Source: an optimization exercise on an open RTL-to-GDS flow (aim: small area and a short achievable clock period). Production flows keep margins and buffers that such runs may drop.
RTL that was checked went through simulation tests only; none was proved equivalent to the original.
The series may have gaps, and a smaller design here may also do less where the tests do not look.
For runs 2 and 4, only the layout was checked, not whether the RTL still works.
With no activity given, the tool overestimates toggling in this design, so its power and IR-drop figures are unreliable.

<file path="flow/design.v">
`timescale 1ns / 1ps
module Subtractor(
    input clk,
    input rst,               
    input in_valid,
    input [1:0] sel,         
    input [15:0] a,
    input [15:0] b,
    output out_valid,
    output [3:0] LED,
    output [26:0] binary_out,
    output [55:0] seg
);
function [3:0] add3(input [3:0] x);
    reg ge5;
    begin
        ge5 = x[3] | (x[2] & (x[1] | x[0]));
        add3[3] = ge5;
        add3[2] = (x[3] & x[0]) | (x[2] & ~x[1] & ~x[0]);
        add3[1] = (x[3] & ~x[0]) | (x[1] & (~x[2] | x[0]));
        add3[0] = x[0] ^ ge5;
    end
endfunction
function [6:0] seg7(input [3:0] d, input blank);
    reg [6:0] s;
    begin
        case (d)
            4'd0: s = ~7'b0111111;
            4'd1: s = ~7'b0000110;
            4'd2: s = ~7'b1011011;
            4'd3: s = ~7'b1001111;
            4'd4: s = ~7'b1100110;
            4'd5: s = ~7'b1101101;
            4'd6: s = ~7'b1111101;
            4'd7: s = ~7'b0000111;
            4'd8: s = ~7'b1111111;
            default: s = ~7'b1101111;
        endcase
        seg7 = blank ? 7'b1111111 : s;
    end
endfunction
reg [15:0] A, B;
reg [1:0] S0;
reg v0;
always @(posedge clk) begin
    v0 <= in_valid & ~rst;
    S0 <= sel; A <= a; B <= b;
end
wire mul = (S0 == 2'd2);
wire shr = (S0 == 2'd3);
wire cin = (S0 == 2'd1);
wire [15:0] Bm = mul ? B : 16'd1;
wire [15:0] X = shr ? {1'b0, A[15:1]} : A;
wire [15:0] Yp = (B ^ {16{S0[0]}}) & {16{~S0[1]}};
wire y0 = Yp[0];
wire pp0_0 = X[0] & Bm[0];
wire pp0_1 = X[1] & Bm[0];
wire pp0_2 = X[2] & Bm[0];
wire pp0_3 = X[3] & Bm[0];
wire pp0_4 = X[4] & Bm[0];
wire pp0_5 = X[5] & Bm[0];
wire pp0_6 = X[6] & Bm[0];
wire pp0_7 = X[7] & Bm[0];
wire pp0_8 = X[8] & Bm[0];
wire pp0_9 = X[9] & Bm[0];
wire pp0_10 = X[10] & Bm[0];
wire pp0_11 = X[11] & Bm[0];
wire pp0_12 = X[12] & Bm[0];
wire pp0_13 = X[13] & Bm[0];
wire pp0_14 = X[14] & Bm[0];
wire pp0_15 = X[15] & Bm[0];
wire pp1_0 = (A[0] & Bm[1]) | Yp[1];
wire pp1_1 = (A[1] & Bm[1]) | Yp[2];
wire pp1_2 = (A[2] & Bm[1]) | Yp[3];
wire pp1_3 = (A[3] & Bm[1]) | Yp[4];
wire pp1_4 = (A[4] & Bm[1]) | Yp[5];
wire pp1_5 = (A[5] & Bm[1]) | Yp[6];
wire pp1_6 = (A[6] & Bm[1]) | Yp[7];
wire pp1_7 = (A[7] & Bm[1]) | Yp[8];
wire pp1_8 = (A[8] & Bm[1]) | Yp[9];
wire pp1_9 = (A[9] & Bm[1]) | Yp[10];
wire pp1_10 = (A[10] & Bm[1]) | Yp[11];
wire pp1_11 = (A[11] & Bm[1]) | Yp[12];
wire pp1_12 = (A[12] & Bm[1]) | Yp[13];
wire pp1_13 = (A[13] & Bm[1]) | Yp[14];
wire pp1_14 = (A[14] & Bm[1]) | Yp[15];
wire pp1_15 = A[15] & Bm[1];
wire pp2_0 = A[0] & Bm[2];
wire pp2_1 = A[1] & Bm[2];
wire pp2_2 = A[2] & Bm[2];
wire pp2_3 = A[3] & Bm[2];
wire pp2_4 = A[4] & Bm[2];
wire pp2_5 = A[5] & Bm[2];
wire pp2_6 = A[6] & Bm[2];
wire pp2_7 = A[7] & Bm[2];
wire pp2_8 = A[8] & Bm[2];
wire pp2_9 = A[9] & Bm[2];
wire pp2_10 = A[10] & Bm[2];
wire pp2_11 = A[11] & Bm[2];
wire pp2_12 = A[12] & Bm[2];
wire pp2_13 = A[13] & Bm[2];
wire pp2_14 = A[14] & Bm[2];
wire pp2_15 = A[15] & Bm[2];
wire pp3_0 = A[0] & Bm[3];
wire pp3_1 = A[1] & Bm[3];
wire pp3_2 = A[2] & Bm[3];
wire pp3_3 = A[3] & Bm[3];
wire pp3_4 = A[4] & Bm[3];
wire pp3_5 = A[5] & Bm[3];
wire pp3_6 = A[6] & Bm[3];
wire pp3_7 = A[7] & Bm[3];
wire pp3_8 = A[8] & Bm[3];
wire pp3_9 = A[9] & Bm[3];
wire pp3_10 = A[10] & Bm[3];
wire pp3_11 = A[11] & Bm[3];
wire pp3_12 = A[12] & Bm[3];
wire pp3_13 = A[13] & Bm[3];
wire pp3_14 = A[14] & Bm[3];
wire pp3_15 = A[15] & Bm[3];
wire pp4_0 = A[0] & Bm[4];
wire pp4_1 = A[1] & Bm[4];
wire pp4_2 = A[2] & Bm[4];
wire pp4_3 = A[3] & Bm[4];
wire pp4_4 = A[4] & Bm[4];
wire pp4_5 = A[5] & Bm[4];
wire pp4_6 = A[6] & Bm[4];
wire pp4_7 = A[7] & Bm[4];
wire pp4_8 = A[8] & Bm[4];
wire pp4_9 = A[9] & Bm[4];
wire pp4_10 = A[10] & Bm[4];
wire pp4_11 = A[11] & Bm[4];
wire pp4_12 = A[12] & Bm[4];
wire pp4_13 = A[13] & Bm[4];
wire pp4_14 = A[14] & Bm[4];
wire pp4_15 = A[15] & Bm[4];
wire pp5_0 = A[0] & Bm[5];
wire pp5_1 = A[1] & Bm[5];
wire pp5_2 = A[2] & Bm[5];
wire pp5_3 = A[3] & Bm[5];
wire pp5_4 = A[4] & Bm[5];
wire pp5_5 = A[5] & Bm[5];
wire pp5_6 = A[6] & Bm[5];
wire pp5_7 = A[7] & Bm[5];
wire pp5_8 = A[8] & Bm[5];
wire pp5_9 = A[9] & Bm[5];
wire pp5_10 = A[10] & Bm[5];
wire pp5_11 = A[11] & Bm[5];
wire pp5_12 = A[12] & Bm[5];
wire pp5_13 = A[13] & Bm[5];
wire pp5_14 = A[14] & Bm[5];
wire pp5_15 = A[15] & Bm[5];
wire pp6_0 = A[0] & Bm[6];
wire pp6_1 = A[1] & Bm[6];
wire pp6_2 = A[2] & Bm[6];
wire pp6_3 = A[3] & Bm[6];
wire pp6_4 = A[4] & Bm[6];
wire pp6_5 = A[5] & Bm[6];
wire pp6_6 = A[6] & Bm[6];
wire pp6_7 = A[7] & Bm[6];
wire pp6_8 = A[8] & Bm[6];
wire pp6_9 = A[9] & Bm[6];
wire pp6_10 = A[10] & Bm[6];
wire pp6_11 = A[11] & Bm[6];
wire pp6_12 = A[12] & Bm[6];
wire pp6_13 = A[13] & Bm[6];
wire pp6_14 = A[14] & Bm[6];
wire pp6_15 = A[15] & Bm[6];
wire pp7_0 = A[0] & Bm[7];
wire pp7_1 = A[1] & Bm[7];
wire pp7_2 = A[2] & Bm[7];
wire pp7_3 = A[3] & Bm[7];
wire pp7_4 = A[4] & Bm[7];
wire pp7_5 = A[5] & Bm[7];
wire pp7_6 = A[6] & Bm[7];
wire pp7_7 = A[7] & Bm[7];
wire pp7_8 = A[8] & Bm[7];
wire pp7_9 = A[9] & Bm[7];
wire pp7_10 = A[10] & Bm[7];
wire pp7_11 = A[11] & Bm[7];
wire pp7_12 = A[12] & Bm[7];
wire pp7_13 = A[13] & Bm[7];
wire pp7_14 = A[14] & Bm[7];
wire pp7_15 = A[15] & Bm[7];
wire pp8_0 = A[0] & Bm[8];
wire pp8_1 = A[1] & Bm[8];
wire pp8_2 = A[2] & Bm[8];
wire pp8_3 = A[3] & Bm[8];
wire pp8_4 = A[4] & Bm[8];
wire pp8_5 = A[5] & Bm[8];
wire pp8_6 = A[6] & Bm[8];
wire pp8_7 = A[7] & Bm[8];
wire pp8_8 = A[8] & Bm[8];
wire pp8_9 = A[9] & Bm[8];
wire pp8_10 = A[10] & Bm[8];
wire pp8_11 = A[11] & Bm[8];
wire pp8_12 = A[12] & Bm[8];
wire pp8_13 = A[13] & Bm[8];
wire pp8_14 = A[14] & Bm[8];
wire pp8_15 = A[15] & Bm[8];
wire pp9_0 = A[0] & Bm[9];
wire pp9_1 = A[1] & Bm[9];
wire pp9_2 = A[2] & Bm[9];
wire pp9_3 = A[3] & Bm[9];
wire pp9_4 = A[4] & Bm[9];
wire pp9_5 = A[5] & Bm[9];
wire pp9_6 = A[6] & Bm[9];
wire pp9_7 = A[7] & Bm[9];
wire pp9_8 = A[8] & Bm[9];
wire pp9_9 = A[9] & Bm[9];
wire pp9_10 = A[10] & Bm[9];
wire pp9_11 = A[11] & Bm[9];
wire pp9_12 = A[12] & Bm[9];
wire pp9_13 = A[13] & Bm[9];
wire pp9_14 = A[14] & Bm[9];
wire pp9_15 = A[15] & Bm[9];
wire pp10_0 = A[0] & Bm[10];
wire pp10_1 = A[1] & Bm[10];
wire pp10_2 = A[2] & Bm[10];
wire pp10_3 = A[3] & Bm[10];
wire pp10_4 = A[4] & Bm[10];
wire pp10_5 = A[5] & Bm[10];
wire pp10_6 = A[6] & Bm[10];
wire pp10_7 = A[7] & Bm[10];
wire pp10_8 = A[8] & Bm[10];
wire pp10_9 = A[9] & Bm[10];
wire pp10_10 = A[10] & Bm[10];
wire pp10_11 = A[11] & Bm[10];
wire pp10_12 = A[12] & Bm[10];
wire pp10_13 = A[13] & Bm[10];
wire pp10_14 = A[14] & Bm[10];
wire pp10_15 = A[15] & Bm[10];
wire pp11_0 = A[0] & Bm[11];
wire pp11_1 = A[1] & Bm[11];
wire pp11_2 = A[2] & Bm[11];
wire pp11_3 = A[3] & Bm[11];
wire pp11_4 = A[4] & Bm[11];
wire pp11_5 = A[5] & Bm[11];
wire pp11_6 = A[6] & Bm[11];
wire pp11_7 = A[7] & Bm[11];
wire pp11_8 = A[8] & Bm[11];
wire pp11_9 = A[9] & Bm[11];
wire pp11_10 = A[10] & Bm[11];
wire pp11_11 = A[11] & Bm[11];
wire pp11_12 = A[12] & Bm[11];
wire pp11_13 = A[13] & Bm[11];
wire pp11_14 = A[14] & Bm[11];
wire pp11_15 = A[15] & Bm[11];
wire pp12_0 = A[0] & Bm[12];
wire pp12_1 = A[1] & Bm[12];
wire pp12_2 = A[2] & Bm[12];
wire pp12_3 = A[3] & Bm[12];
wire pp12_4 = A[4] & Bm[12];
wire pp12_5 = A[5] & Bm[12];
wire pp12_6 = A[6] & Bm[12];
wire pp12_7 = A[7] & Bm[12];
wire pp12_8 = A[8] & Bm[12];
wire pp12_9 = A[9] & Bm[12];
wire pp12_10 = A[10] & Bm[12];
wire pp12_11 = A[11] & Bm[12];
wire pp12_12 = A[12] & Bm[12];
wire pp12_13 = A[13] & Bm[12];
wire pp12_14 = A[14] & Bm[12];
wire pp13_0 = A[0] & Bm[13];
wire pp13_1 = A[1] & Bm[13];
wire pp13_2 = A[2] & Bm[13];
wire pp13_3 = A[3] & Bm[13];
wire pp13_4 = A[4] & Bm[13];
wire pp13_5 = A[5] & Bm[13];
wire pp13_6 = A[6] & Bm[13];
wire pp13_7 = A[7] & Bm[13];
wire pp13_8 = A[8] & Bm[13];
wire pp13_9 = A[9] & Bm[13];
wire pp13_10 = A[10] & Bm[13];
wire pp13_11 = A[11] & Bm[13];
wire pp13_12 = A[12] & Bm[13];
wire pp13_13 = A[13] & Bm[13];
wire pp14_0 = A[0] & Bm[14];
wire pp14_1 = A[1] & Bm[14];
wire pp14_2 = A[2] & Bm[14];
wire pp14_3 = A[3] & Bm[14];
wire pp14_4 = A[4] & Bm[14];
wire pp14_5 = A[5] & Bm[14];
wire pp14_6 = A[6] & Bm[14];
wire pp14_7 = A[7] & Bm[14];
wire pp14_8 = A[8] & Bm[14];
wire pp14_9 = A[9] & Bm[14];
wire pp14_10 = A[10] & Bm[14];
wire pp14_11 = A[11] & Bm[14];
wire pp14_12 = A[12] & Bm[14];
wire pp15_0 = A[0] & Bm[15];
wire pp15_1 = A[1] & Bm[15];
wire pp15_2 = A[2] & Bm[15];
wire pp15_3 = A[3] & Bm[15];
wire pp15_4 = A[4] & Bm[15];
wire pp15_5 = A[5] & Bm[15];
wire pp15_6 = A[6] & Bm[15];
wire pp15_7 = A[7] & Bm[15];
wire pp15_8 = A[8] & Bm[15];
wire pp15_9 = A[9] & Bm[15];
wire pp15_10 = A[10] & Bm[15];
wire pp15_11 = A[11] & Bm[15];
wire hs13_0;
wire hc13_0;
wire s14_0;
wire c14_0;
wire hs14_1;
wire hc14_1;
wire s15_1;
wire c15_1;
wire s15_2;
wire c15_2;
wire hs15_2;
wire hc15_2;
wire s16_3;
wire c16_3;
wire s16_4;
wire c16_4;
wire hs16_3;
wire hc16_3;
wire s17_5;
wire c17_5;
wire s17_6;
wire c17_6;
wire s18_7;
wire c18_7;
wire hs9_4;
wire hc9_4;
wire s10_8;
wire c10_8;
wire hs10_5;
wire hc10_5;
wire s11_9;
wire c11_9;
wire s11_10;
wire c11_10;
wire hs11_6;
wire hc11_6;
wire s12_11;
wire c12_11;
wire s12_12;
wire c12_12;
wire s12_13;
wire c12_13;
wire hs12_7;
wire hc12_7;
wire s13_14;
wire c13_14;
wire s13_15;
wire c13_15;
wire s13_16;
wire c13_16;
wire s13_17;
wire c13_17;
wire s14_18;
wire c14_18;
wire s14_19;
wire c14_19;
wire s14_20;
wire c14_20;
wire s14_21;
wire c14_21;
wire s15_22;
wire c15_22;
wire s15_23;
wire c15_23;
wire s15_24;
wire c15_24;
wire s15_25;
wire c15_25;
wire s16_26;
wire c16_26;
wire s16_27;
wire c16_27;
wire s16_28;
wire c16_28;
wire s16_29;
wire c16_29;
wire s17_30;
wire c17_30;
wire s17_31;
wire c17_31;
wire s17_32;
wire c17_32;
wire s17_33;
wire c17_33;
wire s18_34;
wire c18_34;
wire s18_35;
wire c18_35;
wire s18_36;
wire c18_36;
wire s18_37;
wire c18_37;
wire s19_38;
wire c19_38;
wire s19_39;
wire c19_39;
wire s19_40;
wire c19_40;
wire s19_41;
wire c19_41;
wire s20_42;
wire c20_42;
wire s20_43;
wire c20_43;
wire s20_44;
wire c20_44;
wire s21_45;
wire c21_45;
wire s21_46;
wire c21_46;
wire s22_47;
wire c22_47;
wire hs6_8;
wire hc6_8;
wire s7_48;
wire c7_48;
wire hs7_9;
wire hc7_9;
wire s8_49;
wire c8_49;
wire s8_50;
wire c8_50;
wire hs8_10;
wire hc8_10;
wire s9_51;
wire c9_51;
wire s9_52;
wire c9_52;
wire s9_53;
wire c9_53;
wire s10_54;
wire c10_54;
wire s10_55;
wire c10_55;
wire s10_56;
wire c10_56;
wire s11_57;
wire c11_57;
wire s11_58;
wire c11_58;
wire s11_59;
wire c11_59;
wire s12_60;
wire c12_60;
wire s12_61;
wire c12_61;
wire s12_62;
wire c12_62;
wire s13_63;
wire c13_63;
wire s13_64;
wire c13_64;
wire s13_65;
wire c13_65;
wire s14_66;
wire c14_66;
wire s14_67;
wire c14_67;
wire s14_68;
wire c14_68;
wire s15_69;
wire c15_69;
wire s15_70;
wire c15_70;
wire s15_71;
wire c15_71;
wire s16_72;
wire c16_72;
wire s16_73;
wire c16_73;
wire s16_74;
wire c16_74;
wire s17_75;
wire c17_75;
wire s17_76;
wire c17_76;
wire s17_77;
wire c17_77;
wire s18_78;
wire c18_78;
wire s18_79;
wire c18_79;
wire s18_80;
wire c18_80;
wire s19_81;
wire c19_81;
wire s19_82;
wire c19_82;
wire s19_83;
wire c19_83;
wire s20_84;
wire c20_84;
wire s20_85;
wire c20_85;
wire s20_86;
wire c20_86;
wire s21_87;
wire c21_87;
wire s21_88;
wire c21_88;
wire s21_89;
wire c21_89;
wire s22_90;
wire c22_90;
wire s22_91;
wire c22_91;
wire s22_92;
wire c22_92;
wire s23_93;
wire c23_93;
wire s23_94;
wire c23_94;
wire s23_95;
wire c23_95;
wire s24_96;
wire c24_96;
wire s24_97;
wire c24_97;
wire s25_98;
wire c25_98;
wire hs4_11;
wire hc4_11;
wire s5_99;
wire c5_99;
wire hs5_12;
wire hc5_12;
wire s6_100;
wire c6_100;
wire s6_101;
wire c6_101;
wire s7_102;
wire c7_102;
wire s7_103;
wire c7_103;
wire s8_104;
wire c8_104;
wire s8_105;
wire c8_105;
wire s9_106;
wire c9_106;
wire s9_107;
wire c9_107;
wire s10_108;
wire c10_108;
wire s10_109;
wire c10_109;
wire s11_110;
wire c11_110;
wire s11_111;
wire c11_111;
wire s12_112;
wire c12_112;
wire s12_113;
wire c12_113;
wire s13_114;
wire c13_114;
wire s13_115;
wire c13_115;
wire s14_116;
wire c14_116;
wire s14_117;
wire c14_117;
wire s15_118;
wire c15_118;
wire s15_119;
wire c15_119;
wire s16_120;
wire c16_120;
wire s16_121;
wire c16_121;
wire s17_122;
wire c17_122;
wire s17_123;
wire c17_123;
wire s18_124;
wire c18_124;
wire s18_125;
wire c18_125;
wire s19_126;
wire c19_126;
wire s19_127;
wire c19_127;
wire s20_128;
wire c20_128;
wire s20_129;
wire c20_129;
wire s21_130;
wire c21_130;
wire s21_131;
wire c21_131;
wire s22_132;
wire c22_132;
wire s22_133;
wire c22_133;
wire s23_134;
wire c23_134;
wire s23_135;
wire c23_135;
wire s24_136;
wire c24_136;
wire s24_137;
wire c24_137;
wire s25_138;
wire c25_138;
wire s25_139;
wire c25_139;
wire x26_306;
wire x26_307;
wire hs3_13;
wire hc3_13;
wire s4_140;
wire c4_140;
wire s5_141;
wire c5_141;
wire s6_142;
wire c6_142;
wire s7_143;
wire c7_143;
wire s8_144;
wire c8_144;
wire s9_145;
wire c9_145;
wire s10_146;
wire c10_146;
wire s11_147;
wire c11_147;
wire s12_148;
wire c12_148;
wire s13_149;
wire c13_149;
wire s14_150;
wire c14_150;
wire s15_151;
wire c15_151;
wire s16_152;
wire c16_152;
wire s17_153;
wire c17_153;
wire s18_154;
wire c18_154;
wire s19_155;
wire c19_155;
wire s20_156;
wire c20_156;
wire s21_157;
wire c21_157;
wire s22_158;
wire c22_158;
wire s23_159;
wire c23_159;
wire s24_160;
wire c24_160;
wire s25_161;
wire c25_161;
wire x26_354;
wire hs0_14;
wire hc0_14;
wire hs1_15;
wire hc1_15;
wire s2_162;
wire c2_162;
wire s3_163;
wire c3_163;
wire s4_164;
wire c4_164;
wire s5_165;
wire c5_165;
wire s6_166;
wire c6_166;
wire s7_167;
wire c7_167;
wire s8_168;
wire c8_168;
wire s9_169;
wire c9_169;
wire s10_170;
wire c10_170;
wire s11_171;
wire c11_171;
wire s12_172;
wire c12_172;
wire s13_173;
wire c13_173;
wire s14_174;
wire c14_174;
wire s15_175;
wire c15_175;
wire s16_176;
wire c16_176;
wire s17_177;
wire c17_177;
wire s18_178;
wire c18_178;
wire s19_179;
wire c19_179;
wire s20_180;
wire c20_180;
wire s21_181;
wire c21_181;
wire s22_182;
wire c22_182;
wire s23_183;
wire c23_183;
wire s24_184;
wire c24_184;
wire s25_185;
wire c25_185;
wire x26_407;
assign hs13_0 = pp10_3 ^ pp11_2;
assign hc13_0 = pp10_3 & pp11_2;
assign s14_0 = pp10_4 ^ pp11_3 ^ pp12_2;
assign c14_0 = (pp10_4 & pp11_3) | (pp10_4 & pp12_2) | (pp11_3 & pp12_2);
assign hs14_1 = pp13_1 ^ pp14_0;
assign hc14_1 = pp13_1 & pp14_0;
assign s15_1 = pp10_5 ^ pp11_4 ^ pp12_3;
assign c15_1 = (pp10_5 & pp11_4) | (pp10_5 & pp12_3) | (pp11_4 & pp12_3);
assign s15_2 = pp13_2 ^ pp14_1 ^ pp15_0;
assign c15_2 = (pp13_2 & pp14_1) | (pp13_2 & pp15_0) | (pp14_1 & pp15_0);
assign hs15_2 = pp2_13 ^ pp3_12;
assign hc15_2 = pp2_13 & pp3_12;
assign s16_3 = pp10_6 ^ pp11_5 ^ pp12_4;
assign c16_3 = (pp10_6 & pp11_5) | (pp10_6 & pp12_4) | (pp11_5 & pp12_4);
assign s16_4 = pp13_3 ^ pp14_2 ^ pp15_1;
assign c16_4 = (pp13_3 & pp14_2) | (pp13_3 & pp15_1) | (pp14_2 & pp15_1);
assign hs16_3 = pp2_14 ^ pp3_13;
assign hc16_3 = pp2_14 & pp3_13;
assign s17_5 = pp10_7 ^ pp11_6 ^ pp12_5;
assign c17_5 = (pp10_7 & pp11_6) | (pp10_7 & pp12_5) | (pp11_6 & pp12_5);
assign s17_6 = pp13_4 ^ pp14_3 ^ pp15_2;
assign c17_6 = (pp13_4 & pp14_3) | (pp13_4 & pp15_2) | (pp14_3 & pp15_2);
assign s18_7 = pp10_8 ^ pp11_7 ^ pp12_6;
assign c18_7 = (pp10_8 & pp11_7) | (pp10_8 & pp12_6) | (pp11_7 & pp12_6);
assign hs9_4 = pp2_7 ^ pp3_6;
assign hc9_4 = pp2_7 & pp3_6;
assign s10_8 = pp10_0 ^ pp2_8 ^ pp3_7;
assign c10_8 = (pp10_0 & pp2_8) | (pp10_0 & pp3_7) | (pp2_8 & pp3_7);
assign hs10_5 = pp4_6 ^ pp5_5;
assign hc10_5 = pp4_6 & pp5_5;
assign s11_9 = pp10_1 ^ pp11_0 ^ pp2_9;
assign c11_9 = (pp10_1 & pp11_0) | (pp10_1 & pp2_9) | (pp11_0 & pp2_9);
assign s11_10 = pp3_8 ^ pp4_7 ^ pp5_6;
assign c11_10 = (pp3_8 & pp4_7) | (pp3_8 & pp5_6) | (pp4_7 & pp5_6);
assign hs11_6 = pp6_5 ^ pp7_4;
assign hc11_6 = pp6_5 & pp7_4;
assign s12_11 = pp10_2 ^ pp11_1 ^ pp12_0;
assign c12_11 = (pp10_2 & pp11_1) | (pp10_2 & pp12_0) | (pp11_1 & pp12_0);
assign s12_12 = pp2_10 ^ pp3_9 ^ pp4_8;
assign c12_12 = (pp2_10 & pp3_9) | (pp2_10 & pp4_8) | (pp3_9 & pp4_8);
assign s12_13 = pp5_7 ^ pp6_6 ^ pp7_5;
assign c12_13 = (pp5_7 & pp6_6) | (pp5_7 & pp7_5) | (pp6_6 & pp7_5);
assign hs12_7 = pp8_4 ^ pp9_3;
assign hc12_7 = pp8_4 & pp9_3;
assign s13_14 = pp12_1 ^ pp13_0 ^ pp2_11;
assign c13_14 = (pp12_1 & pp13_0) | (pp12_1 & pp2_11) | (pp13_0 & pp2_11);
assign s13_15 = pp3_10 ^ pp4_9 ^ pp5_8;
assign c13_15 = (pp3_10 & pp4_9) | (pp3_10 & pp5_8) | (pp4_9 & pp5_8);
assign s13_16 = pp6_7 ^ pp7_6 ^ pp8_5;
assign c13_16 = (pp6_7 & pp7_6) | (pp6_7 & pp8_5) | (pp7_6 & pp8_5);
assign s13_17 = pp9_4 ^ pp0_13 ^ pp1_12;
assign c13_17 = (pp9_4 & pp0_13) | (pp9_4 & pp1_12) | (pp0_13 & pp1_12);
assign s14_18 = pp2_12 ^ pp3_11 ^ pp4_10;
assign c14_18 = (pp2_12 & pp3_11) | (pp2_12 & pp4_10) | (pp3_11 & pp4_10);
assign s14_19 = pp5_9 ^ pp6_8 ^ pp7_7;
assign c14_19 = (pp5_9 & pp6_8) | (pp5_9 & pp7_7) | (pp6_8 & pp7_7);
assign s14_20 = pp8_6 ^ pp9_5 ^ hc13_0;
assign c14_20 = (pp8_6 & pp9_5) | (pp8_6 & hc13_0) | (pp9_5 & hc13_0);
assign s14_21 = pp0_14 ^ pp1_13 ^ hs14_1;
assign c14_21 = (pp0_14 & pp1_13) | (pp0_14 & hs14_1) | (pp1_13 & hs14_1);
assign s15_22 = pp4_11 ^ pp5_10 ^ pp6_9;
assign c15_22 = (pp4_11 & pp5_10) | (pp4_11 & pp6_9) | (pp5_10 & pp6_9);
assign s15_23 = pp7_8 ^ pp8_7 ^ pp9_6;
assign c15_23 = (pp7_8 & pp8_7) | (pp7_8 & pp9_6) | (pp8_7 & pp9_6);
assign s15_24 = hc14_1 ^ pp0_15 ^ pp1_14;
assign c15_24 = (hc14_1 & pp0_15) | (hc14_1 & pp1_14) | (pp0_15 & pp1_14);
assign s15_25 = hs15_2 ^ c14_0 ^ s15_1;
assign c15_25 = (hs15_2 & c14_0) | (hs15_2 & s15_1) | (c14_0 & s15_1);
assign s16_26 = pp4_12 ^ pp5_11 ^ pp6_10;
assign c16_26 = (pp4_12 & pp5_11) | (pp4_12 & pp6_10) | (pp5_11 & pp6_10);
assign s16_27 = pp7_9 ^ pp8_8 ^ pp9_7;
assign c16_27 = (pp7_9 & pp8_8) | (pp7_9 & pp9_7) | (pp8_8 & pp9_7);
assign s16_28 = hc15_2 ^ pp1_15 ^ hs16_3;
assign c16_28 = (hc15_2 & pp1_15) | (hc15_2 & hs16_3) | (pp1_15 & hs16_3);
assign s16_29 = c15_1 ^ c15_2 ^ s16_3;
assign c16_29 = (c15_1 & c15_2) | (c15_1 & s16_3) | (c15_2 & s16_3);
assign s17_30 = pp2_15 ^ pp3_14 ^ pp4_13;
assign c17_30 = (pp2_15 & pp3_14) | (pp2_15 & pp4_13) | (pp3_14 & pp4_13);
assign s17_31 = pp5_12 ^ pp6_11 ^ pp7_10;
assign c17_31 = (pp5_12 & pp6_11) | (pp5_12 & pp7_10) | (pp6_11 & pp7_10);
assign s17_32 = pp8_9 ^ pp9_8 ^ hc16_3;
assign c17_32 = (pp8_9 & pp9_8) | (pp8_9 & hc16_3) | (pp9_8 & hc16_3);
assign s17_33 = c16_3 ^ c16_4 ^ s17_5;
assign c17_33 = (c16_3 & c16_4) | (c16_3 & s17_5) | (c16_4 & s17_5);
assign s18_34 = pp13_5 ^ pp14_4 ^ pp15_3;
assign c18_34 = (pp13_5 & pp14_4) | (pp13_5 & pp15_3) | (pp14_4 & pp15_3);
assign s18_35 = pp3_15 ^ pp4_14 ^ pp5_13;
assign c18_35 = (pp3_15 & pp4_14) | (pp3_15 & pp5_13) | (pp4_14 & pp5_13);
assign s18_36 = pp6_12 ^ pp7_11 ^ pp8_10;
assign c18_36 = (pp6_12 & pp7_11) | (pp6_12 & pp8_10) | (pp7_11 & pp8_10);
assign s18_37 = pp9_9 ^ c17_5 ^ c17_6;
assign c18_37 = (pp9_9 & c17_5) | (pp9_9 & c17_6) | (c17_5 & c17_6);
assign s19_38 = pp10_9 ^ pp11_8 ^ pp12_7;
assign c19_38 = (pp10_9 & pp11_8) | (pp10_9 & pp12_7) | (pp11_8 & pp12_7);
assign s19_39 = pp13_6 ^ pp14_5 ^ pp15_4;
assign c19_39 = (pp13_6 & pp14_5) | (pp13_6 & pp15_4) | (pp14_5 & pp15_4);
assign s19_40 = pp4_15 ^ pp5_14 ^ pp6_13;
assign c19_40 = (pp4_15 & pp5_14) | (pp4_15 & pp6_13) | (pp5_14 & pp6_13);
assign s19_41 = pp7_12 ^ pp8_11 ^ pp9_10;
assign c19_41 = (pp7_12 & pp8_11) | (pp7_12 & pp9_10) | (pp8_11 & pp9_10);
assign s20_42 = pp10_10 ^ pp11_9 ^ pp12_8;
assign c20_42 = (pp10_10 & pp11_9) | (pp10_10 & pp12_8) | (pp11_9 & pp12_8);
assign s20_43 = pp13_7 ^ pp14_6 ^ pp15_5;
assign c20_43 = (pp13_7 & pp14_6) | (pp13_7 & pp15_5) | (pp14_6 & pp15_5);
assign s20_44 = pp5_15 ^ pp6_14 ^ pp7_13;
assign c20_44 = (pp5_15 & pp6_14) | (pp5_15 & pp7_13) | (pp6_14 & pp7_13);
assign s21_45 = pp10_11 ^ pp11_10 ^ pp12_9;
assign c21_45 = (pp10_11 & pp11_10) | (pp10_11 & pp12_9) | (pp11_10 & pp12_9);
assign s21_46 = pp13_8 ^ pp14_7 ^ pp15_6;
assign c21_46 = (pp13_8 & pp14_7) | (pp13_8 & pp15_6) | (pp14_7 & pp15_6);
assign s22_47 = pp10_12 ^ pp11_11 ^ pp12_10;
assign c22_47 = (pp10_12 & pp11_11) | (pp10_12 & pp12_10) | (pp11_11 & pp12_10);
assign hs6_8 = pp2_4 ^ pp3_3;
assign hc6_8 = pp2_4 & pp3_3;
assign s7_48 = pp2_5 ^ pp3_4 ^ pp4_3;
assign c7_48 = (pp2_5 & pp3_4) | (pp2_5 & pp4_3) | (pp3_4 & pp4_3);
assign hs7_9 = pp5_2 ^ pp6_1;
assign hc7_9 = pp5_2 & pp6_1;
assign s8_49 = pp2_6 ^ pp3_5 ^ pp4_4;
assign c8_49 = (pp2_6 & pp3_5) | (pp2_6 & pp4_4) | (pp3_5 & pp4_4);
assign s8_50 = pp5_3 ^ pp6_2 ^ pp7_1;
assign c8_50 = (pp5_3 & pp6_2) | (pp5_3 & pp7_1) | (pp6_2 & pp7_1);
assign hs8_10 = pp8_0 ^ pp0_8;
assign hc8_10 = pp8_0 & pp0_8;
assign s9_51 = pp4_5 ^ pp5_4 ^ pp6_3;
assign c9_51 = (pp4_5 & pp5_4) | (pp4_5 & pp6_3) | (pp5_4 & pp6_3);
assign s9_52 = pp7_2 ^ pp8_1 ^ pp9_0;
assign c9_52 = (pp7_2 & pp8_1) | (pp7_2 & pp9_0) | (pp8_1 & pp9_0);
assign s9_53 = pp0_9 ^ pp1_8 ^ hs9_4;
assign c9_53 = (pp0_9 & pp1_8) | (pp0_9 & hs9_4) | (pp1_8 & hs9_4);
assign s10_54 = pp6_4 ^ pp7_3 ^ pp8_2;
assign c10_54 = (pp6_4 & pp7_3) | (pp6_4 & pp8_2) | (pp7_3 & pp8_2);
assign s10_55 = pp9_1 ^ hc9_4 ^ pp0_10;
assign c10_55 = (pp9_1 & hc9_4) | (pp9_1 & pp0_10) | (hc9_4 & pp0_10);
assign s10_56 = pp1_9 ^ hs10_5 ^ s10_8;
assign c10_56 = (pp1_9 & hs10_5) | (pp1_9 & s10_8) | (hs10_5 & s10_8);
assign s11_57 = pp8_3 ^ pp9_2 ^ hc10_5;
assign c11_57 = (pp8_3 & pp9_2) | (pp8_3 & hc10_5) | (pp9_2 & hc10_5);
assign s11_58 = pp0_11 ^ pp1_10 ^ hs11_6;
assign c11_58 = (pp0_11 & pp1_10) | (pp0_11 & hs11_6) | (pp1_10 & hs11_6);
assign s11_59 = c10_8 ^ s11_10 ^ s11_9;
assign c11_59 = (c10_8 & s11_10) | (c10_8 & s11_9) | (s11_10 & s11_9);
assign s12_60 = hc11_6 ^ pp0_12 ^ pp1_11;
assign c12_60 = (hc11_6 & pp0_12) | (hc11_6 & pp1_11) | (pp0_12 & pp1_11);
assign s12_61 = hs12_7 ^ c11_10 ^ c11_9;
assign c12_61 = (hs12_7 & c11_10) | (hs12_7 & c11_9) | (c11_10 & c11_9);
assign s12_62 = s12_11 ^ s12_12 ^ s12_13;
assign c12_62 = (s12_11 & s12_12) | (s12_11 & s12_13) | (s12_12 & s12_13);
assign s13_63 = hc12_7 ^ hs13_0 ^ c12_11;
assign c13_63 = (hc12_7 & hs13_0) | (hc12_7 & c12_11) | (hs13_0 & c12_11);
assign s13_64 = c12_12 ^ c12_13 ^ s13_14;
assign c13_64 = (c12_12 & c12_13) | (c12_12 & s13_14) | (c12_13 & s13_14);
assign s13_65 = s13_15 ^ s13_16 ^ s13_17;
assign c13_65 = (s13_15 & s13_16) | (s13_15 & s13_17) | (s13_16 & s13_17);
assign s14_66 = c13_14 ^ c13_15 ^ c13_16;
assign c14_66 = (c13_14 & c13_15) | (c13_14 & c13_16) | (c13_15 & c13_16);
assign s14_67 = s14_0 ^ s14_18 ^ s14_19;
assign c14_67 = (s14_0 & s14_18) | (s14_0 & s14_19) | (s14_18 & s14_19);
assign s14_68 = c13_17 ^ s14_20 ^ s14_21;
assign c14_68 = (c13_17 & s14_20) | (c13_17 & s14_21) | (s14_20 & s14_21);
assign s15_69 = c14_18 ^ c14_19 ^ s15_2;
assign c15_69 = (c14_18 & c14_19) | (c14_18 & s15_2) | (c14_19 & s15_2);
assign s15_70 = s15_22 ^ s15_23 ^ c14_20;
assign c15_70 = (s15_22 & s15_23) | (s15_22 & c14_20) | (s15_23 & c14_20);
assign s15_71 = s15_24 ^ c14_21 ^ s15_25;
assign c15_71 = (s15_24 & c14_21) | (s15_24 & s15_25) | (c14_21 & s15_25);
assign s16_72 = c15_22 ^ c15_23 ^ s16_26;
assign c16_72 = (c15_22 & c15_23) | (c15_22 & s16_26) | (c15_23 & s16_26);
assign s16_73 = s16_27 ^ s16_4 ^ c15_24;
assign c16_73 = (s16_27 & s16_4) | (s16_27 & c15_24) | (s16_4 & c15_24);
assign s16_74 = s16_28 ^ c15_25 ^ s16_29;
assign c16_74 = (s16_28 & c15_25) | (s16_28 & s16_29) | (c15_25 & s16_29);
assign s17_75 = c16_26 ^ c16_27 ^ s17_30;
assign c17_75 = (c16_26 & c16_27) | (c16_26 & s17_30) | (c16_27 & s17_30);
assign s17_76 = s17_31 ^ s17_6 ^ s17_32;
assign c17_76 = (s17_31 & s17_6) | (s17_31 & s17_32) | (s17_6 & s17_32);
assign s17_77 = c16_28 ^ c16_29 ^ s17_33;
assign c17_77 = (c16_28 & c16_29) | (c16_28 & s17_33) | (c16_29 & s17_33);
assign s18_78 = c17_30 ^ c17_31 ^ s18_34;
assign c18_78 = (c17_30 & c17_31) | (c17_30 & s18_34) | (c17_31 & s18_34);
assign s18_79 = s18_35 ^ s18_36 ^ s18_7;
assign c18_79 = (s18_35 & s18_36) | (s18_35 & s18_7) | (s18_36 & s18_7);
assign s18_80 = c17_32 ^ c17_33 ^ s18_37;
assign c18_80 = (c17_32 & c17_33) | (c17_32 & s18_37) | (c17_33 & s18_37);
assign s19_81 = c18_34 ^ c18_35 ^ c18_36;
assign c19_81 = (c18_34 & c18_35) | (c18_34 & c18_36) | (c18_35 & c18_36);
assign s19_82 = c18_7 ^ s19_38 ^ s19_39;
assign c19_82 = (c18_7 & s19_38) | (c18_7 & s19_39) | (s19_38 & s19_39);
assign s19_83 = s19_40 ^ s19_41 ^ c18_37;
assign c19_83 = (s19_40 & s19_41) | (s19_40 & c18_37) | (s19_41 & c18_37);
assign s20_84 = pp8_12 ^ pp9_11 ^ c19_38;
assign c20_84 = (pp8_12 & pp9_11) | (pp8_12 & c19_38) | (pp9_11 & c19_38);
assign s20_85 = c19_39 ^ c19_40 ^ c19_41;
assign c20_85 = (c19_39 & c19_40) | (c19_39 & c19_41) | (c19_40 & c19_41);
assign s20_86 = s20_42 ^ s20_43 ^ s20_44;
assign c20_86 = (s20_42 & s20_43) | (s20_42 & s20_44) | (s20_43 & s20_44);
assign s21_87 = pp6_15 ^ pp7_14 ^ pp8_13;
assign c21_87 = (pp6_15 & pp7_14) | (pp6_15 & pp8_13) | (pp7_14 & pp8_13);
assign s21_88 = pp9_12 ^ c20_42 ^ c20_43;
assign c21_88 = (pp9_12 & c20_42) | (pp9_12 & c20_43) | (c20_42 & c20_43);
assign s21_89 = c20_44 ^ s21_45 ^ s21_46;
assign c21_89 = (c20_44 & s21_45) | (c20_44 & s21_46) | (s21_45 & s21_46);
assign s22_90 = pp13_9 ^ pp14_8 ^ pp15_7;
assign c22_90 = (pp13_9 & pp14_8) | (pp13_9 & pp15_7) | (pp14_8 & pp15_7);
assign s22_91 = pp7_15 ^ pp8_14 ^ pp9_13;
assign c22_91 = (pp7_15 & pp8_14) | (pp7_15 & pp9_13) | (pp8_14 & pp9_13);
assign s22_92 = c21_45 ^ c21_46 ^ s22_47;
assign c22_92 = (c21_45 & c21_46) | (c21_45 & s22_47) | (c21_46 & s22_47);
assign s23_93 = pp10_13 ^ pp11_12 ^ pp12_11;
assign c23_93 = (pp10_13 & pp11_12) | (pp10_13 & pp12_11) | (pp11_12 & pp12_11);
assign s23_94 = pp13_10 ^ pp14_9 ^ pp15_8;
assign c23_94 = (pp13_10 & pp14_9) | (pp13_10 & pp15_8) | (pp14_9 & pp15_8);
assign s23_95 = pp8_15 ^ pp9_14 ^ c22_47;
assign c23_95 = (pp8_15 & pp9_14) | (pp8_15 & c22_47) | (pp9_14 & c22_47);
assign s24_96 = pp10_14 ^ pp11_13 ^ pp12_12;
assign c24_96 = (pp10_14 & pp11_13) | (pp10_14 & pp12_12) | (pp11_13 & pp12_12);
assign s24_97 = pp13_11 ^ pp14_10 ^ pp15_9;
assign c24_97 = (pp13_11 & pp14_10) | (pp13_11 & pp15_9) | (pp14_10 & pp15_9);
assign s25_98 = pp10_15 ^ pp11_14 ^ pp12_13;
assign c25_98 = (pp10_15 & pp11_14) | (pp10_15 & pp12_13) | (pp11_14 & pp12_13);
assign hs4_11 = pp2_2 ^ pp3_1;
assign hc4_11 = pp2_2 & pp3_1;
assign s5_99 = pp2_3 ^ pp3_2 ^ pp4_1;
assign c5_99 = (pp2_3 & pp3_2) | (pp2_3 & pp4_1) | (pp3_2 & pp4_1);
assign hs5_12 = pp5_0 ^ pp0_5;
assign hc5_12 = pp5_0 & pp0_5;
assign s6_100 = pp4_2 ^ pp5_1 ^ pp6_0;
assign c6_100 = (pp4_2 & pp5_1) | (pp4_2 & pp6_0) | (pp5_1 & pp6_0);
assign s6_101 = pp0_6 ^ pp1_5 ^ hs6_8;
assign c6_101 = (pp0_6 & pp1_5) | (pp0_6 & hs6_8) | (pp1_5 & hs6_8);
assign s7_102 = pp7_0 ^ hc6_8 ^ pp0_7;
assign c7_102 = (pp7_0 & hc6_8) | (pp7_0 & pp0_7) | (hc6_8 & pp0_7);
assign s7_103 = pp1_6 ^ hs7_9 ^ s7_48;
assign c7_103 = (pp1_6 & hs7_9) | (pp1_6 & s7_48) | (hs7_9 & s7_48);
assign s8_104 = hc7_9 ^ pp1_7 ^ c7_48;
assign c8_104 = (hc7_9 & pp1_7) | (hc7_9 & c7_48) | (pp1_7 & c7_48);
assign s8_105 = s8_49 ^ s8_50 ^ hs8_10;
assign c8_105 = (s8_49 & s8_50) | (s8_49 & hs8_10) | (s8_50 & hs8_10);
assign s9_106 = c8_49 ^ c8_50 ^ hc8_10;
assign c9_106 = (c8_49 & c8_50) | (c8_49 & hc8_10) | (c8_50 & hc8_10);
assign s9_107 = s9_51 ^ s9_52 ^ s9_53;
assign c9_107 = (s9_51 & s9_52) | (s9_51 & s9_53) | (s9_52 & s9_53);
assign s10_108 = c9_51 ^ c9_52 ^ s10_54;
assign c10_108 = (c9_51 & c9_52) | (c9_51 & s10_54) | (c9_52 & s10_54);
assign s10_109 = s10_55 ^ c9_53 ^ s10_56;
assign c10_109 = (s10_55 & c9_53) | (s10_55 & s10_56) | (c9_53 & s10_56);
assign s11_110 = c10_54 ^ c10_55 ^ s11_57;
assign c11_110 = (c10_54 & c10_55) | (c10_54 & s11_57) | (c10_55 & s11_57);
assign s11_111 = s11_58 ^ c10_56 ^ s11_59;
assign c11_111 = (s11_58 & c10_56) | (s11_58 & s11_59) | (c10_56 & s11_59);
assign s12_112 = c11_57 ^ s12_60 ^ c11_58;
assign c12_112 = (c11_57 & s12_60) | (c11_57 & c11_58) | (s12_60 & c11_58);
assign s12_113 = c11_59 ^ s12_61 ^ s12_62;
assign c12_113 = (c11_59 & s12_61) | (c11_59 & s12_62) | (s12_61 & s12_62);
assign s13_114 = c12_60 ^ c12_61 ^ c12_62;
assign c13_114 = (c12_60 & c12_61) | (c12_60 & c12_62) | (c12_61 & c12_62);
assign s13_115 = s13_63 ^ s13_64 ^ s13_65;
assign c13_115 = (s13_63 & s13_64) | (s13_63 & s13_65) | (s13_64 & s13_65);
assign s14_116 = c13_63 ^ c13_64 ^ s14_66;
assign c14_116 = (c13_63 & c13_64) | (c13_63 & s14_66) | (c13_64 & s14_66);
assign s14_117 = s14_67 ^ c13_65 ^ s14_68;
assign c14_117 = (s14_67 & c13_65) | (s14_67 & s14_68) | (c13_65 & s14_68);
assign s15_118 = c14_66 ^ c14_67 ^ s15_69;
assign c15_118 = (c14_66 & c14_67) | (c14_66 & s15_69) | (c14_67 & s15_69);
assign s15_119 = s15_70 ^ c14_68 ^ s15_71;
assign c15_119 = (s15_70 & c14_68) | (s15_70 & s15_71) | (c14_68 & s15_71);
assign s16_120 = c15_69 ^ s16_72 ^ c15_70;
assign c16_120 = (c15_69 & s16_72) | (c15_69 & c15_70) | (s16_72 & c15_70);
assign s16_121 = s16_73 ^ c15_71 ^ s16_74;
assign c16_121 = (s16_73 & c15_71) | (s16_73 & s16_74) | (c15_71 & s16_74);
assign s17_122 = c16_72 ^ s17_75 ^ c16_73;
assign c17_122 = (c16_72 & s17_75) | (c16_72 & c16_73) | (s17_75 & c16_73);
assign s17_123 = s17_76 ^ c16_74 ^ s17_77;
assign c17_123 = (s17_76 & c16_74) | (s17_76 & s17_77) | (c16_74 & s17_77);
assign s18_124 = c17_75 ^ s18_78 ^ s18_79;
assign c18_124 = (c17_75 & s18_78) | (c17_75 & s18_79) | (s18_78 & s18_79);
assign s18_125 = c17_76 ^ s18_80 ^ c17_77;
assign c18_125 = (c17_76 & s18_80) | (c17_76 & c17_77) | (s18_80 & c17_77);
assign s19_126 = c18_78 ^ c18_79 ^ s19_81;
assign c19_126 = (c18_78 & c18_79) | (c18_78 & s19_81) | (c18_79 & s19_81);
assign s19_127 = s19_82 ^ c18_80 ^ s19_83;
assign c19_127 = (s19_82 & c18_80) | (s19_82 & s19_83) | (c18_80 & s19_83);
assign s20_128 = c19_81 ^ c19_82 ^ s20_84;
assign c20_128 = (c19_81 & c19_82) | (c19_81 & s20_84) | (c19_82 & s20_84);
assign s20_129 = s20_85 ^ s20_86 ^ c19_83;
assign c20_129 = (s20_85 & s20_86) | (s20_85 & c19_83) | (s20_86 & c19_83);
assign s21_130 = s21_87 ^ c20_84 ^ c20_85;
assign c21_130 = (s21_87 & c20_84) | (s21_87 & c20_85) | (c20_84 & c20_85);
assign s21_131 = c20_86 ^ s21_88 ^ s21_89;
assign c21_131 = (c20_86 & s21_88) | (c20_86 & s21_89) | (s21_88 & s21_89);
assign s22_132 = c21_87 ^ s22_90 ^ s22_91;
assign c22_132 = (c21_87 & s22_90) | (c21_87 & s22_91) | (s22_90 & s22_91);
assign s22_133 = c21_88 ^ c21_89 ^ s22_92;
assign c22_133 = (c21_88 & c21_89) | (c21_88 & s22_92) | (c21_89 & s22_92);
assign s23_134 = c22_90 ^ c22_91 ^ s23_93;
assign c23_134 = (c22_90 & c22_91) | (c22_90 & s23_93) | (c22_91 & s23_93);
assign s23_135 = s23_94 ^ c22_92 ^ s23_95;
assign c23_135 = (s23_94 & c22_92) | (s23_94 & s23_95) | (c22_92 & s23_95);
assign s24_136 = pp9_15 ^ c23_93 ^ c23_94;
assign c24_136 = (pp9_15 & c23_93) | (pp9_15 & c23_94) | (c23_93 & c23_94);
assign s24_137 = s24_96 ^ s24_97 ^ c23_95;
assign c24_137 = (s24_96 & s24_97) | (s24_96 & c23_95) | (s24_97 & c23_95);
assign s25_138 = pp13_12 ^ pp14_11 ^ pp15_10;
assign c25_138 = (pp13_12 & pp14_11) | (pp13_12 & pp15_10) | (pp14_11 & pp15_10);
assign s25_139 = c24_96 ^ c24_97 ^ s25_98;
assign c25_139 = (c24_96 & c24_97) | (c24_96 & s25_98) | (c24_97 & s25_98);
assign x26_306 = pp11_15 ^ pp12_14 ^ pp13_13;
assign x26_307 = pp14_12 ^ pp15_11 ^ c25_98;
assign hs3_13 = pp2_1 ^ pp3_0;
assign hc3_13 = pp2_1 & pp3_0;
assign s4_140 = pp4_0 ^ pp0_4 ^ pp1_3;
assign c4_140 = (pp4_0 & pp0_4) | (pp4_0 & pp1_3) | (pp0_4 & pp1_3);
assign s5_141 = hc4_11 ^ pp1_4 ^ s5_99;
assign c5_141 = (hc4_11 & pp1_4) | (hc4_11 & s5_99) | (pp1_4 & s5_99);
assign s6_142 = c5_99 ^ hc5_12 ^ s6_100;
assign c6_142 = (c5_99 & hc5_12) | (c5_99 & s6_100) | (hc5_12 & s6_100);
assign s7_143 = c6_100 ^ s7_102 ^ c6_101;
assign c7_143 = (c6_100 & s7_102) | (c6_100 & c6_101) | (s7_102 & c6_101);
assign s8_144 = c7_102 ^ c7_103 ^ s8_104;
assign c8_144 = (c7_102 & c7_103) | (c7_102 & s8_104) | (c7_103 & s8_104);
assign s9_145 = c8_104 ^ s9_106 ^ c8_105;
assign c9_145 = (c8_104 & s9_106) | (c8_104 & c8_105) | (s9_106 & c8_105);
assign s10_146 = c9_106 ^ s10_108 ^ c9_107;
assign c10_146 = (c9_106 & s10_108) | (c9_106 & c9_107) | (s10_108 & c9_107);
assign s11_147 = c10_108 ^ s11_110 ^ c10_109;
assign c11_147 = (c10_108 & s11_110) | (c10_108 & c10_109) | (s11_110 & c10_109);
assign s12_148 = c11_110 ^ s12_112 ^ c11_111;
assign c12_148 = (c11_110 & s12_112) | (c11_110 & c11_111) | (s12_112 & c11_111);
assign s13_149 = c12_112 ^ s13_114 ^ c12_113;
assign c13_149 = (c12_112 & s13_114) | (c12_112 & c12_113) | (s13_114 & c12_113);
assign s14_150 = c13_114 ^ s14_116 ^ c13_115;
assign c14_150 = (c13_114 & s14_116) | (c13_114 & c13_115) | (s14_116 & c13_115);
assign s15_151 = c14_116 ^ s15_118 ^ c14_117;
assign c15_151 = (c14_116 & s15_118) | (c14_116 & c14_117) | (s15_118 & c14_117);
assign s16_152 = c15_118 ^ s16_120 ^ c15_119;
assign c16_152 = (c15_118 & s16_120) | (c15_118 & c15_119) | (s16_120 & c15_119);
assign s17_153 = c16_120 ^ s17_122 ^ c16_121;
assign c17_153 = (c16_120 & s17_122) | (c16_120 & c16_121) | (s17_122 & c16_121);
assign s18_154 = s18_124 ^ c17_122 ^ c17_123;
assign c18_154 = (s18_124 & c17_122) | (s18_124 & c17_123) | (c17_122 & c17_123);
assign s19_155 = s19_126 ^ c18_124 ^ c18_125;
assign c19_155 = (s19_126 & c18_124) | (s19_126 & c18_125) | (c18_124 & c18_125);
assign s20_156 = c19_126 ^ s20_128 ^ s20_129;
assign c20_156 = (c19_126 & s20_128) | (c19_126 & s20_129) | (s20_128 & s20_129);
assign s21_157 = c20_128 ^ s21_130 ^ s21_131;
assign c21_157 = (c20_128 & s21_130) | (c20_128 & s21_131) | (s21_130 & s21_131);
assign s22_158 = s22_132 ^ c21_130 ^ c21_131;
assign c22_158 = (s22_132 & c21_130) | (s22_132 & c21_131) | (c21_130 & c21_131);
assign s23_159 = c22_132 ^ s23_134 ^ s23_135;
assign c23_159 = (c22_132 & s23_134) | (c22_132 & s23_135) | (s23_134 & s23_135);
assign s24_160 = c23_134 ^ s24_136 ^ c23_135;
assign c24_160 = (c23_134 & s24_136) | (c23_134 & c23_135) | (s24_136 & c23_135);
assign s25_161 = s25_138 ^ c24_136 ^ s25_139;
assign c25_161 = (s25_138 & c24_136) | (s25_138 & s25_139) | (c24_136 & s25_139);
assign x26_354 = c25_138 ^ x26_306 ^ c25_139;
assign hs0_14 = cin ^ y0;
assign hc0_14 = cin & y0;
assign hs1_15 = pp0_1 ^ pp1_0;
assign hc1_15 = pp0_1 & pp1_0;
assign s2_162 = pp2_0 ^ pp0_2 ^ pp1_1;
assign c2_162 = (pp2_0 & pp0_2) | (pp2_0 & pp1_1) | (pp0_2 & pp1_1);
assign s3_163 = pp0_3 ^ pp1_2 ^ hs3_13;
assign c3_163 = (pp0_3 & pp1_2) | (pp0_3 & hs3_13) | (pp1_2 & hs3_13);
assign s4_164 = hc3_13 ^ hs4_11 ^ s4_140;
assign c4_164 = (hc3_13 & hs4_11) | (hc3_13 & s4_140) | (hs4_11 & s4_140);
assign s5_165 = hs5_12 ^ c4_140 ^ s5_141;
assign c5_165 = (hs5_12 & c4_140) | (hs5_12 & s5_141) | (c4_140 & s5_141);
assign s6_166 = s6_101 ^ c5_141 ^ s6_142;
assign c6_166 = (s6_101 & c5_141) | (s6_101 & s6_142) | (c5_141 & s6_142);
assign s7_167 = c6_142 ^ s7_103 ^ s7_143;
assign c7_167 = (c6_142 & s7_103) | (c6_142 & s7_143) | (s7_103 & s7_143);
assign s8_168 = s8_105 ^ c7_143 ^ s8_144;
assign c8_168 = (s8_105 & c7_143) | (s8_105 & s8_144) | (c7_143 & s8_144);
assign s9_169 = s9_107 ^ c8_144 ^ s9_145;
assign c9_169 = (s9_107 & c8_144) | (s9_107 & s9_145) | (c8_144 & s9_145);
assign s10_170 = c9_145 ^ s10_109 ^ s10_146;
assign c10_170 = (c9_145 & s10_109) | (c9_145 & s10_146) | (s10_109 & s10_146);
assign s11_171 = s11_111 ^ c10_146 ^ s11_147;
assign c11_171 = (s11_111 & c10_146) | (s11_111 & s11_147) | (c10_146 & s11_147);
assign s12_172 = s12_113 ^ c11_147 ^ s12_148;
assign c12_172 = (s12_113 & c11_147) | (s12_113 & s12_148) | (c11_147 & s12_148);
assign s13_173 = s13_115 ^ c12_148 ^ s13_149;
assign c13_173 = (s13_115 & c12_148) | (s13_115 & s13_149) | (c12_148 & s13_149);
assign s14_174 = s14_117 ^ c13_149 ^ s14_150;
assign c14_174 = (s14_117 & c13_149) | (s14_117 & s14_150) | (c13_149 & s14_150);
assign s15_175 = s15_119 ^ c14_150 ^ s15_151;
assign c15_175 = (s15_119 & c14_150) | (s15_119 & s15_151) | (c14_150 & s15_151);
assign s16_176 = s16_121 ^ c15_151 ^ s16_152;
assign c16_176 = (s16_121 & c15_151) | (s16_121 & s16_152) | (c15_151 & s16_152);
assign s17_177 = s17_123 ^ c16_152 ^ s17_153;
assign c17_177 = (s17_123 & c16_152) | (s17_123 & s17_153) | (c16_152 & s17_153);
assign s18_178 = s18_125 ^ c17_153 ^ s18_154;
assign c18_178 = (s18_125 & c17_153) | (s18_125 & s18_154) | (c17_153 & s18_154);
assign s19_179 = s19_127 ^ c18_154 ^ s19_155;
assign c19_179 = (s19_127 & c18_154) | (s19_127 & s19_155) | (c18_154 & s19_155);
assign s20_180 = c19_127 ^ c19_155 ^ s20_156;
assign c20_180 = (c19_127 & c19_155) | (c19_127 & s20_156) | (c19_155 & s20_156);
assign s21_181 = c20_129 ^ s21_157 ^ c20_156;
assign c21_181 = (c20_129 & s21_157) | (c20_129 & c20_156) | (s21_157 & c20_156);
assign s22_182 = s22_133 ^ c21_157 ^ s22_158;
assign c22_182 = (s22_133 & c21_157) | (s22_133 & s22_158) | (c21_157 & s22_158);
assign s23_183 = c22_133 ^ c22_158 ^ s23_159;
assign c23_183 = (c22_133 & c22_158) | (c22_133 & s23_159) | (c22_158 & s23_159);
assign s24_184 = s24_137 ^ s24_160 ^ c23_159;
assign c24_184 = (s24_137 & s24_160) | (s24_137 & c23_159) | (s24_160 & c23_159);
assign s25_185 = c24_137 ^ s25_161 ^ c24_160;
assign c25_185 = (c24_137 & s25_161) | (c24_137 & c24_160) | (s25_161 & c24_160);
assign x26_407 = x26_307 ^ x26_354 ^ c25_161;
wire [26:0] ta = {x26_407, s25_185, s24_184, s23_183, s22_182, s21_181, s20_180, s19_179, s18_178, s17_177, s16_176, s15_175, s14_174, s13_173, s12_172, s11_171, s10_170, s9_169, s8_168, s7_167, s6_166, s5_165, s4_164, s3_163, s2_162, hs1_15, pp0_0};
wire [26:0] tb = {c25_185, c24_184, c23_183, c22_182, c21_181, c20_180, c19_179, c18_178, c17_177, c16_176, c15_175, c14_174, c13_173, c12_172, c11_171, c10_170, c9_169, c8_168, c7_167, c6_166, c5_165, c4_164, c3_163, c2_162, hc1_15, hc0_14, hs0_14};
wire [26:0] tsum = ta + tb;
reg [26:0] R1;
reg [1:0] S1;
reg v1;
always @(posedge clk) begin
    v1 <= v0 & ~rst;
    R1 <= {tsum[26:16] & {11{mul}}, tsum[15:0]};    
    S1 <= S0;
end
wire [26:0] Rm = R1;
reg [31:0] dd;
integer i, k;
always @(*) begin
    dd = 32'd0;
    for (i = 26; i >= 11; i = i - 1) begin
        for (k = 0; k < 8; k = k + 1) dd[4*k +: 4] = add3(dd[4*k +: 4]);
        dd = {dd[30:0], Rm[i]};
    end
end
reg [26:0] R2;
reg [18:0] D2;                    
reg [1:0] S2;
reg v2;
always @(posedge clk) begin
    v2 <= v1 & ~rst;
    R2 <= Rm; S2 <= S1; D2 <= dd[18:0];
end
reg [31:0] de;
reg blank;
reg [55:0] sg;
always @(*) begin
    de = {13'd0, D2};
    for (i = 10; i >= 0; i = i - 1) begin
        for (k = 0; k < 8; k = k + 1) de[4*k +: 4] = add3(de[4*k +: 4]);
        de = {de[30:0], R2[i]};
    end
    blank = 1'b1;
    for (k = 7; k >= 0; k = k - 1) begin
        blank = blank & (de[4*k +: 4] == 4'd0);
        sg[7*k +: 7] = seg7(de[4*k +: 4], blank);
    end
end
reg [55:0] seg_r;
reg [3:0] led_r;
reg [26:0] bin_r;
reg v3;
always @(posedge clk) begin
    v3 <= v2 & ~rst;
    seg_r <= sg;
    bin_r <= R2;
    led_r <= {S2 == 2'd3, S2 == 2'd2, S2 == 2'd1, S2 == 2'd0};
end
assign out_valid = v3;
assign LED = led_r;
assign binary_out = bin_r;
assign seg = seg_r;
endmodule
</file>
<file path="flow/flow/run.sh">
#!/bin/bash
# Layout flow: the standard ORFS flow (standard.sh) with three changes:
#  - synthesis skips the generic ABC pass inside Yosys's synth (SYNTH_ARGS=-noabc), so
#    extract_fa sees the adder cells' XOR/majority logic as written;
#  - the technology-mapping ABC script (flow/abc_area.script) maps for a delay target
#    and then sizes cells for it, instead of sizing every path for minimum delay;
#  - port buffers use the small buffer given in flow/port_buffer.txt.
set -euo pipefail
W=$(pwd)
mkdir -p "$W/scripts_x"
for f in "$FLOW_HOME"/scripts/*; do ln -sfn "$f" "$W/scripts_x/"; done
rm -f "$W/scripts_x/abc_area.script"
cp "$W/flow/abc_area.script" "$W/scripts_x/abc_area.script"
PB=$(cat "$W/flow/port_buffer.txt")
bash standard.sh SCRIPTS_DIR="$W/scripts_x" SYNTH_ARGS=-noabc "BUFFER_PORTS_ARGS=-buffer_cell $PB" finish > "$W/make_finish.log" 2>&1
</file>
<file path="flow/flow/abc_area.script">
strash
dch -f
map -D 5000
topo
stime -c
buffer -c
upsize -c -D 5000
dnsize -c -D 5000
</file>
<file path="flow/flow/port_buffer.txt">
sky130_fd_sc_hd__buf_1
</file>
<file path="flow/standard.sh">
#!/bin/bash
# synth_recipe.tcl (not shown) runs the flow's synth.tcl, then flattens the netlist and writes it again
# the make line also repeats each setting of config.mk as NAME=value (left out here)
make -C /OpenROAD-flow-scripts/flow DESIGN_CONFIG=/design/flow/config.mk WORK_HOME=/design/flow/orfs CLKGATE_MAP_FILE= SYNTH_SCRIPT=/design/flow/synth_recipe.tcl "${@:-finish}"
</file>
<file path="flow/config.mk">
export PLATFORM = sky130hd
export DESIGN_NAME = Subtractor
export DESIGN_NICKNAME = Subtractor
export VERILOG_FILES = /design/flow/design.v
export SDC_FILE = /design/flow/constraint.sdc
export NUM_CORES = 4
export LEC_CHECK = 0
export ABC_AREA = 1
export CAP_MARGIN = 20
export CORE_MARGIN = 2
export CORE_UTILIZATION = 60
export CTS_CLUSTER_DIAMETER = 100
export CTS_CLUSTER_SIZE = 30
export SLEW_MARGIN = 20
</file>
<file path="flow/constraint.sdc">
create_clock -name core_clock -period 33.0 [get_ports {clk}]
set_input_delay 6.6000 -clock core_clock [delete_from_list [all_inputs] [get_ports {clk}]]
set_output_delay 6.6000 -clock core_clock [all_outputs]
set_load 0.01 [all_outputs]
</file>
Fig. 1: run 1, clock distribution
(2 px per µm)
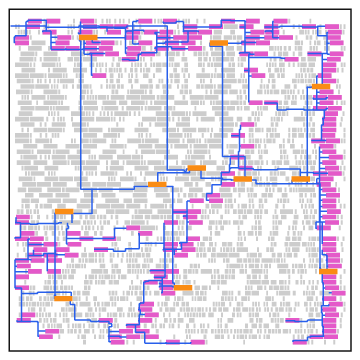
- magenta: flip-flops (count 201)
- blue: clock wires (length 2190 µm)
- orange: cells driving clock nets (count 11)
- flops lie: all over the die
- routed clock nets: 12

Fig. 2: run 1, routed metal, one color a layer
(2 px per µm) Two of the layers only.
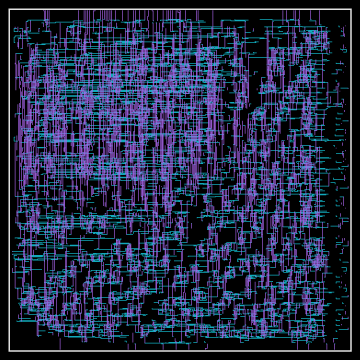
- cyan: met1 (wire length 14700 µm)
- purple: met2 (wire length 17800 µm)
detailed-route wire length per cell: 13.9 µm
GRT Util Overall: 24.2%

Fig. 3: run 1, zoomed window
Region (65, 65) to (105, 105) µm. Cells in gray, sequential cells in the stronger gray; small squares are vias.
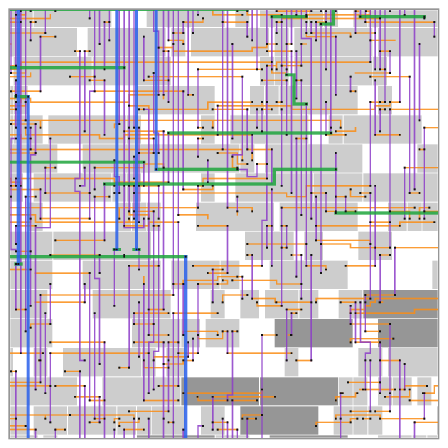
- blue: met4
- orange: met1
- purple: met2
- green: met3
- sequential cells in the window: 6
- cells with their middle in the window: 107
- most frequent: fa_1 (33), nor2_1 (29)
- netlist names of flops here include: `D2` (3), `R1` (3)

Fig. 4: run 1, cell placement
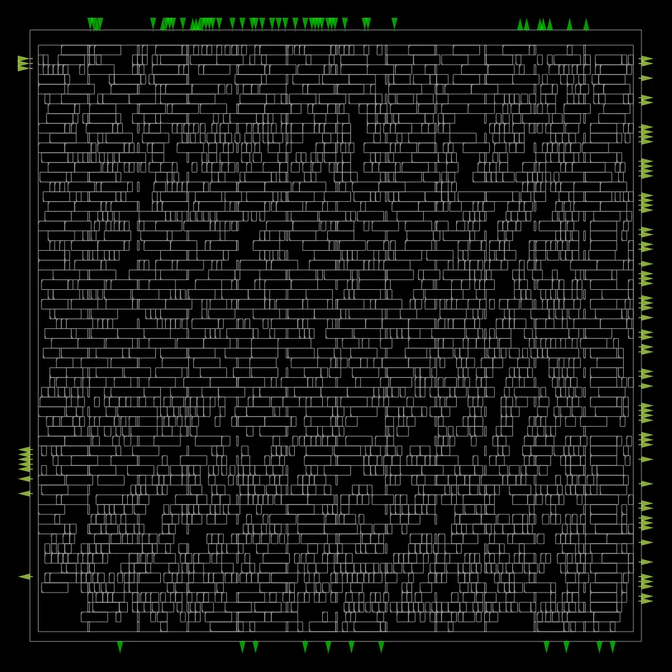
core outline area: 27000 µm²
share of the final layout cell area in sequential cells: 22.8%
Final Instance Count excl. Fillers: 2509
number of tap cells added at floorplan: 341
final core occ: 65.3%

==> run summary, run 1 <==
Synthesis:
- The post-synthesis area per instance is 8.00 µm².
- The multiplexer share of the synthesized area is 0%.
- Counting flops with an async set or reset pin after synthesis yields a share of 0%.
- The area share of fa/ha/maj cells after synthesis is 25.8%.
- The register bit total from synthesis is 201.
- The synthesized netlist occupies a cell area of 16600 µm².
- The number of library cell types mapped by synthesis is 54.
- For this run, the number of Yosys warnings is 1.
- After synthesis, the most frequently instantiated cells are nor2_1 (352), inv_1 (283), nand2_1 (265), dfxtp_1 (201), fa_1 (187).
- Among all cell types in the netlist, the one instantiated most often is nor2_1.
- The xor and xnor fraction of the mapped netlist area is 6.82%.
- Sorting the synthesized cells by area gives the leading types as dfxtp_1 (24%), fa_1 (23%), nor2_1 (8.0%), inv_1 (6.4%), nand2_1 (6.0%).
- The compound-cell area share of the yosys netlist is 17.7%.
- The share of the synthesized area in the top cell type is 24.3%.
- By area, the combinational part of the netlist is dominated by adder cells.
- The number of nets in the synthesized netlist is 2336.
- The cell count after synthesis came out at 2070.

Worst setup path:
- The worst-path maximum fanout is 1.
- The cell depth of the worst setup path is 1.
- The highest cell delay on the worst timing path is 0.34 ns.
- The launch instance of the worst register-to-register path is S0[1].
- Together, buffers and inverters on the worst path number 1.
- The startpoint type of the worst setup path is a register.
- For this design, the slowest cell found on the critical path is dfxtp_1.
- Measured in cells, the most critical reg-to-reg path has a length of 26.
- The cell family contributing the most delay on the critical path is flip-flops.
- The critical path endpoint is binary_out[18].
- By startpoint and endpoint, the worst setup path is classified as register to output pin.
- Data on the critical path arrives at its endpoint at 0.98 ns.
- The worst endpoint required time is 26.40 ns.
- The critical path starts at bin_r[18].
- The end of the worst register-to-register path is R1[26].

CTS:
- The post-CTS setup repair buffer count is 0.
- The tree built by TritonCTS fans out to 201 sinks.
- TritonCTS built the clock tree.
- In this run the number of H-tree levels came out at 1.
- The clock passes through at most 3 buffers.
- The post-cts gate resize count is 0.
- The clock reaches the later pin of the worst-skew pair after 0.48 ns.

Die:
- The floorplan step set the die width to 170 µm.
- The die covers 29000 µm².
- The row count is 60.
- The overall die height is 170 µm.
- During I/O placement, the number of pins put on the boundary was 125.
- The effective utilization at floorplan is 61.3%.

STA:
- The sum of negative setup slack is 0 ns.
- Setup repair after global routing left no endpoint under its margin.
- The worst pin sits at a relative slew slack of 46.1%.
- The post-layout minimum cycle time is 7.58 ns.
- The count of pins over their slew limit is 0.
- The final count of hold timing violations is 0.
- The final setup violation count is 0.
- The final critical-path share of the clock period is 23.0%.
- The timing-limited maximum frequency is 132 MHz.
- The final worst clock skew is 0.0224 ns.

Final layout:
- Ranked by flip-flop count, first place goes to seg_r.
- The final instance area is 17700 µm².
- The number of flip-flops in the largest register is 56.
- The post-route netlist has 5.40% of its cells at a drive strength greater than 1.
- The area growth from synthesis to layout is 6.57%.
- In the layout the commonest cells are nor2_1 (352), inv_1 (283), nand2_1 (265), dfxtp_1 (201), fa_1 (187).
- Leaving out fill and tap cells, the most frequent cell in the layout is nor2_1.
- In the final layout, the registers with the most flip-flops are seg_r (56), R1 (27), bin_r (27).
- The net total in the final layout is 2432.
- 0 antenna diodes ended up in the layout.

Global routing:
- Global routing consumed, on the met1 layer, 29.7% of the routing resources.
- The first global-routing pass estimated 58000 µm of wire.
- The layer carrying the most global-route usage is met2.
- The number of antenna violations at the first check in global routing is 0.
- The met2 track demand over resource in global routing is 45.4%.
- The remaining global-route overflow is 0.
- For this run, global-route usage on met3 was measured as 2.40%.

Detailed routing:
- Once detail routing completed, the nets flagged for antenna violations numbered 0.
- The highest metal layer carrying signal wires in the routed design is met4.
- The wire length on met3 is 1570 µm.
- The post-route met1 wirelength is 14700 µm.
- The total number of vias is 13800.
- Dividing the detail-routed via count by the number of cells gives 5.50.
- Wire segments on met2 add up to 17800 µm in the final route.
- The first detailed-routing pass ran for 5 iterations.
- The final layout contains routed wiring with a total length of 35000 µm.

Flow run:
- Across the run, the number of max-cap violations was 0.

Worst hold path:
- In this run the most critical hold path is launched from R2[25].
- The path category of the worst min-delay check is register to register.

Place:
- In this run the tool buffered the top-level ports with 124 buffer cells.
- The worst setup slack after placement is 25.81 ns.
- Routability-driven placement finished with a final weighted congestion of 0.860.

Status:
- The run finished with no timing, DRC or antenna violations.
==> run 1: layout make-up <==
cell class	count	area [µm²]	share of cell area, %
flip-flops and latches	201	4020	22.8
clock inverters	3	53.8	0.305
repair buffers	126	480	2.72
clock buffers	12	289	1.64
inverters	293	1100	6.23
multi-input cells	1533	11300	63.9
well taps	341	427	2.42
==> run 1: worst min-delay path by stage <==
stage	endpoint	slack, ns	cells past startpoint
after global placement	R2[9]	0.31	0
after CTS	bin_r[25]	0.32	0
after floorplan	D2[0]	0.31	0
final	bin_r[25]	0.31	0
after detailed placement	R2[3]	0.31	0
after global routing	bin_r[25]	0.32	0
==> run 1: stage by stage <==
step	hold WS (ns)	cells	util (%)
finish	0.315	2509	65.3
global route	0.318	2509	65.3
CTS	0.321	2509	65.3
detailed placement	0.312	2494	64.0
global placement	0.310	2494	64.0
floorplan	0.310	2070	-
Fig. 5: run 1, selected gate families
(3 px per µm)
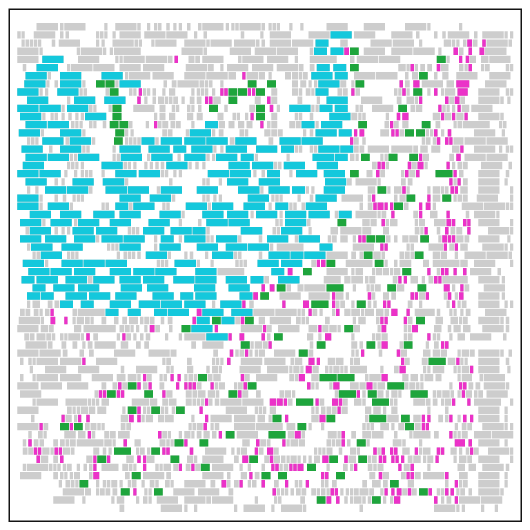

==> run 1 -> run 2 <==
--- a/flow/design.v
+++ b/flow/design.v
@@ -1132,5 +1132,5 @@
 always @(*) begin
     dd = 32'd0;
-    for (i = 26; i >= 11; i = i - 1) begin
+    for (i = 26; i >= 12; i = i - 1) begin
         for (k = 0; k < 8; k = k + 1) dd[4*k +: 4] = add3(dd[4*k +: 4]);
         dd = {dd[30:0], Rm[i]};
@@ -1138,10 +1138,10 @@
 end
 reg [26:0] R2;
-reg [18:0] D2;                    
+reg [17:0] D2;                    
 reg [1:0] S2;
 reg v2;
 always @(posedge clk) begin
     v2 <= v1 & ~rst;
-    R2 <= Rm; S2 <= S1; D2 <= dd[18:0];
+    R2 <= Rm; S2 <= S1; D2 <= dd[17:0];
 end
 reg [31:0] de;
@@ -1149,6 +1149,6 @@
 reg [55:0] sg;
 always @(*) begin
-    de = {13'd0, D2};
-    for (i = 10; i >= 0; i = i - 1) begin
+    de = {14'd0, D2};
+    for (i = 11; i >= 0; i = i - 1) begin
         for (k = 0; k < 8; k = k + 1) de[4*k +: 4] = add3(de[4*k +: 4]);
         de = {de[30:0], R2[i]};
==> flow/flow/port_buffer.txt (replaced) <==
sky130_fd_sc_hd__buf_2
Fig. 6: run 2, selected gate families
(3 px per µm)
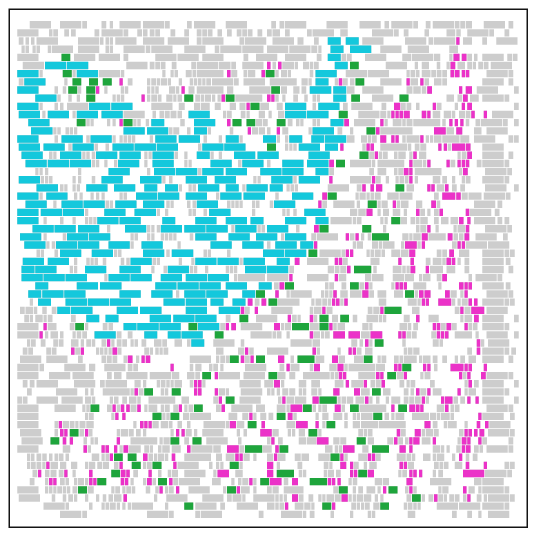
- green: XOR/XNOR gates (cells 105)
- magenta: NAND gates (cells 373; where all over the die)
- cyan: adder and majority cells (cells 229)
Final Instance Count excl. Fillers: 2609
commonest non-fill, non-tap cell in the layout: nor2_1
multi-input gate share of total cell area: 63.3%

Fig. 7: run 2, zoomed window
Region (66, 66) to (106, 106) µm. Cells in gray, sequential cells in the stronger gray; small squares are vias.
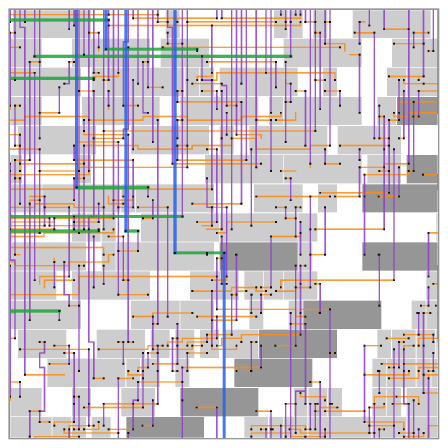
- green: met3
- orange: met1
- blue: met4
- purple: met2
- netlist names of flops here include: `R1` (6), `D2` (2)
- sequential cells in the window: 9
- most frequent: fa_1 (25), nor2_1 (19)
- cells with their middle in the window: 107

==> run summary, run 2 <==
Detailed routing:
- The routed wire length is 37000 µm (was 35000 µm).
- The wire length on met3 is 1770 µm (was 1570 µm).
- The met2 wire length is 19000 µm (was 17800 µm).
- The iteration count of the initial detailed-routing pass is 5 (unchanged).
- The remaining number of nets flagged by the antenna check after routing is 0 (unchanged).
- The average vias per placed instance came to 5.57 (was 5.50).
- The highest metal layer used by the detailed router was met4 (unchanged).
- The per-cell routed wire length is 14.2 µm (was 13.9 µm).
- The total number of vias is 14500 (was 13800).
- The post-route met1 wirelength came to 15200 µm (was 14700 µm).

Final layout:
- The number of clock buffers in the layout is 19 (was 12).
- The portion of the layout cell area used by clock cells is 3.15% (was 1.94%).
- The dominant kind of cell is multi-input combinational cells (unchanged).
- The total number of multi-input combinational cells is 1585 (was 1533).
- The final instance area is 18500 µm² (was 17700 µm²).
- Biggest registers after layout: seg_r (56), R1 (27), bin_r (27) (unchanged).
- The area growth from synthesis to layout came to 8.85% (was 6.57%).
- The number of buffers other than clock buffers in the final layout is 126 (unchanged).
- The portion of the layout cell area used by non-clock buffers is 3.44% (was 2.72%).
- The antenna cell count is 0 (unchanged).
- The net total in the final layout is 2484 (was 2432).
- The number of flip-flops in the largest register is 56 (unchanged).
- The share of final-layout standard cells stronger than drive strength 1 is 13.4% (was 5.40%).
- The register area is 4000 µm² (was 4020 µm²).
- The multi-input logic area is 11700 µm² (was 11300 µm²).
- The non-clock inverter total of the final layout was 288 (was 293).

Worst setup path:
- The highest cell delay on the worst timing path came to 0.32 ns (was 0.34 ns).
- The count of buffer and inverter cells on the critical path is 1 (unchanged).
- The data arrival time of the critical path is 0.89 ns (was 0.98 ns).
- The worst endpoint required time is 26.40 ns (about the same).
- The startpoint type of the worst setup path is a register (unchanged).
- The cell family contributing the most delay on the critical path was flip-flops (unchanged).
- The cell depth of the worst setup path is 1 (unchanged).
- The worst-path maximum fanout is 1 (unchanged).
- The launch instance of the worst register-to-register path is S0[0] (was S0[1]).
- The end of the worst register-to-register path is R1[25] (was R1[26]).
- The worst setup path startpoint is bin_r[13] (was bin_r[18]).
- The critical setup path kind is register to output pin (unchanged).

Die:
- The floorplan die area was 29600 µm² (was 29000 µm²).
- The effective utilization at floorplan is 61.1% (was 61.3%).
- The core area came to 27800 µm² (was 27000 µm²).
- The die width was 172 µm (was 170 µm).
- The overall die height is 172 µm (was 170 µm).

Synthesis:
- The register bit total from synthesis is 200 (was 201).
- The share of synthesized flip-flops with an asynchronous set or reset came to 0% (unchanged).
- The number of synthesis warnings is 1 (unchanged).
- The synthesized instance count was 2119 (was 2070).
- The combinational family with the most area after synthesis is adder cells (unchanged).
- Most area-consuming cells after synthesis: dfxtp_1 (24%), fa_1 (22%), nor2_1 (7.4%), nand2_1 (6.0%), inv_1 (6.0%) (was dfxtp_1 (24%), fa_1 (23%), nor2_1 (8.0%), inv_1 (6.4%), nand2_1 (6.0%)).
- The xor and xnor fraction of the mapped netlist area came to 5.86% (was 6.82%).
- The leading cell type by number of instances after synthesis is nor2_1 (unchanged).
- The number of library cell types mapped by synthesis came to 65 (was 54).
- The post-synthesis area per instance is 8.01 µm² (was 8.00 µm²).
- The multiplexer share of the synthesized area is 0% (unchanged).
- The share of the synthesized area in the top cell type is 23.6% (was 24.3%).
- The compound-cell area share of the yosys netlist is 19.0% (was 17.7%).
- Synth top cells by count: nor2_1 (335), nand2_1 (271), inv_1 (270), dfxtp_1 (200), fa_1 (187) (was nor2_1 (352), inv_1 (283), nand2_1 (265), dfxtp_1 (201), fa_1 (187)).
- The area share of fa/ha/maj cells after synthesis is 25.2% (was 25.8%).

STA:
- The final count of hold timing violations is 0 (unchanged).
- The timing-limited maximum frequency is 134 MHz (was 132 MHz).
- The final setup violation count came to 0 (unchanged).
- The post-layout minimum cycle time is 7.49 ns (was 7.58 ns).
- The remaining max-slew budget at the tightest pin is 41.0% (was 46.1%).
- The final critical-path share of the clock period was 22.7% (was 23.0%).
- Setup repair after global routing missed its margin: no (unchanged).
- The final worst clock skew came to 0.0163 ns (was 0.0224 ns).

Place:
- The last weighted congestion value of the routability-driven placer came to 0.884 (was 0.860).
- The count of input and output buffers was 124 (unchanged).

Status:
- Run status: no timing/DRC/antenna violations (unchanged).

Global routing:
- The layer carrying the most global-route usage is met2 (unchanged).
- The met2 track demand over resource in global routing came to 46.6% (was 45.4%).
- The met1 capacity usage during global routing was 30.8% (was 29.7%).
- The global-route total usage across every layer is 25.6% (was 24.2%).
- The remaining global-route overflow is 0 (unchanged).
- The global-route wire length before repair is 61500 µm (was 58000 µm).
- The met3 demand-to-capacity share in global routing came to 3.43% (was 2.40%).

Worst hold path:
- The sink of the worst hold path was R2[0] (was bin_r[25]).
- The launch point of the worst hold path is R1[0] (was R2[25]).
- The hold path depth came to 0 (unchanged).

CTS:
- The post-cts gate resize count came to 0 (unchanged).
- The clock network latency to the later pin of the worst-skew pair is 0.45 ns (was 0.48 ns).
- The clock tree from TritonCTS is built (unchanged).
- The clock tree buffer depth is 2 (was 3).

Power:
Fig. 8: run 2, cell placement
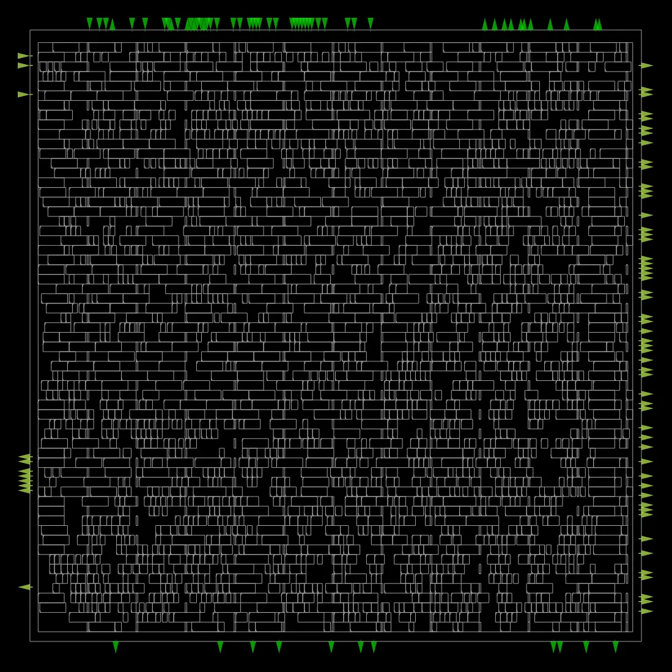
share of the final layout cell area in sequential cells: 21.7%
number of tap cells added at floorplan: 378
number of sequential storage elements: 200
num rows: 61

## run 2: cell count changes in the layout (fill, tap and decap cells not counted), sizes merged, moves of 11 or more
cell	before	now
xor2	100	89
nand3	26	46
nor2	363	344
a21oi	117	128
o21ai	143	163
nand2	291	316
## run 2: stage by stage
stage,cells,hold WS [ns],util [%]
3_5_place_dp,2577,0.312,64.4
6_report,2609,0.328,66.5
2_1_floorplan,2119,0.310,-
4_1_cts,2609,0.329,66.5
5_1_grt,2609,0.336,66.5
3_3_place_gp,2577,0.310,64.4
## run 2: cell families (layout without fill, tap and decap cells)
kind of cell | count (synthesis) | in the layout
AO/OA/AOI/OAI | 511 | 511
AND/OR/NAND/NOR | 740 | 740
adder cells (fa/ha/maj) | 229 | 229
XOR/XNOR | 105 | 105
buffers and inverters | 334 | 446
flip-flops | 200 | 200
Fig. 9: run 2, routed metal, one color a layer
(2 px per µm) Two of the layers only.
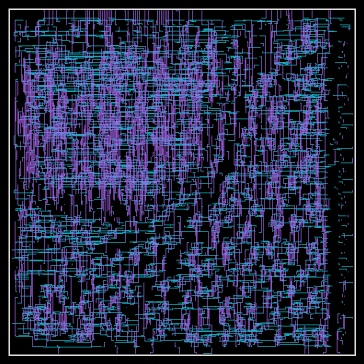

==> run 2 -> run 3 <==
--- a/flow/design.v
+++ b/flow/design.v
@@ -1132,5 +1132,5 @@
 always @(*) begin
     dd = 32'd0;
-    for (i = 26; i >= 12; i = i - 1) begin
+    for (i = 26; i >= 11; i = i - 1) begin
         for (k = 0; k < 8; k = k + 1) dd[4*k +: 4] = add3(dd[4*k +: 4]);
         dd = {dd[30:0], Rm[i]};
@@ -1138,10 +1138,10 @@
 end
 reg [26:0] R2;
-reg [17:0] D2;                    
+reg [18:0] D2;                    
 reg [1:0] S2;
 reg v2;
 always @(posedge clk) begin
     v2 <= v1 & ~rst;
-    R2 <= Rm; S2 <= S1; D2 <= dd[17:0];
+    R2 <= Rm; S2 <= S1; D2 <= dd[18:0];
 end
 reg [31:0] de;
@@ -1149,6 +1149,6 @@
 reg [55:0] sg;
 always @(*) begin
-    de = {14'd0, D2};
-    for (i = 11; i >= 0; i = i - 1) begin
+    de = {13'd0, D2};
+    for (i = 10; i >= 0; i = i - 1) begin
         for (k = 0; k < 8; k = k + 1) de[4*k +: 4] = add3(de[4*k +: 4]);
         de = {de[30:0], R2[i]};
==> flow/run.sh (new file) <==
#!/bin/bash
# synth_recipe.tcl (not shown) runs the flow's synth.tcl, then flattens the netlist and writes it again
# the make line also repeats each setting of config.mk as NAME=value (left out here)
make -C /OpenROAD-flow-scripts/flow DESIGN_CONFIG=/design/flow/config.mk WORK_HOME=/design/flow/orfs CLKGATE_MAP_FILE= SYNTH_SCRIPT=/design/flow/synth_recipe.tcl finish
removed: flow/flow/run.sh
removed: flow/flow/abc_area.script
removed: flow/flow/port_buffer.txt
removed: flow/standard.sh
Fig. 10: run 3, routed metal, one color a layer
(2 px per µm) Two of the layers only.
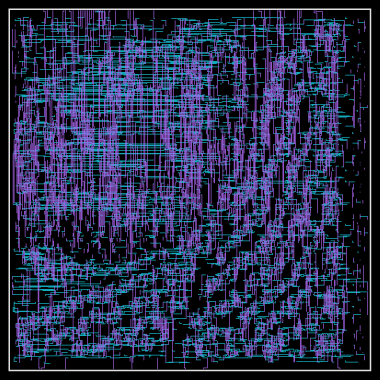
- purple: met2 (wire length 22.1 mm)
- cyan: met1 (wire length 17700 µm)
number of vias in the routed layout: 16500
GRT Util Overall: 27.0%
Detailed Route WL: 43500 µm
detailed-route wire length per cell: 13.9 µm

Fig. 11: run 3, zoomed window
Region (70, 70) to (110, 110) µm. Cells in gray, sequential cells in the stronger gray; small squares are vias.
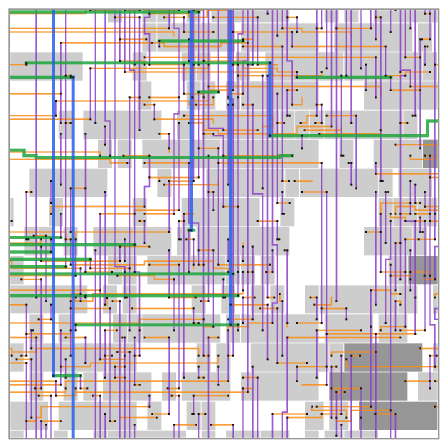

==> run summary, run 3 <==
Synthesis:
- The leading cell type by number of instances after synthesis is nand2_1 (was nor2_1).
- The register bit total from synthesis is 201 (was 200).
- The area of the mapped netlist is 18600 µm² (was 17000 µm²).
- The synthesized instance count came to 2617 (was 2119).
- The number of synthesis warnings is 1 (unchanged).
- Synth top cells by count: nand2_1 (668), inv_1 (442), nor2_1 (223), dfxtp_1 (201), fa_1 (187) (was nor2_1 (335), nand2_1 (271), inv_1 (270), dfxtp_1 (200), fa_1 (187)).
- The post-synthesis area per instance is 7.10 µm² (was 8.01 µm²).
- The share of the synthesized area in the top cell type came to 21.7% (was 23.6%).
- The share of synthesized flip-flops with an asynchronous set or reset is 0% (unchanged).
- The number of library cell types mapped by synthesis is 50 (was 65).

Detailed routing:
- The met2 wire length is 22100 µm (was 19000 µm).
- The average vias per placed instance is 5.29 (was 5.57).
- The highest metal layer used by the detailed router is met4 (unchanged).
- The post-detailed-route DRC marker count is 0 (unchanged).
- The remaining number of nets flagged by the antenna check after routing is 0 (unchanged).
- The wire length on met3 was 2300 µm (was 1770 µm).
- The iteration count of the initial detailed-routing pass is 5 (unchanged).
- The post-route met1 wirelength is 17700 µm (was 15200 µm).

Place:
- The post-placement cell count is 3104 (was 2577).
- The count of input and output buffers is 124 (unchanged).
- The placed instance area is 20200 µm² (was 17900 µm²).
- The worst setup slack after placement is 25.02 ns (was 25.68 ns).

CTS:
- The number of sinks handled by clock tree synthesis came to 201 (was 200).
- The deepest level of the CTS H-tree is 1 (was 4).
- The clock network latency to the later pin of the worst-skew pair is 0.50 ns (was 0.45 ns).
- The post-CTS setup repair buffer count came to 0 (unchanged).
- The clock tree from TritonCTS is built (unchanged).
- The post-cts gate resize count came to 0 (unchanged).
- The clock tree buffer depth is 3 (was 2).
- The clock slew seen by the registers of the worst setup and hold paths is 0.11 ns (was 0.08 ns).

Worst setup path:
- The critical path endpoint is R1[25] (was binary_out[13]).
- The number of cells on the worst reg-to-reg path is 41 (was 25).
- The count of buffer and inverter cells on the critical path is 9 (was 1).
- The critical setup path kind is register to register (was register to output pin).
- The startpoint type of the worst setup path is a register (unchanged).
- The standard cell with the maximum stage delay on the critical path was dfxtp_1 (unchanged).
- The launch instance of the worst register-to-register path is S0[1] (was S0[0]).
- The cell family contributing the most delay on the critical path is compound AO/OA/AOI/OAI gates (was flip-flops).
- The cell depth of the worst setup path is 41 (was 1).
- The worst endpoint required time was 33.40 ns (was 26.40 ns).
- The end of the worst register-to-register path is R1[25] (unchanged).
- The worst setup path startpoint is S0[1] (was bin_r[13]).
- The highest cell delay on the worst timing path is 0.76 ns (was 0.32 ns).
- The data arrival time of the critical path is 8.59 ns (was 0.89 ns).

STA:
- The remaining max-slew budget at the tightest pin came to 38.7% (was 41.0%).
- The final critical-path share of the clock period came to 24.8% (was 22.7%).
- The count of pins over their slew limit is 0 (unchanged).
- The final worst clock skew was 0.0368 ns (was 0.0163 ns).
- Setup repair after global routing missed its margin: no (unchanged).
- The post-layout minimum cycle time was 8.19 ns (was 7.49 ns).
- The worst hold margin was 0.301 ns (was 0.328 ns).
- The final count of hold timing violations came to 0 (unchanged).
- The timing-limited maximum frequency is 122 MHz (was 134 MHz).
- The sum of negative setup slack was 0 ns (unchanged).
- The final setup violation count was 0 (unchanged).

Global routing:
- The number of antenna violations at the first check in global routing came to 0 (unchanged).
- The met2 track demand over resource in global routing is 50.6% (was 46.6%).
- The layer carrying the most global-route usage is met2 (unchanged).
- The global-route wire length before repair is 72800 µm (was 61500 µm).
- The met1 capacity usage during global routing is 32.1% (was 30.8%).
- The met3 demand-to-capacity share in global routing is 3.28% (was 3.43%).
- The remaining global-route overflow came to 0 (unchanged).

Final layout:
- The register ranked first by flip-flop count is seg_r (unchanged).
- The net total in the final layout is 3021 (was 2484).
- The final instance area is 20600 µm² (was 18500 µm²).
- The share of final-layout standard cells stronger than drive strength 1 came to 7.33% (was 13.4%).
- The number of flip-flops in the largest register is 56 (unchanged).
- Commonest cells after routing, fill and taps aside: nand2_1 (668), inv_1 (442), nor2_1 (223), dfxtp_1 (201), fa_1 (187) (was nor2_1 (335), nand2_1 (271), inv_1 (270), dfxtp_1 (200), fa_1 (187)).
- Biggest registers after layout: seg_r (56), R1 (27), bin_r (27) (unchanged).
- The final core utilization came to 67.5% (was 66.5%).
- The area growth from synthesis to layout was 11.0% (was 8.85%).
- The antenna cell count is 0 (unchanged).

Worst hold path:
- The launch point of the worst hold path is R2[26] (was R1[0]).
- The sink of the worst hold path is bin_r[26] (was R2[0]).
- The path category of the worst min-delay check is register to register (unchanged).
- The hold path depth is 0 (unchanged).

Die:
- The core area came to 30500 µm² (was 27800 µm²).
- The overall die height is 180 µm (was 172 µm).
- The effective utilization at floorplan is 60.9% (was 61.1%).
- The die width is 180 µm (was 172 µm).
- The floorplan die area is 32400 µm² (was 29600 µm²).
- The top-level I/O count came to 125 (unchanged).
- The row count is 64 (was 61).

Flow run:
- The count of maximum capacitance violations came to 0 (unchanged).

Status:
- Run status: no timing/DRC/antenna violations (unchanged).
Fig. 12: run 3, selected gate families
(3 px per µm)
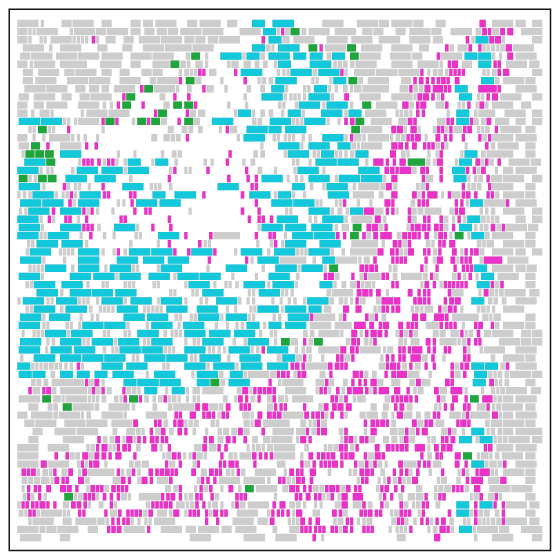
- cyan: adder and majority cells (cells 262)
- magenta: NAND gates (cells 939; where all over the die)
- green: XOR/XNOR gates (cells 45)
Final Instance Count excl. Fillers: 3123
multi-input gate share of total cell area: 61.0%
commonest non-fill, non-tap cell in the layout: nand2_1

run 3: cell type report:
type | count | area (µm²) | share of cell area, %
clock inverters | 5 | 81.3 | 0.395
repair buffers | 125 | 1250 | 6.06
multi-input cells | 1889 | 12600 | 61.0
flip-flops and latches | 201 | 4020 | 19.5
inverters | 493 | 1850 | 8.99
well taps | 396 | 495 | 2.40
clock buffers | 14 | 339 | 1.65
run 3: kinds of logic after synthesis:
| logic type | count (synthesis) | synth area share [%] |
|---|---|---|
| compound gates | 381 | 12.2 |
| flops | 201 | 21.7 |
| xor+xnor | 45 | 2.16 |
| simple gates | 1201 | 28.1 |
| buf+inv | 527 | 10.7 |
| fa+ha+maj | 262 | 25.2 |
Fig. 13: run 3, clock distribution
(2 px per µm)
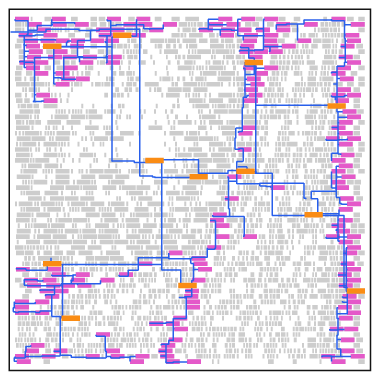

## Run 4: large edit since run 3, in outline
flow/design.v: 1176 -> 1176 lines; modules unchanged: 0
  Subtractor: edited, 1175 -> 1175 lines
--- a/flow/config.mk
+++ b/flow/config.mk
@@ -10,5 +10,3 @@
 export CORE_MARGIN = 2
 export CORE_UTILIZATION = 60
-export CTS_CLUSTER_DIAMETER = 100
-export CTS_CLUSTER_SIZE = 30
 export SLEW_MARGIN = 20
Fig. 14: run 4, clock distribution
(2 px per µm)
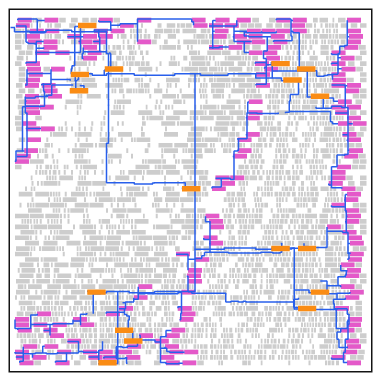
- blue: clock wires (length 2490 µm)
- orange: cells driving clock nets (count 17)
- magenta: flip-flops (count 199)
- routed clock nets: 18
- flops lie: all over the die

Fig. 15: run 4, selected gate families
(2 px per µm)
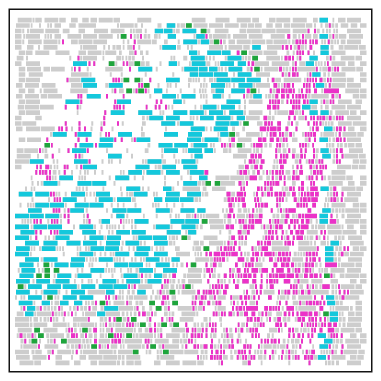
multi-input gate share of total cell area: 59.8%
Final Instance Count excl. Fillers: 3167

Fig. 16: run 4, zoomed window
Region (70, 70) to (110, 110) µm. Cells in gray, sequential cells in the stronger gray; small squares are vias.
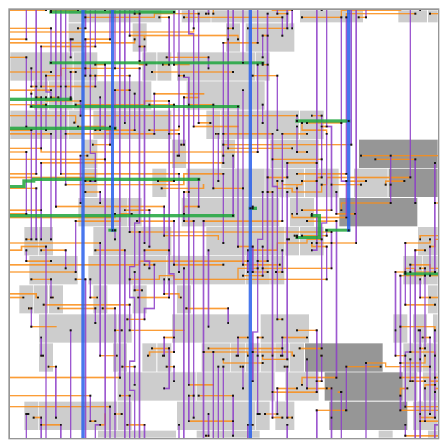
- green: met3
- purple: met2
- orange: met1
- blue: met4
- sequential cells in the window: 6
- cells with their middle in the window: 91
- most frequent: inv_1 (30), fa_1 (18), nor2_1 (9)
- netlist names of flops here include: `R1` (3), `D2` (2)

==> run summary, run 4 <==
Die:
- The floorplan die area is 32600 µm² (was 32400 µm²).
- The overall die height is 180 µm (about the same).
- The number of well taps was 396 (unchanged).
- The top-level I/O count is 125 (unchanged).
- The row count came to 64 (unchanged).
- The core area was 30700 µm² (was 30500 µm²).
- The effective utilization at floorplan came to 60.9% (about the same).

Worst setup path:
- The worst-path maximum fanout came to 27 (was 20).
- The number of cells on the worst reg-to-reg path is 43 (was 41).
- The count of buffer and inverter cells on the critical path is 12 (was 9).
- The launch instance of the worst register-to-register path is S0[1] (unchanged).
- The cell family contributing the most delay on the critical path is adder cells (was compound AO/OA/AOI/OAI gates).
- The highest cell delay on the worst timing path is 0.64 ns (was 0.76 ns).
- The startpoint type of the worst setup path is a register (unchanged).
- The standard cell with the maximum stage delay on the critical path is dfxtp_1 (unchanged).
- The critical setup path kind is register to register (unchanged).
- The data arrival time of the critical path was 8.42 ns (was 8.59 ns).
- The worst endpoint required time is 33.37 ns (was 33.40 ns).

STA:
- The final count of hold timing violations came to 0 (unchanged).
- The count of pins over their slew limit is 0 (unchanged).
- The timing-limited maximum frequency is 124 MHz (was 122 MHz).
- The post-layout minimum cycle time is 8.06 ns (was 8.19 ns).
- The worst hold margin is 0.328 ns (was 0.301 ns).
- The final worst clock skew was 0.0127 ns (was 0.0368 ns).
- The final setup violation count came to 0 (unchanged).
- The remaining max-slew budget at the tightest pin is 47.8% (was 38.7%).
- The final critical-path share of the clock period came to 24.4% (was 24.8%).
- The sum of negative setup slack is 0 ns (unchanged).

Final layout:
- The final core utilization is 68.5% (was 67.5%).
- The portion of the layout cell area used by non-clock buffers is 6.01% (was 6.06%).
- The portion of the layout cell area used by clock cells came to 3.08% (was 2.04%).
- The share of final-layout standard cells stronger than drive strength 1 came to 8.88% (was 7.33%).
- The number of flip-flops in the largest register came to 56 (unchanged).
- The number of buffers other than clock buffers in the final layout is 127 (was 125).
- The area growth from synthesis to layout was 12.4% (was 11.0%).
- The final instance area was 21000 µm² (was 20600 µm²).
- The multi-input logic area is 12600 µm² (about the same).
- The number of sequential cells is 199 (was 201).
- The register area is 3980 µm² (was 4020 µm²).
- The total number of multi-input combinational cells is 1868 (was 1889).
- The non-clock inverter total of the final layout is 545 (was 493).
- The number of clock buffers in the layout is 17 (was 14).
- The net total in the final layout is 3055 (was 3021).
- The register fraction of the total cell area is 19.0% (was 19.5%).

Detailed routing:
- The total number of vias is 17100 (was 16500).
- The per-cell routed wire length is 15.0 µm (was 13.9 µm).
- The iteration count of the initial detailed-routing pass is 7 (was 5).
- The routed wire length came to 47400 µm (was 43500 µm).
- The post-detailed-route DRC marker count came to 0 (unchanged).

Place:
- The post-placement cell count was 3135 (was 3104).
- The worst setup slack after placement is 25.02 ns (about the same).
- The last weighted congestion value of the routability-driven placer was 1.08 (was 0.967).
- The placed instance area is 20400 µm² (was 20200 µm²).

Global routing:
- The number of antenna violations at the first check in global routing is 1 (was 0).
- The global-route wire length before repair was 77500 µm (was 72800 µm).
- The remaining global-route overflow was 0 (unchanged).
- The global-route total usage across every layer was 29.4% (was 27.0%).

CTS:
- The clock slew seen by the registers of the worst setup and hold paths is 0.09 ns (was 0.11 ns).
- The clock tree from TritonCTS is built (unchanged).
- The post-cts gate resize count is 0 (unchanged).
- The deepest level of the CTS H-tree came to 4 (was 1).
- The post-CTS setup repair buffer count came to 0 (unchanged).

Synthesis:
- The share of synthesized flip-flops with an asynchronous set or reset is 0% (unchanged).
- The number of nets produced by synthesis was 2929 (was 2916).
- The synthesized instance count is 2632 (was 2617).
- Synth top cells by count: nand2_1 (647), inv_1 (484), nor2_1 (219), dfxtp_1 (199), fa_1 (187) (was nand2_1 (668), inv_1 (442), nor2_1 (223), dfxtp_1 (201), fa_1 (187)).
- Most area-consuming cells after synthesis: dfxtp_1 (21%), fa_1 (20%), nand2_1 (13%), inv_1 (9.7%), ha_1 (4.9%) (was dfxtp_1 (22%), fa_1 (20%), nand2_1 (14%), inv_1 (8.9%), ha_1 (5.1%)).
- The share of the synthesized area in the top cell type came to 21.3% (was 21.7%).
- The post-synthesis area per instance was 7.10 µm² (about the same).

Flow run:
- The count of maximum capacitance violations was 0 (unchanged).

Worst hold path:
- The launch point of the worst hold path is R1[1] (was R2[26]).
- The hold path depth is 0 (unchanged).

Status:
- Run status: no timing/DRC/antenna violations (unchanged).
## run 4: worst max path at each step
stage / startpoint / slack (ns) / cells past startpoint / endpoint
5_1_grt: S0[1] / 24.26 / 43 / R1[25]
3_5_place_dp: S0[1] / 25.02 / 43 / R1[25]
3_3_place_gp: S0[1] / 25.23 / 43 / R1[25]
6_report: S0[1] / 24.94 / 43 / R1[25]
2_1_floorplan: led_r[0] / 26.07 / 0 / LED[0]
4_1_cts: S0[1] / 24.96 / 43 / R1[25]
## run 4: layer usage
layer  vias up  part of all wire (%)  GRT usage (%)
met2       524                    52           55.2
met4         2                   3.7           12.3
met1      8080                    40           33.3
met5         -                 0.023              0
met3       121                   4.8           4.10
li1       8419                     -              -
## run 4: kinds of logic (layout without fill, tap and decap cells)
family                   count (synthesis)  in the layout  share of synthesized area [%]
AND/OR/NAND/NOR                       1193           1193                           28.4
buffers and inverters                  565            704                           11.4
AO/OA/AOI/OAI                          359            359                           11.3
adder cells (fa/ha/maj)                260            260                           24.9
flip-flops                             199            199                           21.3
XOR/XNOR                                56             56                           2.62

==> static timing again, ports no longer ideal <==
The results above use ideal ports. As a check the final layouts listed here were re-extracted and re-timed, cells and wires unchanged.
Step 1 sets driving cells, clkbuf_16 on the clock port and buf_2 on the other inputs (assumed; they add their load-dependent delay and slew).
Step 2 times the ports against the registers' clock, not the clock port: input delays grow and output delays shrink by t, the midpoint of the rising clock arrivals with the driver on.
a / b / c = ideal / step 1 / step 2; a / b = the first two.
| run | t, ns | slack for setup (ns) | hold slack, ns | clock arrival spread, ns |
|---|---|---|---|---|
| run 1 | 0.522 | 25.425 / 25.374 / 25.678 | 0.315 / 0.315 / 0.315 | 0.022 / 0.023 |
| run 2 | 0.495 | 25.511 / 25.460 / 25.533 | 0.328 / 0.328 / 0.328 | 0.016 / 0.017 |
| run 3 | 0.538 | 24.812 / 24.812 / 24.812 | 0.301 / 0.301 / 0.301 | 0.038 / 0.038 |
| run 4 | 0.526 | 24.945 / 24.945 / 24.945 | 0.328 / 0.328 / 0.328 | 0.013 / 0.013 |
After both steps setup and hold are still met in every run listed.
